This design comes from an exercise in tuning for small area and a short achievable clock period on the open sky130 flow, not from production work.
At most, simulation tests tie the RTL to the original design; equivalence was not proved.
Not every run is shown, and edits may drop behaviour that the tests do not exercise.
For run 4, only the layout was checked, not whether the RTL still works.
No activity file was given, so power comes from the tool's default toggle rates.

`design/flow/constraint.sdc`:
```
create_clock -name core_clock -period 5.5 [get_ports {clock}]
set_input_delay 1.1000 -clock core_clock [delete_from_list [all_inputs] [get_ports {clock}]]
set_output_delay 1.1000 -clock core_clock [all_outputs]
set_load 0.01 [all_outputs]
```
`design/flow/design.v`:
```
module arb_rr(input clk, rst_n, input [7:0] request, input [63:0] tgt,
   output reg [7:0] grant, output reg [7:0] push);
reg [2:0] token_cs;
reg       granted_r;
reg [7:0] grant_ns;
reg [2:0] token_ns;
reg       grant_ro;
reg [2:0] idx;
reg [7:0] push_ns;
integer k;
always @* begin
   grant_ns = 8'b0;
   grant_ro = 1'b0;
   token_ns = token_cs;
   idx      = 3'd0;
   for(k = 7; k >= 0; k = k - 1) begin
      idx = token_cs + k[2:0];
      if(request[idx]) begin
         grant_ns      = 8'b0;
         grant_ns[idx] = 1'b1;
         token_ns      = idx;
         grant_ro      = 1'b1;
      end
   end
   if(!grant_ro && granted_r)
      token_ns = token_cs + 3'd1;
   push_ns = 8'b0;
   for(k = 0; k < 8; k = k + 1)
      if(grant_ns[k])
         push_ns = push_ns | tgt[k*8 +: 8];
end
always @(posedge clk, negedge rst_n)
   if(!rst_n) begin
      token_cs  <= 3'd0;
      granted_r <= 1'b0;
      grant     <= 8'b0;
      push      <= 8'b0;
   end
   else begin
      token_cs  <= token_ns;
      granted_r <= grant_ro;
      grant     <= grant_ns;
      push      <= push_ns;
   end
endmodule
module fifo(output full, empty, ready, output reg [6:0] head, tail,
   output reg [7:0] cnt, output do_push_o, do_pop_o, output reg pushed_last,
   output slot_next,
   output [127:0] tap,
   input [31:0] wdata, input [3:0] wgrp,
   input push, pop, reset_n, clock);
parameter WIDTH = 32;
parameter DEPTH = 128;
wire do_pop  = pop && !empty;
wire do_push = push && !full;
assign do_push_o = do_push;
assign do_pop_o = do_pop;
assign full = cnt[7];
assign empty = (cnt == 0);
assign ready = !empty;
reg [4:0] hd;
assign slot_next = (hd == 5'd1);
always @(posedge clock, negedge reset_n) begin
   if(!reset_n) begin
      head <= 0;
      tail <= 0;
      cnt <= 0;
      hd <= 0;
      pushed_last <= 0;
   end
   else begin
      pushed_last <= do_push;
      hd <= do_push ? hd : hd - 5'd1;
      if(do_pop)
         tail <= tail + 1;
      if(do_push)
         head <= head + 1;
      if(do_push && !do_pop)
         cnt <= cnt + 1;
      else if(do_pop && !do_push)
         cnt <= cnt - 1;
   end
end
genvar g;
generate for(g = 0; g < 4; g = g + 1) begin: grp
   reg [32*32-1:0] sr;
   always @(posedge clock)
      sr <= {sr[31*32-1:0], wgrp[g] ? wdata : sr[32*32-1:31*32]};
   assign tap[g*32 +: 32] = sr[31:0];
end
endgenerate
endmodule
module portin(input clock, reset_n, frame_n, valid_n, di, granted,
   input push_ok,            
   input [6:0] slot,         
   input slot_now,           
   input [4:0] ph,           
   output reg [7:0] tgt,     
   output vld,
   output [31:0] gdata,      
   output [31:0] d0, d1,     
   output act0, act1,        
   output [2:0] tj0, tj1,    
   output [1:0] tg0, tg1);   
reg [2:0] cnta;
reg [3:0] inc_addr;
reg [31:0] b0, b1;
reg rb, pb, vld_r;
reg [1:0] pend, actr;
reg [6:0] ts0, ts1;
reg [2:0] j0, j1;
assign vld = vld_r && !granted;
assign gdata = pb ? b1 : b0;
assign d0 = b0;
assign d1 = b1;
assign act0 = actr[0];
assign act1 = actr[1];
assign tj0 = j0;
assign tj1 = j1;
assign tg0 = ts0[6:5];
assign tg1 = ts1[6:5];
wire [2:0] tenc = {|tgt[7:4], tgt[7] | tgt[6] | tgt[3] | tgt[2],
                   tgt[7] | tgt[5] | tgt[3] | tgt[1]};
always @(posedge clock)
   if(reset_n && frame_n && !valid_n)
      tgt <= inc_addr[3] ? 8'd0 : (8'd1 << inc_addr[2:0]);
always @(posedge clock) begin
   if(!valid_n && !rb) b0 <= {di, b0[31:1]};
   if(!valid_n &&  rb) b1 <= {di, b1[31:1]};
end
always @(posedge clock, negedge reset_n)
   if(!reset_n) begin
      cnta <= 0;
      inc_addr <= 0;
      rb <= 0;
      pb <= 0;
      vld_r <= 0;
   end
   else begin
      if(!frame_n && valid_n) begin
         if(!cnta[2]) begin
            inc_addr[cnta[1:0]] <= di;
            cnta <= cnta + 1;
         end
      end
      else if(frame_n && !valid_n) begin
         vld_r <= 1;
         cnta <= 0;
         pb <= rb;
         rb <= !rb;
      end
      if(granted)
         vld_r <= 0;
   end
wire set0 = granted && push_ok && !pb;
wire set1 = granted && push_ok &&  pb;
always @(posedge clock, negedge reset_n)
   if(!reset_n) begin
      pend <= 2'b00;
      actr <= 2'b00;
   end
   else begin
      pend[0] <= set0 || (pend[0] && !actr[0]);
      pend[1] <= set1 || (pend[1] && !actr[1]);
      actr[0] <= set0 ? slot_now : (pend[0] && !actr[0] && ts0[4:0] == ph + 5'd1);
      actr[1] <= set1 ? slot_now : (pend[1] && !actr[1] && ts1[4:0] == ph + 5'd1);
   end
always @(posedge clock) begin
   if(set0) begin ts0 <= slot; j0 <= tenc; end
   if(set1) begin ts1 <= slot; j1 <= tenc; end
end
endmodule
module portout(input [31:0] gdata, input [127:0] tap,
   input [7:0] cnt, input [6:0] tail, input do_push, do_pop, pushed_last,
   input rdy, clock, reset_n, output reg frameo_n, valido_n, dout, pop);
reg [5:0] count;
reg  state;
reg  cb;
reg  par;
reg [4:0] dt;      
reg [31:0] bk0, bk1;
parameter WAIT = 1'b0, READ_PAYLOAD = 1'b1;
wire first = (state == READ_PAYLOAD) && (count == 6'd0);
wire c0 = (cnt == 8'd0);
wire c1 = (cnt == 8'd1);
wire c2 = (cnt == 8'd2);
wire ex = first ? !(c0 || c1 || (c2 && pushed_last)) : !(c0 || (c1 && pushed_last));
wire ser = ex && (first ? (dt == 5'd30) : (dt == 5'd31));
wire [6:0] nsl = first ? tail + 7'd1 : tail;
wire [31:0] sdata = tap[nsl[6:5]*32 +: 32];
wire [31:0] cdata = par ? gdata : sdata;
wire [31:0] sbank = cb ? bk0 : bk1;
always @(posedge clock) begin
   if((par || ser) && !cb) bk0 <= cdata;
   if((par || ser) &&  cb) bk1 <= cdata;
end
always @(posedge clock, negedge reset_n)
   if(!reset_n) begin
      par <= 1'b0;
      dt <= 5'd0;
   end
   else begin
      par <= do_push && (first ? c1 : c0);
      dt <= do_pop ? dt : dt - 5'd1;
   end
always @(posedge clock, negedge reset_n)
begin
   if(!reset_n) begin
      dout <= 0;
      frameo_n <= 1;
      valido_n <= 1;
      pop <= 0;
      count <= 0;
      cb <= 0;
      state <= WAIT;
   end
   else
      case(state)
      WAIT:
         if(rdy) begin
            pop <= 1;
            cb <= !cb;
            state <= READ_PAYLOAD;
         end
         else begin
            pop <= 0;
            dout <= 0;
            frameo_n <= 1;
            valido_n <= 1;
            count <= 0;
            state <= WAIT;
         end
      READ_PAYLOAD:
         if(count <= 31) begin
            pop <= 0;
            dout <= sbank[count[4:0]];
            count <= count + 1;
            frameo_n <= 0;
            valido_n <= 0;
            state <= READ_PAYLOAD;
         end
         else begin
            pop <= 0;
            dout <= 0;
            count <= 0;
            frameo_n <= 1;
            valido_n <= 1;
            state <= WAIT;
         end
      endcase
end
endmodule
module switch_fabric(input [255:0] din, input [7:0] grant, output [31:0] gbus,
   input [511:0] sdata, input [15:0] act, input [47:0] tj, input [31:0] tg,
   output reg [255:0] wdata, output reg [31:0] wgrp);
reg [31:0] gp;
integer i, j, g;
always @* begin
   gp = 32'h0;
   for(i = 0; i < 8; i = i + 1)
      if(grant[i])
         gp = gp | din[i*32 +: 32];
end
assign gbus = gp;
always @* begin
   wdata = 256'h0;
   wgrp = 32'h0;
   for(j = 0; j < 8; j = j + 1)
      for(i = 0; i < 16; i = i + 1)
         if(act[i] && tj[i*3 +: 3] == j) begin
            wdata[j*32 +: 32] = wdata[j*32 +: 32] | sdata[i*32 +: 32];
            for(g = 0; g < 4; g = g + 1)
               if(tg[i*2 +: 2] == g)
                  wgrp[j*4 + g] = 1'b1;
         end
end
endmodule
module router(input clock,  reset_n, input [7:0]frame_n, valid_n, di,
   output [7:0] dout, valido_n, frameo_n);
reg [4:0] ph;
always @(posedge clock, negedge reset_n)
   if(!reset_n) ph <= 5'd0;
   else ph <= ph + 5'd1;
wire [255:0] gdata_from_portin;
wire [63:0] tgt_from_portin;
wire [7:0] vld_from_portin;
wire [511:0] sdata;
wire [15:0] act;
wire [47:0] tj;
wire [31:0] tg;
wire [7:0] grant_from_arbiter, push_from_arbiter;
wire [31:0] gbus;
wire [255:0] wdata;
wire [31:0] wgrp;
wire [7:0] ready_from_fifo, full_from_fifo, do_push, do_pop, pushed_last, slot_next;
wire [6:0] head [7:0];
wire [6:0] tail [7:0];
wire [7:0] cnt [7:0];
wire [127:0] tap [7:0];
wire [7:0] pop_from_portout;
reg [6:0] gslot;
reg gnow;
integer q;
always @* begin
   gslot = 7'd0;
   gnow = 1'b0;
   for(q = 0; q < 8; q = q + 1)
      if(push_from_arbiter[q]) begin
         gslot = gslot | head[q];
         gnow = gnow | slot_next[q];
      end
end
wire push_ok = |do_push;
reg [31:0] gbus_r;
always @(posedge clock) gbus_r <= gbus;
arb_rr arbiter(.clk(clock), .rst_n(reset_n), .request(vld_from_portin),
   .tgt(tgt_from_portin), .grant(grant_from_arbiter), .push(push_from_arbiter));
switch_fabric switch_fabric(.din(gdata_from_portin), .grant(grant_from_arbiter), .gbus(gbus),
   .sdata(sdata), .act(act), .tj(tj), .tg(tg), .wdata(wdata), .wgrp(wgrp));
genvar i;
generate for(i=0;i<8;i=i+1) begin: inst
   portin portin(.clock(clock), .reset_n(reset_n), .frame_n(frame_n[i]),
      .valid_n(valid_n[i]), .di(di[i]), .granted(grant_from_arbiter[i]),
      .push_ok(push_ok), .slot(gslot), .slot_now(gnow), .ph(ph),
      .tgt(tgt_from_portin[i*8 +: 8]), .vld(vld_from_portin[i]),
      .gdata(gdata_from_portin[i*32 +: 32]),
      .d0(sdata[(2*i)*32 +: 32]), .d1(sdata[(2*i+1)*32 +: 32]),
      .act0(act[2*i]), .act1(act[2*i+1]),
      .tj0(tj[(2*i)*3 +: 3]), .tj1(tj[(2*i+1)*3 +: 3]),
      .tg0(tg[(2*i)*2 +: 2]), .tg1(tg[(2*i+1)*2 +: 2]));
   fifo fifo(.clock(clock), .reset_n(reset_n),
      .push(push_from_arbiter[i]), .pop(pop_from_portout[i]),
      .full(full_from_fifo[i]), .empty(), .ready(ready_from_fifo[i]),
      .head(head[i]), .tail(tail[i]), .cnt(cnt[i]),
      .do_push_o(do_push[i]), .do_pop_o(do_pop[i]), .pushed_last(pushed_last[i]),
      .slot_next(slot_next[i]),
      .tap(tap[i]), .wdata(wdata[i*32 +: 32]), .wgrp(wgrp[i*4 +: 4]));
   portout portout(.gdata(gbus_r), .tap(tap[i]), .cnt(cnt[i]), .tail(tail[i]),
      .do_push(do_push[i]), .do_pop(do_pop[i]), .pushed_last(pushed_last[i]),
      .rdy(ready_from_fifo[i]),
      .clock(clock), .reset_n(reset_n), .frameo_n(frameo_n[i]),
      .valido_n(valido_n[i]), .dout(dout[i]), .pop(pop_from_portout[i]));
   end
endgenerate
endmodule
```
`design/flow/config.mk`:
```
export PLATFORM = sky130hd
export DESIGN_NAME = router
export DESIGN_NICKNAME = router
export VERILOG_FILES = /design/flow/design.v
export SDC_FILE = /design/flow/constraint.sdc
export NUM_CORES = 8
export LEC_CHECK = 0
export CAP_MARGIN = 20
export CORE_MARGIN = 2
export CORE_UTILIZATION = 55
export CTS_CLUSTER_DIAMETER = 60
export CTS_CLUSTER_SIZE = 24
export SETUP_SLACK_MARGIN = 2.0
export SLEW_MARGIN = 20
```
`design/flow/run.sh`:
```
#!/bin/bash
# synth_recipe.tcl (not shown) runs the flow's synth.tcl, then flattens the netlist and writes it again
# the make line also repeats each setting of config.mk as NAME=value (left out here)
make -C /OpenROAD-flow-scripts/flow DESIGN_CONFIG=/design/flow/config.mk WORK_HOME=/design/flow/orfs CLKGATE_MAP_FILE= SYNTH_SCRIPT=/design/flow/synth_recipe.tcl finish
```
### Met1 routing, run 1

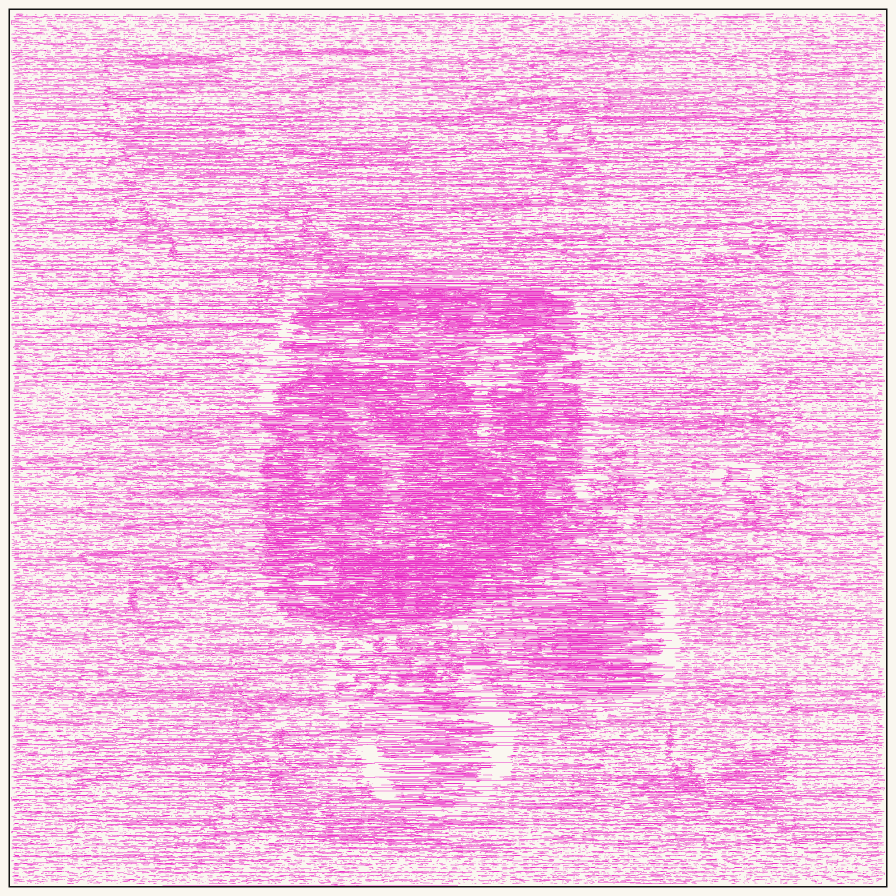
longest straight run: 511 um
main direction: horizontal
wire length on this layer: 785 mm
share of all routed wire: 45%
nets with wire on the layer: 45915
global routing usage on met1: 33.25%
detailed-route via count: 330000

### Nets reached from selected ports, run 1

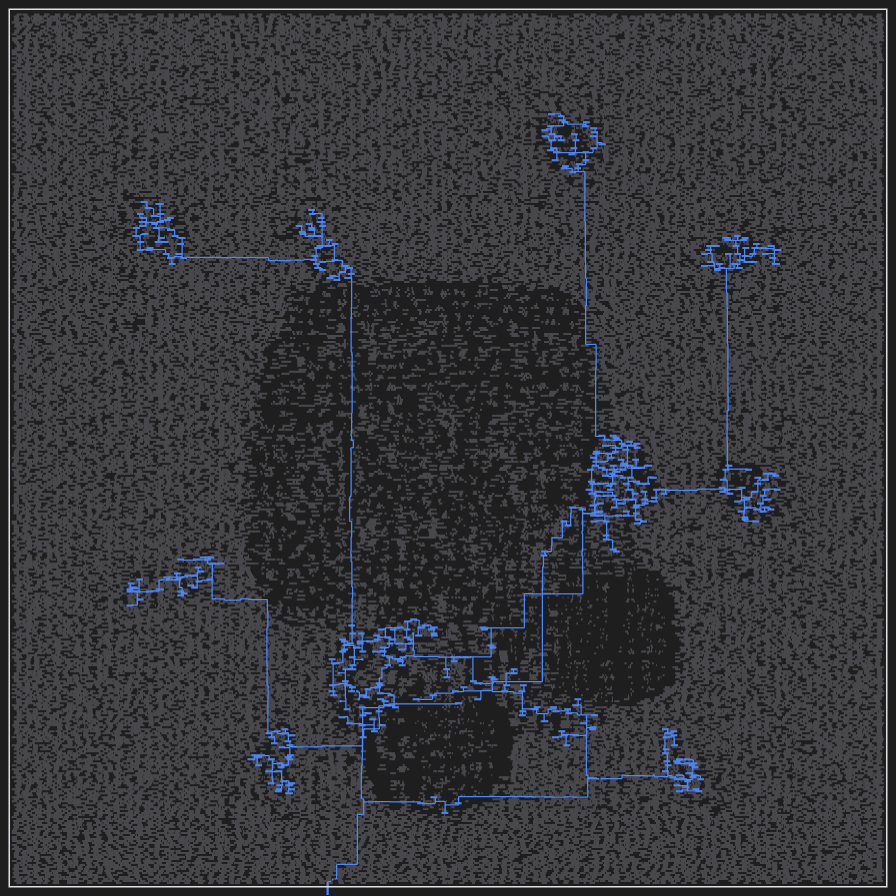
| color | port | bits | direction | end cells | wire |
|---|---|---|---|---|---|
| blue | `reset_n` | 1 | input | 505 | 8610 um |
num ports: 50
number of buffer cells added on primary ports: 49

### The routed nets, run 1

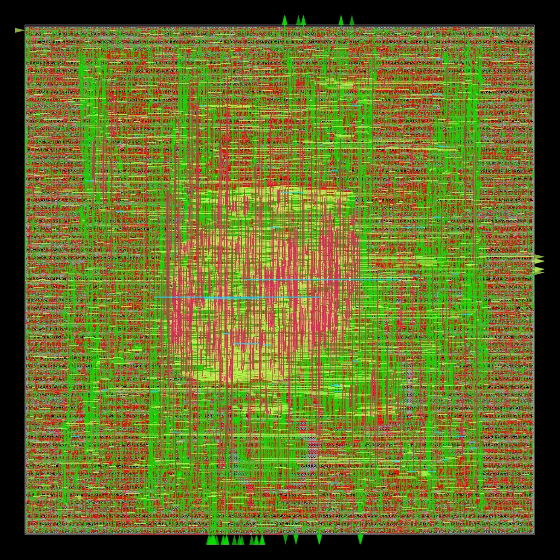
met3 routed wirelength: 148300 um
drt wl/cell: 26.54 um
wire length on met1: 784800 um
uppermost routed layer: met5

==> Implementation_results.wiki, run 1 <==
{| class="wikitable"
! Metric !! Value
|-
| Fraction of post-synthesis cell area in the top cell type by area || about 84%
|-
| Most frequently used flop master after synthesis || sky130_fd_sc_hd__dfxtp_1
|-
| Clock buffer count in the final layout || 2168
|-
| Max-cap viol count || 0
|-
| Drt drc || 0
|-
| Post-synthesis cell type with the largest combined area || sky130_fd_sc_hd__dfxtp_1
|-
| Die boundary height || about 1200 um
|-
| Post-synthesis xor/xnor area fraction || less than 1%
|-
| Number of H-tree branching levels || 7
|-
| Antenna violations before repair || 286
|-
| Leakage || ~340 nW
|-
| Sequential cell area share || 81.85%
|-
| Layout Utilization || between 60% and 70%
|-
| Number of endpoints with negative hold slack in the final report || 0
|-
| Proportion of layout cells with a drive suffix above 1 || ~10%
|-
| Beginning of the worst register-to-register path || inst[4].portin.j1[1]$_DFFE_PP_
|-
| Number of flip-flops under the largest register name || 32770
|-
| Global-route track usage on met2 || 34.42%
|-
| Top cells by count, synth || 32800 x sky130_fd_sc_hd__dfxtp_1, 1718 x sky130_fd_sc_hd__nor2_1, 1248 x sky130_fd_sc_hd__edfxtp_1
|-
| End point of the critical path || frameo_n[5]
|-
| CTS clock-pin slew for the worst setup and hold paths || roughly 0.09 ns
|-
| Seq cells post-synth || roughly 35000
|-
| Area enclosed by the die boundary || 1424000 um^2
|-
| Endpoint of the worst register-to-register path || inst[5].fifo.grp[0].sr[24]$_DFF_P_
|-
| Sequential fraction of the synthesis area || about 91%
|-
| Post-Synthesis Net Count || 45370
|-
| Group drawing the most power || sequential cells
|-
| Number of distinct library cells after synthesis || 94
|-
| Worst slew pin tran || ~1.3 ns
|-
| RSZ-0062 raised after global routing || true
|-
| Half-perimeter wire length of the detailed placement result || 1098000 um
|-
| CTS tree || built
|-
| Met2 wire length || 715100 um
|-
| Initial core utilization || 55.19%
|-
| Clock root buffer || sky130_fd_sc_hd__clkbuf_16
|-
| Pins over their slew limit || 0
|-
| CORE AREA || 1410000 um^2
|-
| Reg power frac || 62.5%
|-
| Detailed-route vias per instance || 4.965
|-
| Buffer count excluding the clock tree in the final layout || 946
|-
| Register bank with the most flops || inst.fifo.grp.sr
|-
| Largest stage delay, worst path || 0.80 ns
|-
| Total overflow reported by the global router || 0
|-
| Internal portion of total power || 356.4 mW
|-
| Critical Path Sink Type || output port
|-
| Combinational family with the most area after synthesis || compound AO/OA/AOI/OAI gates
|-
| Setup ws final || ~1.9 ns
|-
| Hold WS || approximately 0.15 ns
|-
| Switching pwr || 113.4 mW
|-
| Layout inverter count without the clock tree || about 180
|-
| Largest net degree at the start of global routing || 112
|-
| Total number of placement rows || 436
|-
| Mean post-synth cell area || around 17 um^2
|-
| Largest clock skew in the final design || around 0.19 ns
|-
| Register area || 706700 um^2
|-
| Wire length of the first global-routing pass || 2433000 um
|-
| Min cycle time layout || ~3.6 ns
|-
| Seq Cell Count || 34550
|-
| Switching part of the total power || between 20% and 30%
|-
| Clock net sink count || 34550
|-
| Length of the first detailed-routing pass in iterations || 10
|-
| Setup Fix Bufs, Post-CTS || 50
|-
| Simple-gate portion of the synthesized area || 2.094%
|-
| Headroom to the max-slew limit || around a tenth
|-
| Adder-cell area share of the yosys netlist || 0.2654%
|-
| Vias in the first global route || between 300k and 400k
|-
| CP Cell Sequence || buf_6 > buf_6
|-
| Bufs on Longest Clock Path || 6
|-
| Total clock buffers created by CTS || 1831
|-
| Slack of the worst reg-to-reg path || 1.86 ns
|-
| Filler instances || 101900
|-
| Fmax || 274.9 MHz
|-
| WL final || 1764000 um
|-
| Commonest cells after routing, fill and taps aside || 32770 x sky130_fd_sc_hd__dfxtp_1, 1857 x sky130_fd_sc_hd__clkbuf_16, 1408 x sky130_fd_sc_hd__nor2_1
|-
| Total design power || 469.7 mW
|-
| Met3 usage in global routing || just under 8%
|-
| Cell count after synthesis || 45170
|-
| Crit-path leading delay family || flip-flops
|-
| Top-count cell post-synth || sky130_fd_sc_hd__dfxtp_1
|-
| Area of the multi-input gates || 67350 um^2
|-
| Final period utilization || 66.14%
|-
| Number of cells after detailed placement || approximately 63000
|-
| Final estimated routing congestion in global placement || 0.9752
|-
| Worst hold-check path type || input port to asynchronous set/reset pin
|-
| Clock group || 142 mW
|-
| Count of yosys warnings during synthesis || 6
|-
| Most used cell along the critical path || sky130_fd_sc_hd__buf_6
|-
| P_seq || 294 mW
|-
| Post-synth ARST share || 1.439%
|-
| Area growth from synthesis to layout || 10.99%
|-
| Max VDD drop || roughly 0.00043 V
|-
| Dominant class by area || registers
|-
| Standard cell area after detailed placement || 805800 um^2
|-
| Critical path depth || 2
|-
| Count of flip-flops with a built-in enable after synthesis || 1248
|-
| Buffer and inverter count on the worst path || 2
|-
| Most common cell after layout, fill and taps aside || sky130_fd_sc_hd__dfxtp_1
|-
| Crit Path Max Fanout || 3
|-
| R2R depth || 9
|-
| Most Crowded Layer GR || met2
|-
| Clock power share || between 30% and 40%
|-
| Crit path required time || 4.40 ns
|-
| Critical path origin || inst[5].portout.valido_n$_DFFE_PN1N_
|-
| Critical path launch point type || flop
|-
| NumNets Final || 46700
|-
| Result of the run || timing/DRC/antenna clean
|-
| Fraction of area in multi-input gates || 7.801%
|-
| Clk latency of the worst-skew pair || 1.55 ns
|-
| Master of the slowest instance on the critical path || sky130_fd_sc_hd__dfstp_4
|-
| Dominant cells by area after synthesis || sky130_fd_sc_hd__dfxtp_1 84%, sky130_fd_sc_hd__edfxtp_1 4.8%, sky130_fd_sc_hd__dfrtp_1 1.6%
|-
| Combinational gate power || between 30 and 40 mW
|-
| Hold buffer count at CTS || 1
|-
| X dimension of the die || 1193 um
|-
| Setup Slack @ Placement || 1.397 ns
|-
| Mux cell area share after synthesis || 2.078%
|-
| Total number of multi-input combinational cells || 9003
|-
| Data-path buffer share of cell area in the final layout || 1.089%
|-
| Post-synthesis instance area || 777900 um^2
|-
| DRT antenna net count || 0
|-
| Diodes inserted || 308
|-
| Compound-Gate Fraction of Synth Area || 3.531%
|-
| Critical Setup Path Class || flop to output port
|-
| Number of well taps || around 19000
|-
| Number of non-filler instances in the completed layout || 66460
|-
| Total routing usage reported by global routing || between 20% and 30%
|-
| Setup Viol. Count Final || 0
|-
| Power Density || 544.1 nW/um^2
|-
| Final clock-cell share || ~6.4%
|-
| Post-cts gate resize count || around 170
|-
| Setup TNS || 0 ns
|-
| Part of the power in combinational logic || 7.2%
|-
| Initial DRC count || slightly below 30000
|-
| Fin area || 863400 um^2
|-
| Critical path data arrival time || around 2.5 ns
|}
### Routed metal, one color a layer, run 1

Scale bar: 200 um. Only two layers are drawn.
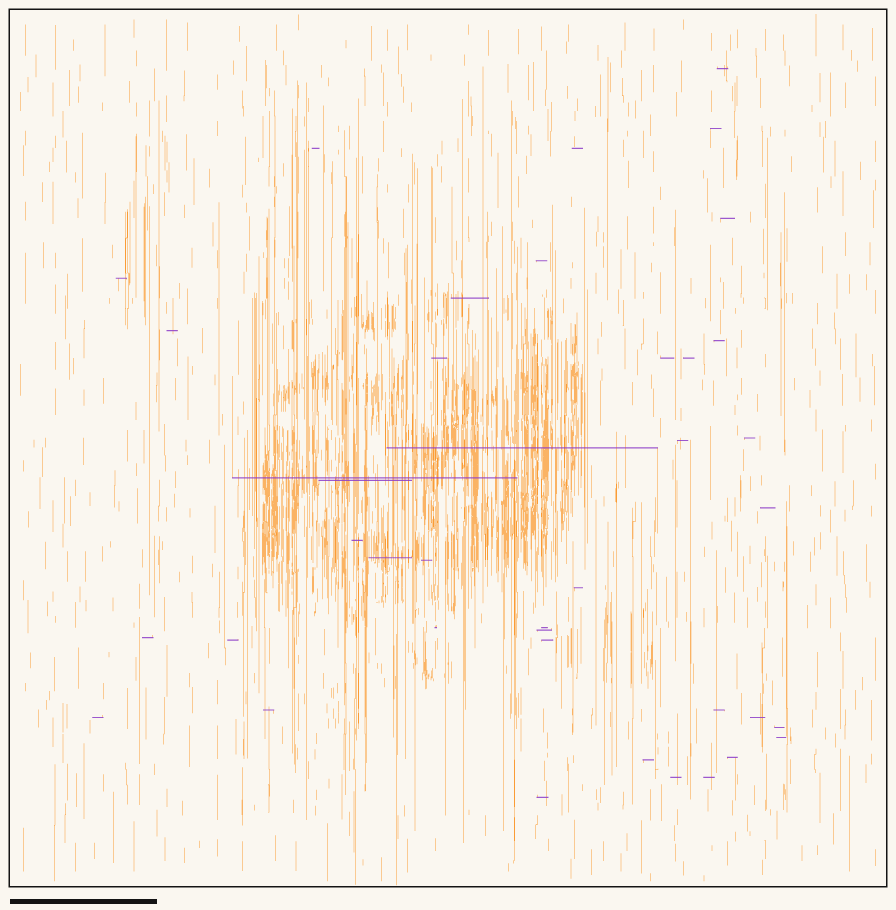

==> run 2, diff against run 1 <==
--- a/design/flow/design.v
+++ b/design/flow/design.v
@@ -3,26 +3,15 @@
 reg [2:0] token_cs;
 reg       granted_r;
-reg [7:0] grant_ns;
-reg [2:0] token_ns;
-reg       grant_ro;
-reg [2:0] idx;
 reg [7:0] push_ns;
 integer k;
+wire [7:0] hi = request & (8'hff << token_cs);
+wire [7:0] hi_first = hi & ~(hi - 8'd1);
+wire [7:0] all_first = request & ~(request - 8'd1);
+wire grant_ro = |request;
+wire [7:0] grant_ns = (|hi) ? hi_first : all_first;
+wire [2:0] gidx = {|grant_ns[7:4], grant_ns[7] | grant_ns[6] | grant_ns[3] | grant_ns[2],
+                   grant_ns[7] | grant_ns[5] | grant_ns[3] | grant_ns[1]};
+wire [2:0] token_ns = grant_ro ? gidx : (granted_r ? token_cs + 3'd1 : token_cs);
 always @* begin
-   grant_ns = 8'b0;
-   grant_ro = 1'b0;
-   token_ns = token_cs;
-   idx      = 3'd0;
-   for(k = 7; k >= 0; k = k - 1) begin
-      idx = token_cs + k[2:0];
-      if(request[idx]) begin
-         grant_ns      = 8'b0;
-         grant_ns[idx] = 1'b1;
-         token_ns      = idx;
-         grant_ro      = 1'b1;
-      end
-   end
-   if(!grant_ro && granted_r)
-      token_ns = token_cs + 3'd1;
    push_ns = 8'b0;
    for(k = 0; k < 8; k = k + 1)
@@ -44,5 +33,5 @@
    end
 endmodule
-module fifo(output full, empty, ready, output reg [6:0] head, tail,
+module fifo(output full, empty, ready, output reg [6:0] head, tail, tail1,
    output reg [7:0] cnt, output do_push_o, do_pop_o, output reg pushed_last,
    output slot_next,
@@ -65,4 +54,5 @@
       head <= 0;
       tail <= 0;
+      tail1 <= 1;
       cnt <= 0;
       hd <= 0;
@@ -72,6 +62,8 @@
       pushed_last <= do_push;
       hd <= do_push ? hd : hd - 5'd1;
-      if(do_pop)
-         tail <= tail + 1;
+      if(do_pop) begin
+         tail <= tail1;
+         tail1 <= tail1 + 1;
+      end
       if(do_push)
          head <= head + 1;
@@ -172,6 +164,9 @@
 endmodule
 module portout(input [31:0] gdata, input [127:0] tap,
-   input [7:0] cnt, input [6:0] tail, input do_push, do_pop, pushed_last,
-   input rdy, clock, reset_n, output reg frameo_n, valido_n, dout, pop);
+   input [7:0] cnt, input [6:0] tail, tail1, input do_push, do_pop, pushed_last,
+   input rdy, clock, reset_n, output frameo_n, valido_n, output reg dout, pop);
+reg snd;
+assign frameo_n = !snd;
+assign valido_n = !snd;
 reg [5:0] count;
 reg  state;
@@ -187,5 +182,5 @@
 wire ex = first ? !(c0 || c1 || (c2 && pushed_last)) : !(c0 || (c1 && pushed_last));
 wire ser = ex && (first ? (dt == 5'd30) : (dt == 5'd31));
-wire [6:0] nsl = first ? tail + 7'd1 : tail;
+wire [6:0] nsl = first ? tail1 : tail;
 wire [31:0] sdata = tap[nsl[6:5]*32 +: 32];
 wire [31:0] cdata = par ? gdata : sdata;
@@ -208,6 +203,5 @@
    if(!reset_n) begin
       dout <= 0;
-      frameo_n <= 1;
-      valido_n <= 1;
+      snd <= 0;
       pop <= 0;
       count <= 0;
@@ -226,6 +220,5 @@
             pop <= 0;
             dout <= 0;
-            frameo_n <= 1;
-            valido_n <= 1;
+            snd <= 0;
             count <= 0;
             state <= WAIT;
@@ -236,6 +229,5 @@
             dout <= sbank[count[4:0]];
             count <= count + 1;
-            frameo_n <= 0;
-            valido_n <= 0;
+            snd <= 1;
             state <= READ_PAYLOAD;
          end
@@ -244,6 +236,5 @@
             dout <= 0;
             count <= 0;
-            frameo_n <= 1;
-            valido_n <= 1;
+            snd <= 0;
             state <= WAIT;
          end
@@ -296,4 +287,5 @@
 wire [6:0] head [7:0];
 wire [6:0] tail [7:0];
+wire [6:0] tail1 [7:0];
 wire [7:0] cnt [7:0];
 wire [127:0] tap [7:0];
@@ -332,9 +324,9 @@
       .push(push_from_arbiter[i]), .pop(pop_from_portout[i]),
       .full(full_from_fifo[i]), .empty(), .ready(ready_from_fifo[i]),
-      .head(head[i]), .tail(tail[i]), .cnt(cnt[i]),
+      .head(head[i]), .tail(tail[i]), .tail1(tail1[i]), .cnt(cnt[i]),
       .do_push_o(do_push[i]), .do_pop_o(do_pop[i]), .pushed_last(pushed_last[i]),
       .slot_next(slot_next[i]),
       .tap(tap[i]), .wdata(wdata[i*32 +: 32]), .wgrp(wgrp[i*4 +: 4]));
-   portout portout(.gdata(gbus_r), .tap(tap[i]), .cnt(cnt[i]), .tail(tail[i]),
+   portout portout(.gdata(gbus_r), .tap(tap[i]), .cnt(cnt[i]), .tail(tail[i]), .tail1(tail1[i]),
       .do_push(do_push[i]), .do_pop(do_pop[i]), .pushed_last(pushed_last[i]),
       .rdy(ready_from_fifo[i]),
==> design/flow/flow/run.sh (new file) <==
#!/bin/bash
set -euo pipefail
sed -e 's|^make \(.*\) "\${@:-finish}"$|make \1 MATCH_CELL_FOOTPRINT=0 "${@:-finish}"|' \
   standard.sh > own_standard.sh
grep -q 'MATCH_CELL_FOOTPRINT=0 ' own_standard.sh
bash standard.sh synth > synth.log 2>&1
export BUFFER_PORTS_ARGS="-buffer_cell sky130_fd_sc_hd__buf_4"
bash own_standard.sh floorplan > floorplan.log 2>&1
bash own_standard.sh place > place.log 2>&1
bash own_standard.sh cts > cts.log 2>&1
bash own_standard.sh route > route.log 2>&1
bash own_standard.sh finish > finish.log 2>&1
test -f out/final.def
==> design/flow/standard.sh (new file) <==
#!/bin/bash
# synth_recipe.tcl (not shown) runs the flow's synth.tcl, then flattens the netlist and writes it again
# the make line also repeats each setting of config.mk as NAME=value (left out here)
make -C /OpenROAD-flow-scripts/flow DESIGN_CONFIG=/design/flow/config.mk WORK_HOME=/design/flow/orfs CLKGATE_MAP_FILE= SYNTH_SCRIPT=/design/flow/synth_recipe.tcl "${@:-finish}"
==> design/flow/config.mk (replaced) <==
export PLATFORM = sky130hd
export DESIGN_NAME = router
export DESIGN_NICKNAME = router
export VERILOG_FILES = /design/flow/design.v
export SDC_FILE = /design/flow/constraint.sdc
export NUM_CORES = 8
export LEC_CHECK = 0
export CAP_MARGIN = 25
export CORE_MARGIN = 2
export CORE_UTILIZATION = 58
export CTS_CLUSTER_DIAMETER = 60
export CTS_CLUSTER_SIZE = 24
export SETUP_SLACK_MARGIN = 2.5
export SLEW_MARGIN = 25
removed: design/flow/run.sh
### Routed metal, one color a layer, run 2

Scale bar: 200 um. Only two layers are drawn.
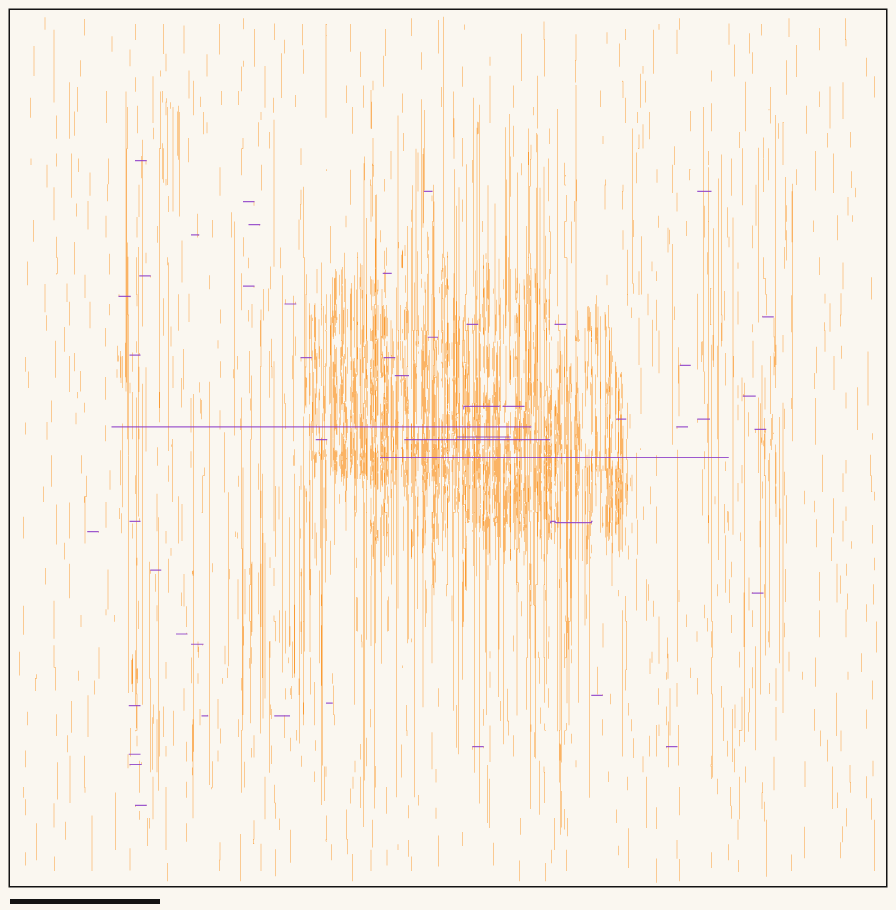
| color | layer | wire length |
|---|---|---|
| orange | metal 4 | 128 mm |
| purple | metal 5 | 1980 um |
drt wl/cell: 26.86 um
detailed-route via count: 341600

### Met1 routing, run 2

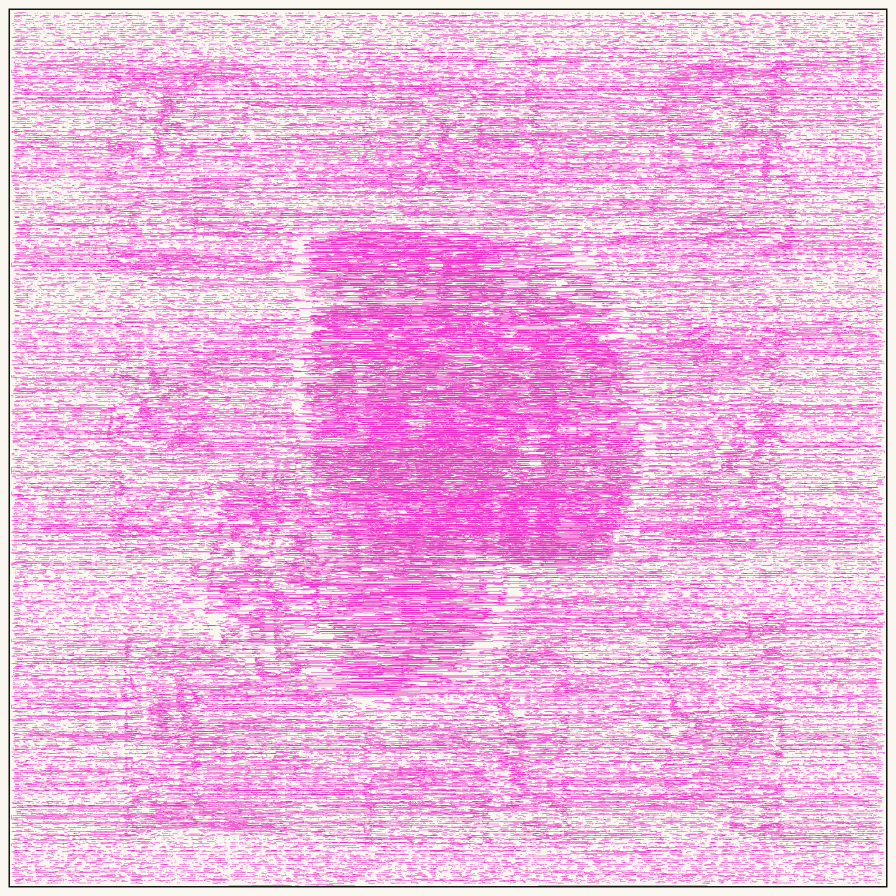
global routing usage on met1: 35.22%
WL final: 1796000 um

### Routed clock nets over the placement, run 2

Scale bar: 200 um.
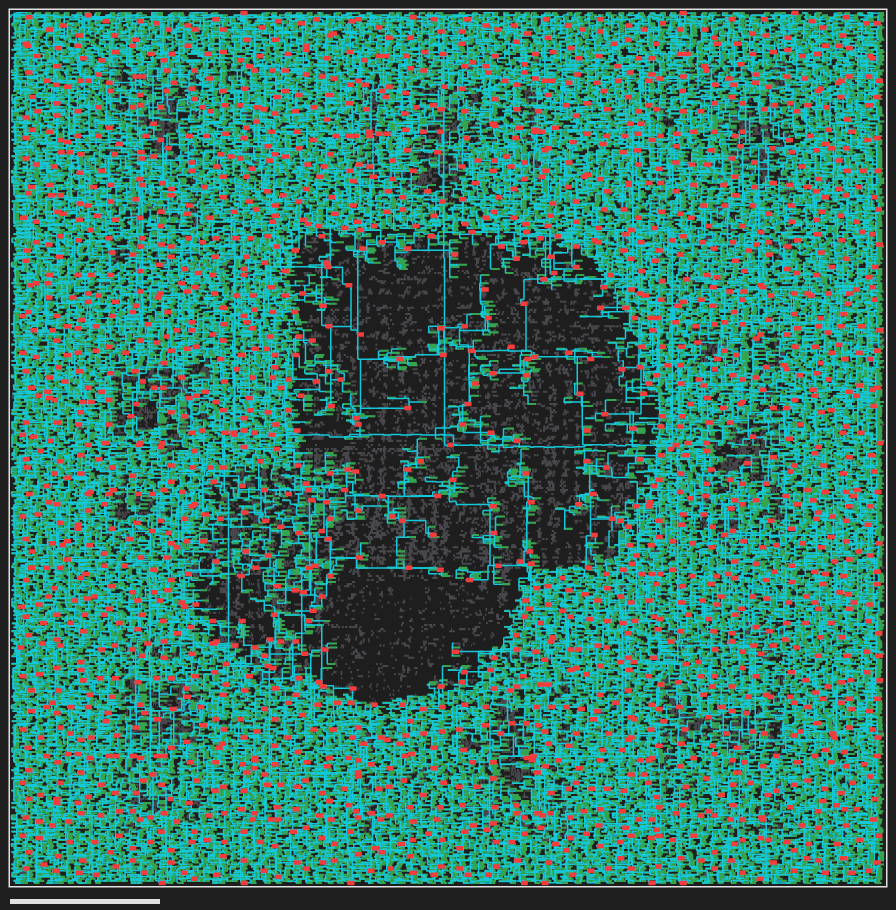
[cyan] clock wires | length: 284 mm
[green] flip-flops | count: 34561
[red] clock drivers | count: 1804
routed clock nets: 1805
flops lie: spread over the die
clock power share: 31.2%
clk latency of the worst-skew pair: 1.42 ns
Clock group: 140 mW

### The routed nets, run 2

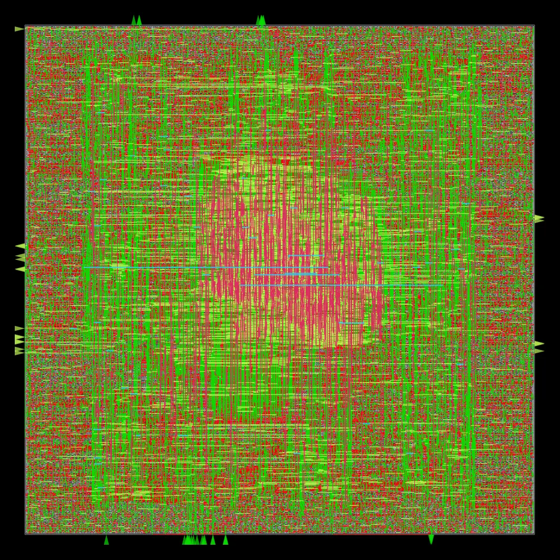
met3 routed wirelength: 159100 um
total routing usage reported by global routing: 25.80%
met2 wire length: 719700 um

==> run 2 against run 1 <==
Power decreased by 4.2%. Critical path type unchanged. Still clean on timing, DRC and antenna. Final area rose by 0.53%. Sequential power is 3% lower. Sequential share of layout area down 0.38 points. Area after synthesis up 0.36%. First-iteration DRC count grew 11%. Non-clock buffer count increased by 300. Largest cell class unchanged. Fmax increased by 10%.
==> Implementation_results.wiki, run 2 <==
{| class="wikitable"
! Metric !! Value
|-
| Number of distinct library cells after synthesis || 103 (+9.6%)
|-
| Critical path origin || inst[1].portout.snd$_DFFE_PN0N_
|-
| Simple-gate portion of the synthesized area || 2.990% (+0.90 points)
|-
| Min cycle time layout || 3.299 ns (-0.3385 ns)
|-
| Leakage || 338.9 nW (+0.32%)
|-
| Largest net degree at the start of global routing || 97 (-13%)
|-
| Half-perimeter wire length of the detailed placement result || 1098000 um (about the same)
|-
| Setup ws final || 2.201 ns (+0.3385 ns)
|-
| DRT antenna net count || 0 (unchanged)
|-
| Final clock-cell share || 6.152% (-0.21 points)
|-
| Number of H-tree branching levels || 7 (unchanged)
|-
| Area enclosed by the die boundary || 1355000 um^2 (-4.8%)
|-
| Post-Synthesis Net Count || 46740 (+3.0%)
|-
| Number of cells after detailed placement || 63600 (+0.32%)
|-
| Slack of the worst reg-to-reg path || 2.30 ns (+0.44 ns)
|-
| Crit Path Max Fanout || 2 (-1)
|-
| Max-cap viol count || 0 (unchanged)
|-
| Result of the run || timing/DRC/antenna clean
|-
| Seq cells post-synth || 34560 (+0.046%)
|-
| Initial DRC count || 32610 (+11%)
|-
| Clock buffer count in the final layout || 2096 (-3.3%)
|-
| Seq Cell Count || 34560 (+0.046%)
|-
| Area growth from synthesis to layout || 11.18%
|-
| Beginning of the worst register-to-register path || inst[1].portin.actr[1]$_DFF_PN0_
|-
| Critical Setup Path Class || flop to output port
|-
| Adder-cell area share of the yosys netlist || 0.2516% (-0.014 points)
|-
| Commonest cells after routing, fill and taps aside || 32770 x sky130_fd_sc_hd__dfxtp_1, 1834 x sky130_fd_sc_hd__clkbuf_16, 1445 x sky130_fd_sc_hd__a22oi_1
|-
| Mux cell area share after synthesis || 0.8524% (-1.2 points)
|-
| Post-cts gate resize count || 467 (+180%)
|-
| R2R depth || 8 (-1)
|-
| Drt drc || 0 (unchanged)
|-
| Critical path launch point type || flop
|-
| Final estimated routing congestion in global placement || 0.9724 (-0.29%)
|-
| Buffer count excluding the clock tree in the final layout || 1246 (+32%)
|-
| Antenna violations before repair || 286 (unchanged)
|-
| Post-synthesis xor/xnor area fraction || 0.3792% (-0.023 points)
|-
| Setup Viol. Count Final || 0 (unchanged)
|-
| Wire length on met1 || 787300 um (+0.32%)
|-
| Top-count cell post-synth || sky130_fd_sc_hd__dfxtp_1
|-
| Diodes inserted || 257 (-17%)
|-
| Count of yosys warnings during synthesis || 6 (unchanged)
|-
| X dimension of the die || 1164 um (-2.4%)
|-
| End point of the critical path || frameo_n[1]
|-
| Part of the power in combinational logic || 5.7% (-1.5 points)
|-
| Wire length of the first global-routing pass || 2466000 um (+1.3%)
|-
| Worst slew pin tran || 1.273 ns (-0.07369 ns)
|-
| Total number of placement rows || 426 (-2.3%)
|-
| Critical Path Sink Type || output port
|-
| Vias in the first global route || 329700 (+3.0%)
|-
| Max VDD drop || 0.0003868 V (-11%)
|-
| Top cells by count, synth || 32800 x sky130_fd_sc_hd__dfxtp_1, 1538 x sky130_fd_sc_hd__nor2_1, 1445 x sky130_fd_sc_hd__a22oi_1
|-
| Total clock buffers created by CTS || 1804 (-1.5%)
|-
| CP Cell Sequence || inv_4 > buf_6
|-
| Critical path data arrival time || 2.20 ns (-0.34 ns)
|-
| Die boundary height || 1164 um (-2.4%)
|-
| Bufs on Longest Clock Path || 6 (unchanged)
|-
| P_seq || 284 mW (-3%)
|-
| Dominant class by area || registers
|-
| Pins over their slew limit || 0 (unchanged)
|-
| Switching part of the total power || 23.59% (-0.54 points)
|}
### The whole layout, all layers, run 2

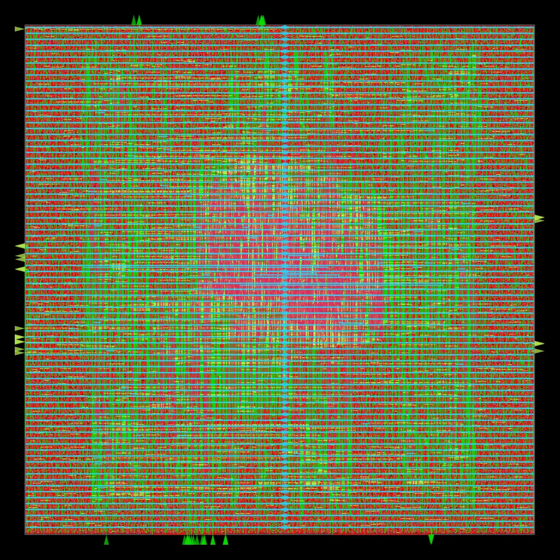

==> run 3, diff against run 2 <==
--- a/design/flow/design.v
+++ b/design/flow/design.v
@@ -1,3 +1,3 @@
-module arb_rr(input clk, rst_n, input [7:0] request, input [63:0] tgt,
+module arb_rr(input clk, rst_n, input [7:0] request, input [31:0] addr,
    output reg [7:0] grant, output reg [7:0] push);
 reg [2:0] token_cs;
@@ -17,5 +17,5 @@
    for(k = 0; k < 8; k = k + 1)
       if(grant_ns[k])
-         push_ns = push_ns | tgt[k*8 +: 8];
+         push_ns = push_ns | (addr[k*4 + 3] ? 8'd0 : (8'd1 << addr[k*4 +: 3]));
 end
 always @(posedge clk, negedge rst_n)
@@ -33,5 +33,5 @@
    end
 endmodule
-module fifo(output full, empty, ready, output reg [6:0] head, tail, tail1,
+module fifo(output full, empty, ready, output reg [6:0] head, tail,
    output reg [7:0] cnt, output do_push_o, do_pop_o, output reg pushed_last,
    output slot_next,
@@ -54,5 +54,4 @@
       head <= 0;
       tail <= 0;
-      tail1 <= 1;
       cnt <= 0;
       hd <= 0;
@@ -62,8 +61,6 @@
       pushed_last <= do_push;
       hd <= do_push ? hd : hd - 5'd1;
-      if(do_pop) begin
-         tail <= tail1;
-         tail1 <= tail1 + 1;
-      end
+      if(do_pop)
+         tail <= tail + 1;
       if(do_push)
          head <= head + 1;
@@ -88,5 +85,5 @@
    input slot_now,           
    input [4:0] ph,           
-   output reg [7:0] tgt,     
+   output reg [3:0] addr,    
    output vld,
    output [31:0] gdata,      
@@ -112,9 +109,7 @@
 assign tg0 = ts0[6:5];
 assign tg1 = ts1[6:5];
-wire [2:0] tenc = {|tgt[7:4], tgt[7] | tgt[6] | tgt[3] | tgt[2],
-                   tgt[7] | tgt[5] | tgt[3] | tgt[1]};
 always @(posedge clock)
    if(reset_n && frame_n && !valid_n)
-      tgt <= inc_addr[3] ? 8'd0 : (8'd1 << inc_addr[2:0]);
+      addr <= inc_addr;
 always @(posedge clock) begin
    if(!valid_n && !rb) b0 <= {di, b0[31:1]};
@@ -159,10 +154,10 @@
    end
 always @(posedge clock) begin
-   if(set0) begin ts0 <= slot; j0 <= tenc; end
-   if(set1) begin ts1 <= slot; j1 <= tenc; end
+   if(set0) begin ts0 <= slot; j0 <= addr[2:0]; end
+   if(set1) begin ts1 <= slot; j1 <= addr[2:0]; end
 end
 endmodule
 module portout(input [31:0] gdata, input [127:0] tap,
-   input [7:0] cnt, input [6:0] tail, tail1, input do_push, do_pop, pushed_last,
+   input [7:0] cnt, input [6:0] tail, input do_push, do_pop, pushed_last,
    input rdy, clock, reset_n, output frameo_n, valido_n, output reg dout, pop);
 reg snd;
@@ -182,6 +177,6 @@
 wire ex = first ? !(c0 || c1 || (c2 && pushed_last)) : !(c0 || (c1 && pushed_last));
 wire ser = ex && (first ? (dt == 5'd30) : (dt == 5'd31));
-wire [6:0] nsl = first ? tail1 : tail;
-wire [31:0] sdata = tap[nsl[6:5]*32 +: 32];
+wire [1:0] ngrp = first ? tail[6:5] + {1'b0, &tail[4:0]} : tail[6:5];
+wire [31:0] sdata = tap[ngrp*32 +: 32];
 wire [31:0] cdata = par ? gdata : sdata;
 wire [31:0] sbank = cb ? bk0 : bk1;
@@ -274,5 +269,5 @@
    else ph <= ph + 5'd1;
 wire [255:0] gdata_from_portin;
-wire [63:0] tgt_from_portin;
+wire [31:0] addr_from_portin;
 wire [7:0] vld_from_portin;
 wire [511:0] sdata;
@@ -287,5 +282,4 @@
 wire [6:0] head [7:0];
 wire [6:0] tail [7:0];
-wire [6:0] tail1 [7:0];
 wire [7:0] cnt [7:0];
 wire [127:0] tap [7:0];
@@ -307,5 +301,5 @@
 always @(posedge clock) gbus_r <= gbus;
 arb_rr arbiter(.clk(clock), .rst_n(reset_n), .request(vld_from_portin),
-   .tgt(tgt_from_portin), .grant(grant_from_arbiter), .push(push_from_arbiter));
+   .addr(addr_from_portin), .grant(grant_from_arbiter), .push(push_from_arbiter));
 switch_fabric switch_fabric(.din(gdata_from_portin), .grant(grant_from_arbiter), .gbus(gbus),
    .sdata(sdata), .act(act), .tj(tj), .tg(tg), .wdata(wdata), .wgrp(wgrp));
@@ -315,5 +309,5 @@
       .valid_n(valid_n[i]), .di(di[i]), .granted(grant_from_arbiter[i]),
       .push_ok(push_ok), .slot(gslot), .slot_now(gnow), .ph(ph),
-      .tgt(tgt_from_portin[i*8 +: 8]), .vld(vld_from_portin[i]),
+      .addr(addr_from_portin[i*4 +: 4]), .vld(vld_from_portin[i]),
       .gdata(gdata_from_portin[i*32 +: 32]),
       .d0(sdata[(2*i)*32 +: 32]), .d1(sdata[(2*i+1)*32 +: 32]),
@@ -324,9 +318,9 @@
       .push(push_from_arbiter[i]), .pop(pop_from_portout[i]),
       .full(full_from_fifo[i]), .empty(), .ready(ready_from_fifo[i]),
-      .head(head[i]), .tail(tail[i]), .tail1(tail1[i]), .cnt(cnt[i]),
+      .head(head[i]), .tail(tail[i]), .cnt(cnt[i]),
       .do_push_o(do_push[i]), .do_pop_o(do_pop[i]), .pushed_last(pushed_last[i]),
       .slot_next(slot_next[i]),
       .tap(tap[i]), .wdata(wdata[i*32 +: 32]), .wgrp(wgrp[i*4 +: 4]));
-   portout portout(.gdata(gbus_r), .tap(tap[i]), .cnt(cnt[i]), .tail(tail[i]), .tail1(tail1[i]),
+   portout portout(.gdata(gbus_r), .tap(tap[i]), .cnt(cnt[i]), .tail(tail[i]),
       .do_push(do_push[i]), .do_pop(do_pop[i]), .pushed_last(pushed_last[i]),
       .rdy(ready_from_fifo[i]),
--- a/design/flow/config.mk
+++ b/design/flow/config.mk
@@ -9,6 +9,6 @@
 export CORE_MARGIN = 2
 export CORE_UTILIZATION = 58
-export CTS_CLUSTER_DIAMETER = 60
-export CTS_CLUSTER_SIZE = 24
+export CTS_CLUSTER_DIAMETER = 70
+export CTS_CLUSTER_SIZE = 28
 export SETUP_SLACK_MARGIN = 2.5
 export SLEW_MARGIN = 25
### The whole layout, all layers, run 3

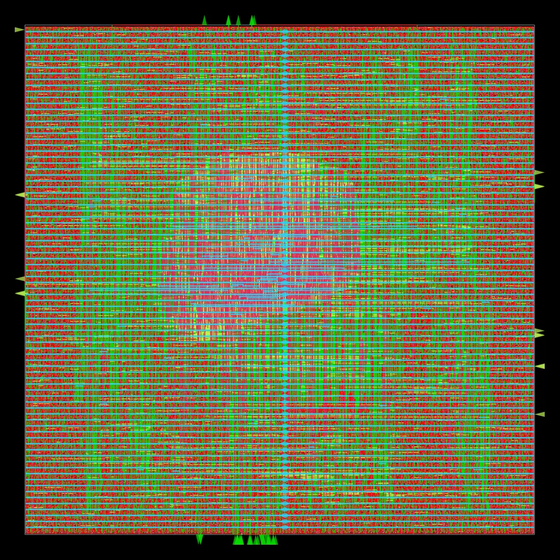
WL final: 1717000 um
die boundary height: 1160 um
Layout Utilization: 63.64%
total number of placement rows: 424

### Routed clock nets over the placement, run 3

Scale bar: 200 um.
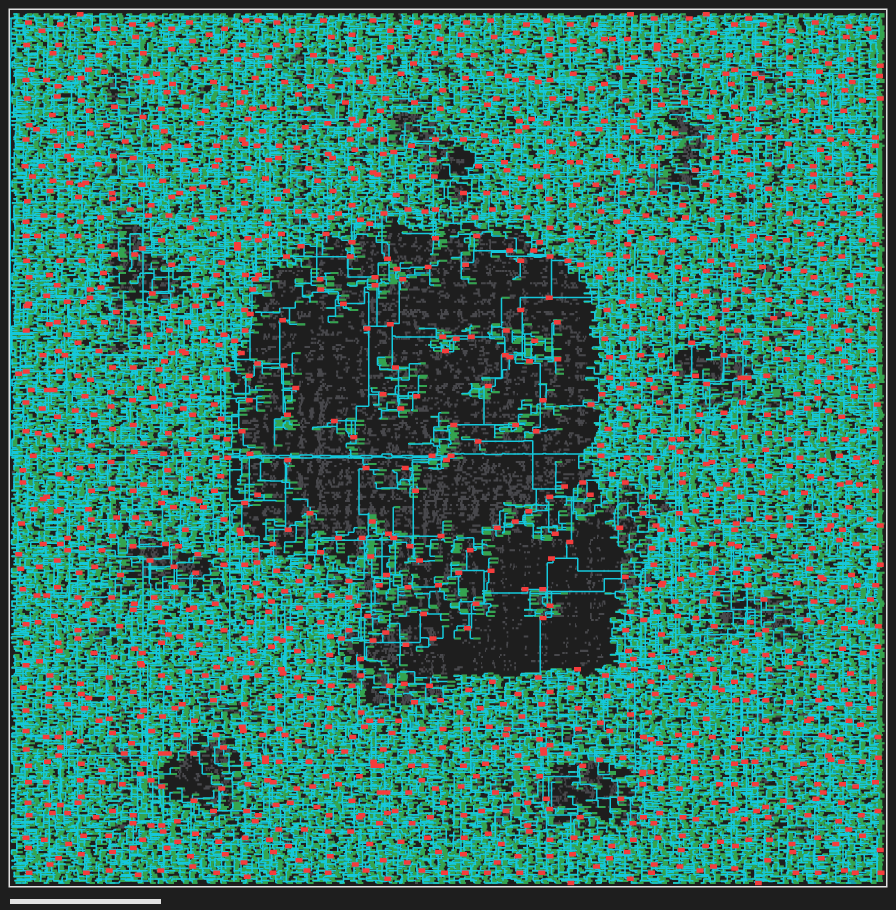
largest clock skew in the final design: 0.1555 ns
Clock group: 123 mW
clock power share: 29.6%
clk latency of the worst-skew pair: 1.39 ns

==> run 3 against run 2 <==
Still clean. First-iteration DRC count shrank 4.0%. Critical path depth grew 1. Register-to-register slack gained 0.06 ns. Critical path type unchanged. Largest cell class unchanged. Largest power group unchanged.
==> Implementation_results.wiki, run 3 <==
{| class="wikitable"
! Metric !! Value
|-
| Vias in the first global route || 314800 (-4.5%)
|-
| Area growth from synthesis to layout || 9.406%
|-
| DRT antenna net count || 0 (unchanged)
|-
| Seq Cell Count || 34510 (-0.14%)
|-
| Leakage || 332.0 nW (-2.0%)
|-
| Area of the multi-input gates || 66130 um^2
|-
| Critical path origin || inst[3].portout.snd$_DFFE_PN0N_
|-
| Sequential fraction of the synthesis area || about nine tenths
|-
| Post-synthesis xor/xnor area fraction || 0.3795% (about the same)
|-
| Group drawing the most power || sequential cells
|-
| Compound-Gate Fraction of Synth Area || ~3.5%
|-
| Initial DRC count || 31320 (-4.0%)
|-
| CTS clock-pin slew for the worst setup and hold paths || 0.11 ns
|-
| Pins over their slew limit || 0 (unchanged)
|-
| Fraction of post-synthesis cell area in the top cell type by area || between 80% and 90%
|-
| Total number of multi-input combinational cells || between 8000 and 9000
|-
| Number of non-filler instances in the completed layout || ~64000
|-
| Reg power frac || approximately 65%
|-
| Crit-path leading delay family || flip-flops
|-
| Detailed-route vias per instance || 5.077
|-
| Num ports || 50
|-
| Most frequently used flop master after synthesis || sky130_fd_sc_hd__dfxtp_1
|-
| Mean post-synth cell area || around 17 um^2
|-
| Number of cells after detailed placement || 62010 (-2.5%)
|-
| Number of H-tree branching levels || 7 (unchanged)
|-
| Post-cts gate resize count || 290 (-38%)
|-
| Total clock buffers created by CTS || 1510 (-16%)
|-
| Count of yosys warnings during synthesis || 6 (unchanged)
|-
| Clock net sink count || 34510
|-
| CTS tree || built
|-
| Cell count after synthesis || approximately 45000
|-
| Drt drc || 0 (unchanged)
|-
| Top cells by count, synth || 32800 x sky130_fd_sc_hd__dfxtp_1, 1659 x sky130_fd_sc_hd__nor2_1, 1216 x sky130_fd_sc_hd__edfxtp_1
|-
| Area enclosed by the die boundary || 1346000 um^2 (-0.67%)
|-
| Setup TNS || 0 ns
|-
| Slack of the worst reg-to-reg path || 2.36 ns (+0.06 ns)
|-
| Worst slew pin tran || 1.260 ns (-0.01281 ns)
|-
| Final estimated routing congestion in global placement || 1.007 (+3.5%)
|-
| Global-route track usage on met2 || 34.49%
|-
| Data-path buffer share of cell area in the final layout || 1.330%
|-
| Power Density || slightly below 500 nW/um^2
|-
| Max VDD drop || 0.0004931 V (+27%)
|-
| Crit Path Max Fanout || 2 (unchanged)
|-
| Adder-cell area share of the yosys netlist || 0.2791% (+0.028 points)
|-
| Wire length of the first global-routing pass || 2365000 um (-4.1%)
|-
| Register area || roughly 710000 um^2
|-
| Total design power || 415.3 mW
|-
| Setup Viol. Count Final || 0 (unchanged)
|-
| Bufs on Longest Clock Path || 6 (unchanged)
|-
| Filler instances || 93070
|-
| Clock root buffer || sky130_fd_sc_hd__clkbuf_16
|-
| Global routing usage on met1 || 34.39% (-0.82 points)
|-
| Clock buffer count in the final layout || 1738 (-17%)
|-
| P_seq || 271 mW (-5%)
|-
| Buffer count excluding the clock tree in the final layout || 1047 (-16%)
|-
| Min cycle time layout || 3.305 ns (+0.005460 ns)
|-
| X dimension of the die || 1160 um (-0.33%)
|-
| Setup ws final || 2.195 ns (-0.005460 ns)
|-
| Wire length on met1 || 767100 um (-2.6%)
|-
| Result of the run || timing/DRC/antenna clean
|-
| NumNets Final || about 46000
|-
| Standard cell area after detailed placement || between 800000 and 900000 um^2
|-
| Crit path required time || 4.40 ns
|-
| Simple-gate portion of the synthesized area || 2.066% (-0.92 points)
|-
| Number of endpoints with negative hold slack in the final report || 0
|-
| Number of distinct library cells after synthesis || 91 (-12%)
|-
| Met3 usage in global routing || 8.465%
|-
| Critical Setup Path Class || flop to output port
|-
| Final clock-cell share || 4.919% (-1.2 points)
|-
| Headroom to the max-slew limit || 15.97%
|-
| Post-Synthesis Net Count || 45220 (-3.3%)
|-
| Combinational family with the most area after synthesis || compound AO/OA/AOI/OAI gates
|-
| Final period utilization || between 60% and 70%
|-
| End point of the critical path || valido_n[3]
|-
| Commonest cells after routing, fill and taps aside || 32770 x sky130_fd_sc_hd__dfxtp_1, 1560 x sky130_fd_sc_hd__clkbuf_16, 1330 x sky130_fd_sc_hd__nor2_1
|-
| Hold WS || 0.2379 ns
|-
| Antenna violations before repair || 293 (+2.4%)
|-
| Largest net degree at the start of global routing || 97 (unchanged)
|-
| Hold buffer count at CTS || 9
|-
| Fraction of area in multi-input gates || 7.794%
|-
| Half-perimeter wire length of the detailed placement result || 1061000 um (-3.3%)
|-
| Count of flip-flops with a built-in enable after synthesis || 1216
|-
| Dominant cells by area after synthesis || sky130_fd_sc_hd__dfxtp_1 85%, sky130_fd_sc_hd__edfxtp_1 4.7%, sky130_fd_sc_hd__dfrtp_1 1.6%
|-
| Combinational gate power || 21.6 mW
|-
| Critical path launch point type || flop
|-
| Mux cell area share after synthesis || 1.893% (+1.0 points)
|-
| Initial core utilization || 58.17%
|-
| RSZ-0062 raised after global routing || true
|-
| Diodes inserted || 285 (+11%)
|-
| Dominant class by area || registers
|-
| CP Cell Sequence || clkinvlp_4 > buf_12 > buf_6
|-
| Worst hold-check path type || input port to flop
|-
| Endpoint of the worst register-to-register path || inst[2].fifo.grp[3].sr[21]$_DFF_P_
|-
| Switching part of the total power || 23.04% (-0.55 points)
|-
| Layout inverter count without the clock tree || ~180
|-
| Top-count cell post-synth || sky130_fd_sc_hd__dfxtp_1
|-
| R2R depth || 8 (unchanged)
|-
| Master of the slowest instance on the critical path || sky130_fd_sc_hd__dfrtp_2
|-
| Number of well taps || 17680
|-
| Critical path data arrival time || 2.20 ns (about the same)
|-
| Critical Path Sink Type || output port
|-
| Largest stage delay, worst path || about 0.45 ns
|-
| Seq cells post-synth || 34510 (-0.14%)
|-
| Part of the power in combinational logic || 5.2% (-0.5 points)
|-
| Met2 wire length || 680100 um (-5.5%)
|-
| Max-cap viol count || 0 (unchanged)
|-
| Met3 routed wirelength || 154100 um (-3.1%)
|-
| Beginning of the worst register-to-register path || inst[3].portin.ts0[6]$_DFFE_PP_
|}
### Nets reached from selected ports, run 3

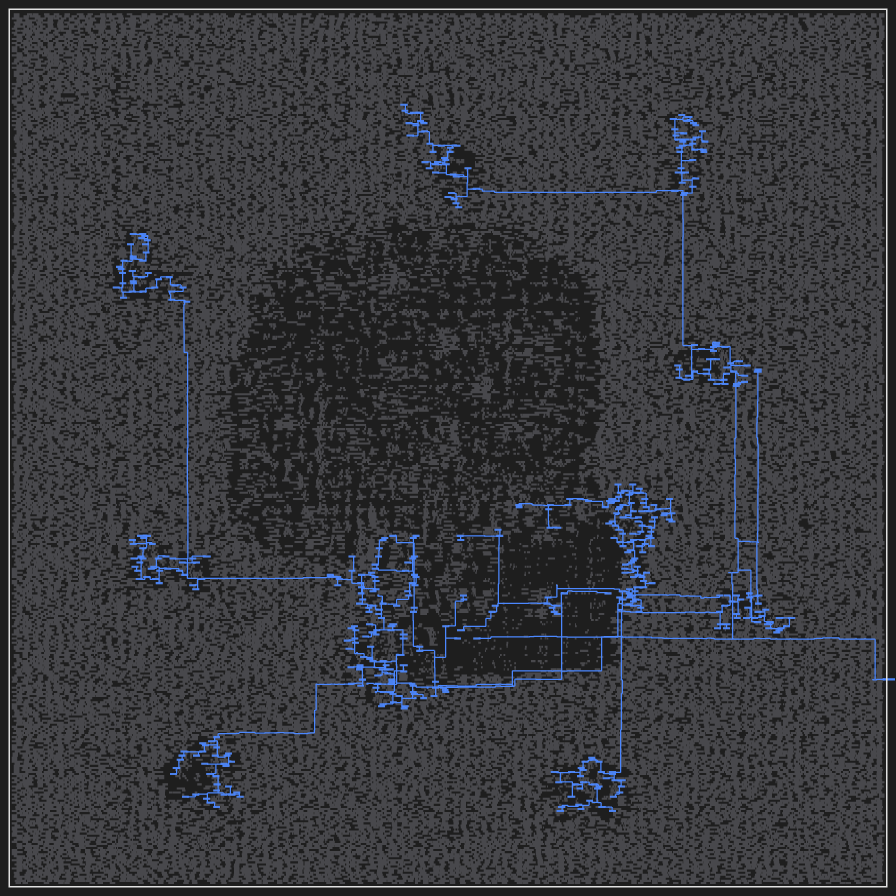
| color | port | bits | direction | end cells | wire |
|---|---|---|---|---|---|
| blue | `reset_n` | 1 | input | 505 | 9580 um |

### Routed metal, one color a layer, run 3

Scale bar: 200 um. Only two layers are drawn.
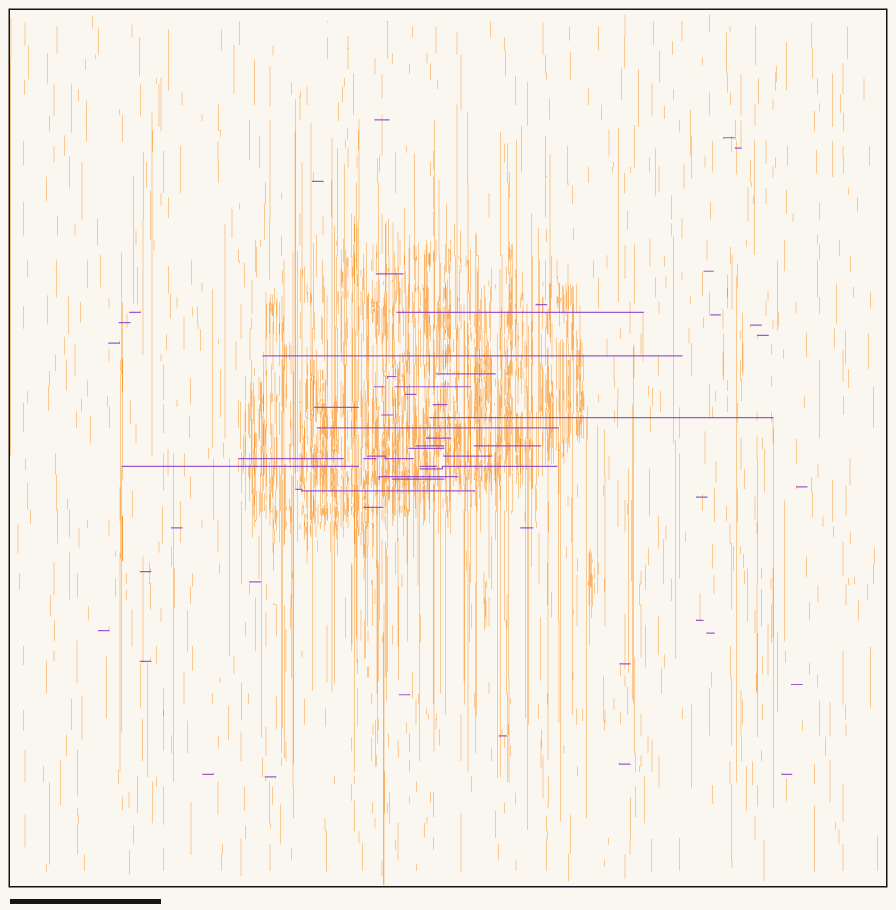
| color | layer | wire length |
|---|---|---|
| orange | metal 4 | 112 mm |
| purple | metal 5 | 3830 um |
total routing usage reported by global routing: 24.83%
detailed-route via count: 327200
drt wl/cell: 26.64 um

==> run 4: a larger rewrite; changed files in full <==
removed: design/flow/flow/run.sh
removed: design/flow/standard.sh
==> design/flow/design.v <==
module arb_rr(input clk, rst_n, input [7:0] request, output reg [7:0] grant);
reg [2:0] token_cs;
reg       granted_r;
reg [7:0] grant_ns;
reg [2:0] token_ns;
reg       grant_ro;
reg [2:0] idx;
integer k;
always @* begin
   grant_ns = 8'b0;
   grant_ro = 1'b0;
   token_ns = token_cs;
   idx      = 3'd0;
   for(k = 7; k >= 0; k = k - 1) begin
      idx = token_cs + k[2:0];
      if(request[idx]) begin
         grant_ns      = 8'b0;
         grant_ns[idx] = 1'b1;
         token_ns      = idx;
         grant_ro      = 1'b1;
      end
   end
   if(!grant_ro && granted_r)
      token_ns = token_cs + 3'd1;
end
always @(posedge clk, negedge rst_n)
   if(!rst_n) begin
      token_cs  <= 3'd0;
      granted_r <= 1'b0;
      grant     <= 8'b0;
   end
   else begin
      token_cs  <= token_ns;
      granted_r <= grant_ro;
      grant     <= grant_ns;
   end
endmodule
module fifo(output full, empty, ready, output reg [6:0] head, tail,
   output reg [7:0] cnt, output do_push_o, output reg pushed_last, pushed_last2,
   output [127:0] tap,
   input [31:0] wdata, input [3:0] wgrp,
   input push, pop, reset_n, clock);
parameter WIDTH = 32;
parameter DEPTH = 128;
wire do_pop  = pop && !empty;
wire do_push = push && !full;
assign do_push_o = do_push;
assign full = (cnt == DEPTH);
assign empty = (cnt == 0);
assign ready = !empty;
always @(posedge clock, negedge reset_n) begin
   if(!reset_n) begin
      head <= 0;
      tail <= 0;
      cnt <= 0;
      pushed_last <= 0;
      pushed_last2 <= 0;
   end
   else begin
      pushed_last <= do_push;
      pushed_last2 <= pushed_last;
      if(do_pop)
         tail <= tail + 1;
      if(do_push)
         head <= head + 1;
      if(do_push && !do_pop)
         cnt <= cnt + 1;
      else if(do_pop && !do_push)
         cnt <= cnt - 1;
   end
end
reg [31:0] wd_r;
reg [3:0] wg_r;
always @(posedge clock) wd_r <= wdata;
always @(posedge clock, negedge reset_n)
   if(!reset_n) wg_r <= 4'd0;
   else wg_r <= wgrp;
genvar g;
generate for(g = 0; g < 4; g = g + 1) begin: grp
   reg [32*32-1:0] sr;
   always @(posedge clock)
      sr <= {sr[31*32-1:0], wg_r[g] ? wd_r : sr[32*32-1:31*32]};
   assign tap[g*32 +: 32] = sr[31:0];
end
endgenerate
endmodule
module portin(input clock, reset_n, frame_n, valid_n, di, granted,
   input push_ok,            
   input [6:0] slot,         
   input [4:0] ph,           
   output reg [3:0] addr, output vld,
   output [31:0] gdata,      
   output [31:0] d0, d1,     
   output act0, act1,        
   output [2:0] tj0, tj1,    
   output [1:0] tg0, tg1);   
reg [2:0] cnta;
reg [3:0] inc_addr;
reg [31:0] b0, b1;
reg rb, pb, vld_r;
reg [1:0] pend;
reg [6:0] ts0, ts1;
reg [2:0] j0, j1;
assign vld = vld_r && !granted;
assign gdata = pb ? b1 : b0;
assign d0 = b0;
assign d1 = b1;
assign act0 = pend[0] && (ts0[4:0] == ph + 5'd1);
assign act1 = pend[1] && (ts1[4:0] == ph + 5'd1);
assign tj0 = j0;
assign tj1 = j1;
assign tg0 = ts0[6:5];
assign tg1 = ts1[6:5];
always @(posedge clock)
   if(reset_n && frame_n && !valid_n)
      addr <= inc_addr;
always @(posedge clock) begin
   if(!valid_n && !rb) b0 <= {di, b0[31:1]};
   if(!valid_n &&  rb) b1 <= {di, b1[31:1]};
end
always @(posedge clock, negedge reset_n)
   if(!reset_n) begin
      cnta <= 0;
      inc_addr <= 0;
      rb <= 0;
      pb <= 0;
      vld_r <= 0;
   end
   else begin
      if(!frame_n && valid_n) begin
         if(!cnta[2]) begin
            inc_addr[cnta[1:0]] <= di;
            cnta <= cnta + 1;
         end
      end
      else if(frame_n && !valid_n) begin
         vld_r <= 1;
         cnta <= 0;
         pb <= rb;
         rb <= !rb;
      end
      if(granted)
         vld_r <= 0;
   end
always @(posedge clock, negedge reset_n)
   if(!reset_n) begin
      pend <= 2'b00;
      ts0 <= 0; ts1 <= 0;
      j0 <= 0; j1 <= 0;
   end
   else begin
      if(act0) pend[0] <= 1'b0;
      if(act1) pend[1] <= 1'b0;
      if(granted && push_ok) begin
         pend[pb] <= 1'b1;
         if(pb) begin ts1 <= slot; j1 <= addr[2:0]; end
         else   begin ts0 <= slot; j0 <= addr[2:0]; end
      end
   end
endmodule
module portout(input [31:0] gdata, input [127:0] tap,
   input [7:0] cnt, input [6:0] tail, input do_push, pushed_last, pushed_last2,
   input [4:0] ph,
   input rdy, clock, reset_n, output reg frameo_n, valido_n, dout, pop);
reg [5:0] count;
reg  state;
reg  cb;
reg [31:0] bk0, bk1;
parameter WAIT = 1'b0, READ_PAYLOAD = 1'b1;
wire first = (state == READ_PAYLOAD) && (count == 6'd0);
wire [7:0] d = first ? cnt - 8'd1 : cnt;
wire [6:0] nsl = first ? tail + 7'd1 : tail;
wire ex = d > {6'd0, pushed_last} + {6'd0, pushed_last2};
wire ser = ex && (ph == nsl[4:0] + 5'd1);
reg par;
wire [31:0] sdata = tap[nsl[6:5]*32 +: 32];
wire [31:0] cdata = par ? gdata : sdata;
wire [31:0] sbank = cb ? bk0 : bk1;
always @(posedge clock, negedge reset_n)
   if(!reset_n) par <= 1'b0;
   else par <= do_push && (d == 8'd0);
always @(posedge clock) begin
   if((par || ser) && !cb) bk0 <= cdata;
   if((par || ser) &&  cb) bk1 <= cdata;
end
always @(posedge clock, negedge reset_n)
begin
   if(!reset_n) begin
      dout <= 0;
      frameo_n <= 1;
      valido_n <= 1;
      pop <= 0;
      count <= 0;
      cb <= 0;
      state <= WAIT;
   end
   else
      case(state)
      WAIT:
         if(rdy) begin
            pop <= 1;
            cb <= !cb;
            state <= READ_PAYLOAD;
         end
         else begin
            pop <= 0;
            dout <= 0;
            frameo_n <= 1;
            valido_n <= 1;
            count <= 0;
            state <= WAIT;
         end
      READ_PAYLOAD:
         if(count <= 31) begin
            pop <= 0;
            dout <= sbank[count[4:0]];
            count <= count + 1;
            frameo_n <= 0;
            valido_n <= 0;
            state <= READ_PAYLOAD;
         end
         else begin
            pop <= 0;
            dout <= 0;
            count <= 0;
            frameo_n <= 1;
            valido_n <= 1;
            state <= WAIT;
         end
      endcase
end
endmodule
module switch_fabric(input [255:0] din, input [31:0] addr,
   input [7:0] grant, output [31:0] gbus, output [7:0] push,
   input [511:0] sdata, input [15:0] act, input [47:0] tj, input [31:0] tg,
   output reg [255:0] wdata, output reg [31:0] wgrp);
reg [31:0] gp;
reg [3:0] ga;
integer i, j, g;
always @* begin
   gp = 32'h0;
   ga = 4'h0;
   for(i = 0; i < 8; i = i + 1)
      if(grant[i]) begin
         gp = gp | din[i*32 +: 32];
         ga = ga | addr[i*4 +: 4];
      end
   if(grant == 8'h0)
      ga = 4'b1000;
end
assign gbus = gp;
genvar k;
generate for(k = 0; k < 8; k = k + 1) begin: pd
   assign push[k] = (ga == k);
end
endgenerate
always @* begin
   wdata = 256'h0;
   wgrp = 32'h0;
   for(j = 0; j < 8; j = j + 1)
      for(i = 0; i < 16; i = i + 1)
         if(act[i] && tj[i*3 +: 3] == j) begin
            wdata[j*32 +: 32] = wdata[j*32 +: 32] | sdata[i*32 +: 32];
            for(g = 0; g < 4; g = g + 1)
               if(tg[i*2 +: 2] == g)
                  wgrp[j*4 + g] = 1'b1;
         end
end
endmodule
module router(input clock,  reset_n, input [7:0]frame_n, valid_n, di,
   output [7:0] dout, valido_n, frameo_n);
reg [4:0] ph;
always @(posedge clock, negedge reset_n)
   if(!reset_n) ph <= 5'd0;
   else ph <= ph + 5'd1;
wire [255:0] gdata_from_portin;
wire [31:0] addr_from_portin;
wire [7:0] vld_from_portin;
wire [511:0] sdata;
wire [15:0] act;
wire [47:0] tj;
wire [31:0] tg;
wire [7:0] grant_from_arbiter;
wire [31:0] gbus;
wire [7:0] push_from_switch;
wire [255:0] wdata;
wire [31:0] wgrp;
wire [7:0] ready_from_fifo, full_from_fifo, do_push, pushed_last, pushed_last2;
wire [6:0] head [7:0];
wire [6:0] tail [7:0];
wire [7:0] cnt [7:0];
wire [127:0] tap [7:0];
wire [7:0] pop_from_portout;
reg [6:0] gslot;
integer q;
always @* begin
   gslot = 7'd0;
   for(q = 0; q < 8; q = q + 1)
      if(push_from_switch[q]) gslot = gslot | head[q];
end
wire push_ok = |do_push;
reg [31:0] gbus_r;
always @(posedge clock) gbus_r <= gbus;
arb_rr arbiter(.clk(clock), .rst_n(reset_n), .request(vld_from_portin), .grant(grant_from_arbiter));
switch_fabric switch_fabric(.din(gdata_from_portin), .addr(addr_from_portin), .grant(grant_from_arbiter),
   .gbus(gbus), .push(push_from_switch),
   .sdata(sdata), .act(act), .tj(tj), .tg(tg), .wdata(wdata), .wgrp(wgrp));
genvar i;
generate for(i=0;i<8;i=i+1) begin: inst
   portin portin(.clock(clock), .reset_n(reset_n), .frame_n(frame_n[i]),
      .valid_n(valid_n[i]), .di(di[i]), .granted(grant_from_arbiter[i]),
      .push_ok(push_ok), .slot(gslot), .ph(ph),
      .addr(addr_from_portin[i*4 +: 4]), .vld(vld_from_portin[i]),
      .gdata(gdata_from_portin[i*32 +: 32]),
      .d0(sdata[(2*i)*32 +: 32]), .d1(sdata[(2*i+1)*32 +: 32]),
      .act0(act[2*i]), .act1(act[2*i+1]),
      .tj0(tj[(2*i)*3 +: 3]), .tj1(tj[(2*i+1)*3 +: 3]),
      .tg0(tg[(2*i)*2 +: 2]), .tg1(tg[(2*i+1)*2 +: 2]));
   fifo fifo(.clock(clock), .reset_n(reset_n),
      .push(push_from_switch[i]), .pop(pop_from_portout[i]),
      .full(full_from_fifo[i]), .empty(), .ready(ready_from_fifo[i]),
      .head(head[i]), .tail(tail[i]), .cnt(cnt[i]),
      .do_push_o(do_push[i]), .pushed_last(pushed_last[i]), .pushed_last2(pushed_last2[i]),
      .tap(tap[i]), .wdata(wdata[i*32 +: 32]), .wgrp(wgrp[i*4 +: 4]));
   portout portout(.gdata(gbus_r), .tap(tap[i]), .cnt(cnt[i]), .tail(tail[i]),
      .do_push(do_push[i]), .pushed_last(pushed_last[i]), .pushed_last2(pushed_last2[i]), .ph(ph),
      .rdy(ready_from_fifo[i]),
      .clock(clock), .reset_n(reset_n), .frameo_n(frameo_n[i]),
      .valido_n(valido_n[i]), .dout(dout[i]), .pop(pop_from_portout[i]));
   end
endgenerate
endmodule
==> design/flow/run.sh <==
#!/bin/bash
# synth_recipe.tcl (not shown) runs the flow's synth.tcl, then flattens the netlist and writes it again
# the make line also repeats each setting of config.mk as NAME=value (left out here)
make -C /OpenROAD-flow-scripts/flow DESIGN_CONFIG=/design/flow/config.mk WORK_HOME=/design/flow/orfs CLKGATE_MAP_FILE= SYNTH_SCRIPT=/design/flow/synth_recipe.tcl finish
==> design/flow/config.mk <==
export PLATFORM = sky130hd
export DESIGN_NAME = router
export DESIGN_NICKNAME = router
export VERILOG_FILES = /design/flow/design.v
export SDC_FILE = /design/flow/constraint.sdc
export NUM_CORES = 8
export LEC_CHECK = 0
export CAP_MARGIN = 20
export CORE_MARGIN = 2
export CORE_UTILIZATION = 65
export SLEW_MARGIN = 20
==> run 4 against run 3 <==
The run now fails in 4_1_cts. Synthesized cell count fell by 2.0%. Area after synthesis rose by 1.2%.
==> Implementation_results.wiki, run 4 <==
{| class="wikitable"
! Metric !! Value
|-
| Number of buffer cells added on primary ports || between 40 and 50
|-
| Cell count after synthesis || 44110 (-2.0%)
|-
| Result of the run || did not finish
|-
| Mean post-synth cell area || 17.79 um^2 (+3.3%)
|-
| Bufs on Longest Clock Path || 6 (unchanged)
|-
| Die boundary height || 1103 um (-5.0%)
|-
| Top-count cell post-synth || sky130_fd_sc_hd__dfxtp_1
|-
| Setup Slack @ Placement || 0.9549 ns
|-
| Most frequently used flop master after synthesis || sky130_fd_sc_hd__dfxtp_1
|-
| Final estimated routing congestion in global placement || 1.091 (+8.4%)
|-
| Adder-cell area share of the yosys netlist || 0.2503% (-0.029 points)
|-
| Setup Fix Bufs, Post-CTS || 0
|-
| Log Error || [ERROR DPL-0033] detailed placement checks failed during check placement.
|-
| Clock net sink count || 34710 (+0.56%)
|-
| Post-synthesis instance area || 784700 um^2
|-
| Dominant cells by area after synthesis || sky130_fd_sc_hd__dfxtp_1 84%, sky130_fd_sc_hd__edfxtp_1 4.0%, sky130_fd_sc_hd__mux2_2 2.4%
|-
| Post-synthesis cell type with the largest combined area || sky130_fd_sc_hd__dfxtp_1
|-
| Number of cells after detailed placement || 59630 (-3.8%)
|-
| Sequential fraction of the synthesis area || 90.27% (-0.72 points)
|-
| Terminating stage of the flow || 4_1_cts
|-
| X dimension of the die || 1103 um (-5.0%)
|-
| Hold buffer count at CTS || 1 (-8)
|-
| Fraction of post-synthesis cell area in the top cell type by area || 84.33% (-0.34 points)
|-
| Top cells by count, synth || 33060 x sky130_fd_sc_hd__dfxtp_1, 1679 x sky130_fd_sc_hd__mux2_2, 1056 x sky130_fd_sc_hd__edfxtp_1
|-
| Standard cell area after detailed placement || 810200 um^2 (+1.1%)
|-
| Post-Synthesis Net Count || 44290 (-2.0%)
|-
| Half-perimeter wire length of the detailed placement result || 1230000 um (+16%)
|-
| Count of flip-flops with a built-in enable after synthesis || 1056 (-13%)
|-
| Mux cell area share after synthesis || 3.754% (+1.9 points)
|-
| Total clock buffers created by CTS || 2906 (+92%)
|-
| Post-synth ARST share || roughly 1.7%
|-
| Initial core utilization || 65.20% (+7.0 points)
|-
| Seq cells post-synth || 34710 (+0.56%)
|-
| Number of H-tree branching levels || 8 (+1)
|-
| Num ports || 50 (unchanged)
|-
| Clock root buffer || sky130_fd_sc_hd__clkbuf_16
|-
| Total number of placement rows || 403 (-5.0%)
|-
| Count of yosys warnings during synthesis || 6 (unchanged)
|-
| Compound-Gate Fraction of Synth Area || 2.791% (-0.74 points)
|-
| Post-synthesis xor/xnor area fraction || 0.4860% (+0.11 points)
|-
| Post-cts gate resize count || 1 (-99.7%)
|-
| Simple-gate portion of the synthesized area || 1.648% (-0.42 points)
|-
| Number of distinct library cells after synthesis || 111 (+22%)
|-
| Combinational family with the most area after synthesis || multiplexers
|}

[re-timing with driven ports]
In the flow no input, the clock included, has a driving cell. The finished layouts below were timed again as built, in two steps. Step 1 (the two cells are an assumption about what drives the block):
set clk [get_ports {clock}]
set_driving_cell -lib_cell sky130_fd_sc_hd__clkbuf_16 $clk
set_driving_cell -lib_cell sky130_fd_sc_hd__buf_2 [delete_from_list [all_inputs] $clk]
Step 2 moves the port delays by t, midway between the first and last clock arrival at a register: inputs arrive t later, outputs are due t later. That takes back most of the time a late clock gives input paths. a / b / c = ideal / step 1 / step 2; a / b = the first two.
run | t, ns | slack for setup (ns) | worst hold slack (ns) | worst setup path after step 2 | latest minus earliest clock arrival (ns)
run 1 | 1.575 | 1.862 / 1.739 / 1.628 | 0.151 / 0.053 / 0.226 | input to register | 0.191 / 0.191
run 2 | 1.511 | 2.201 / 2.008 / 1.741 | 0.094 / 0.015 / 0.217 | input to register | 0.198 / 0.198
run 3 | 1.485 | 2.195 / 2.020 / 1.966 | 0.238 / 0.173 / 0.255 | input to register | 0.156 / 0.156
After both steps every run listed still meets setup and hold. For run 2, which loses most, drivers alone change the setup slack by -0.193 ns; drivers and shift together by -0.460 ns.
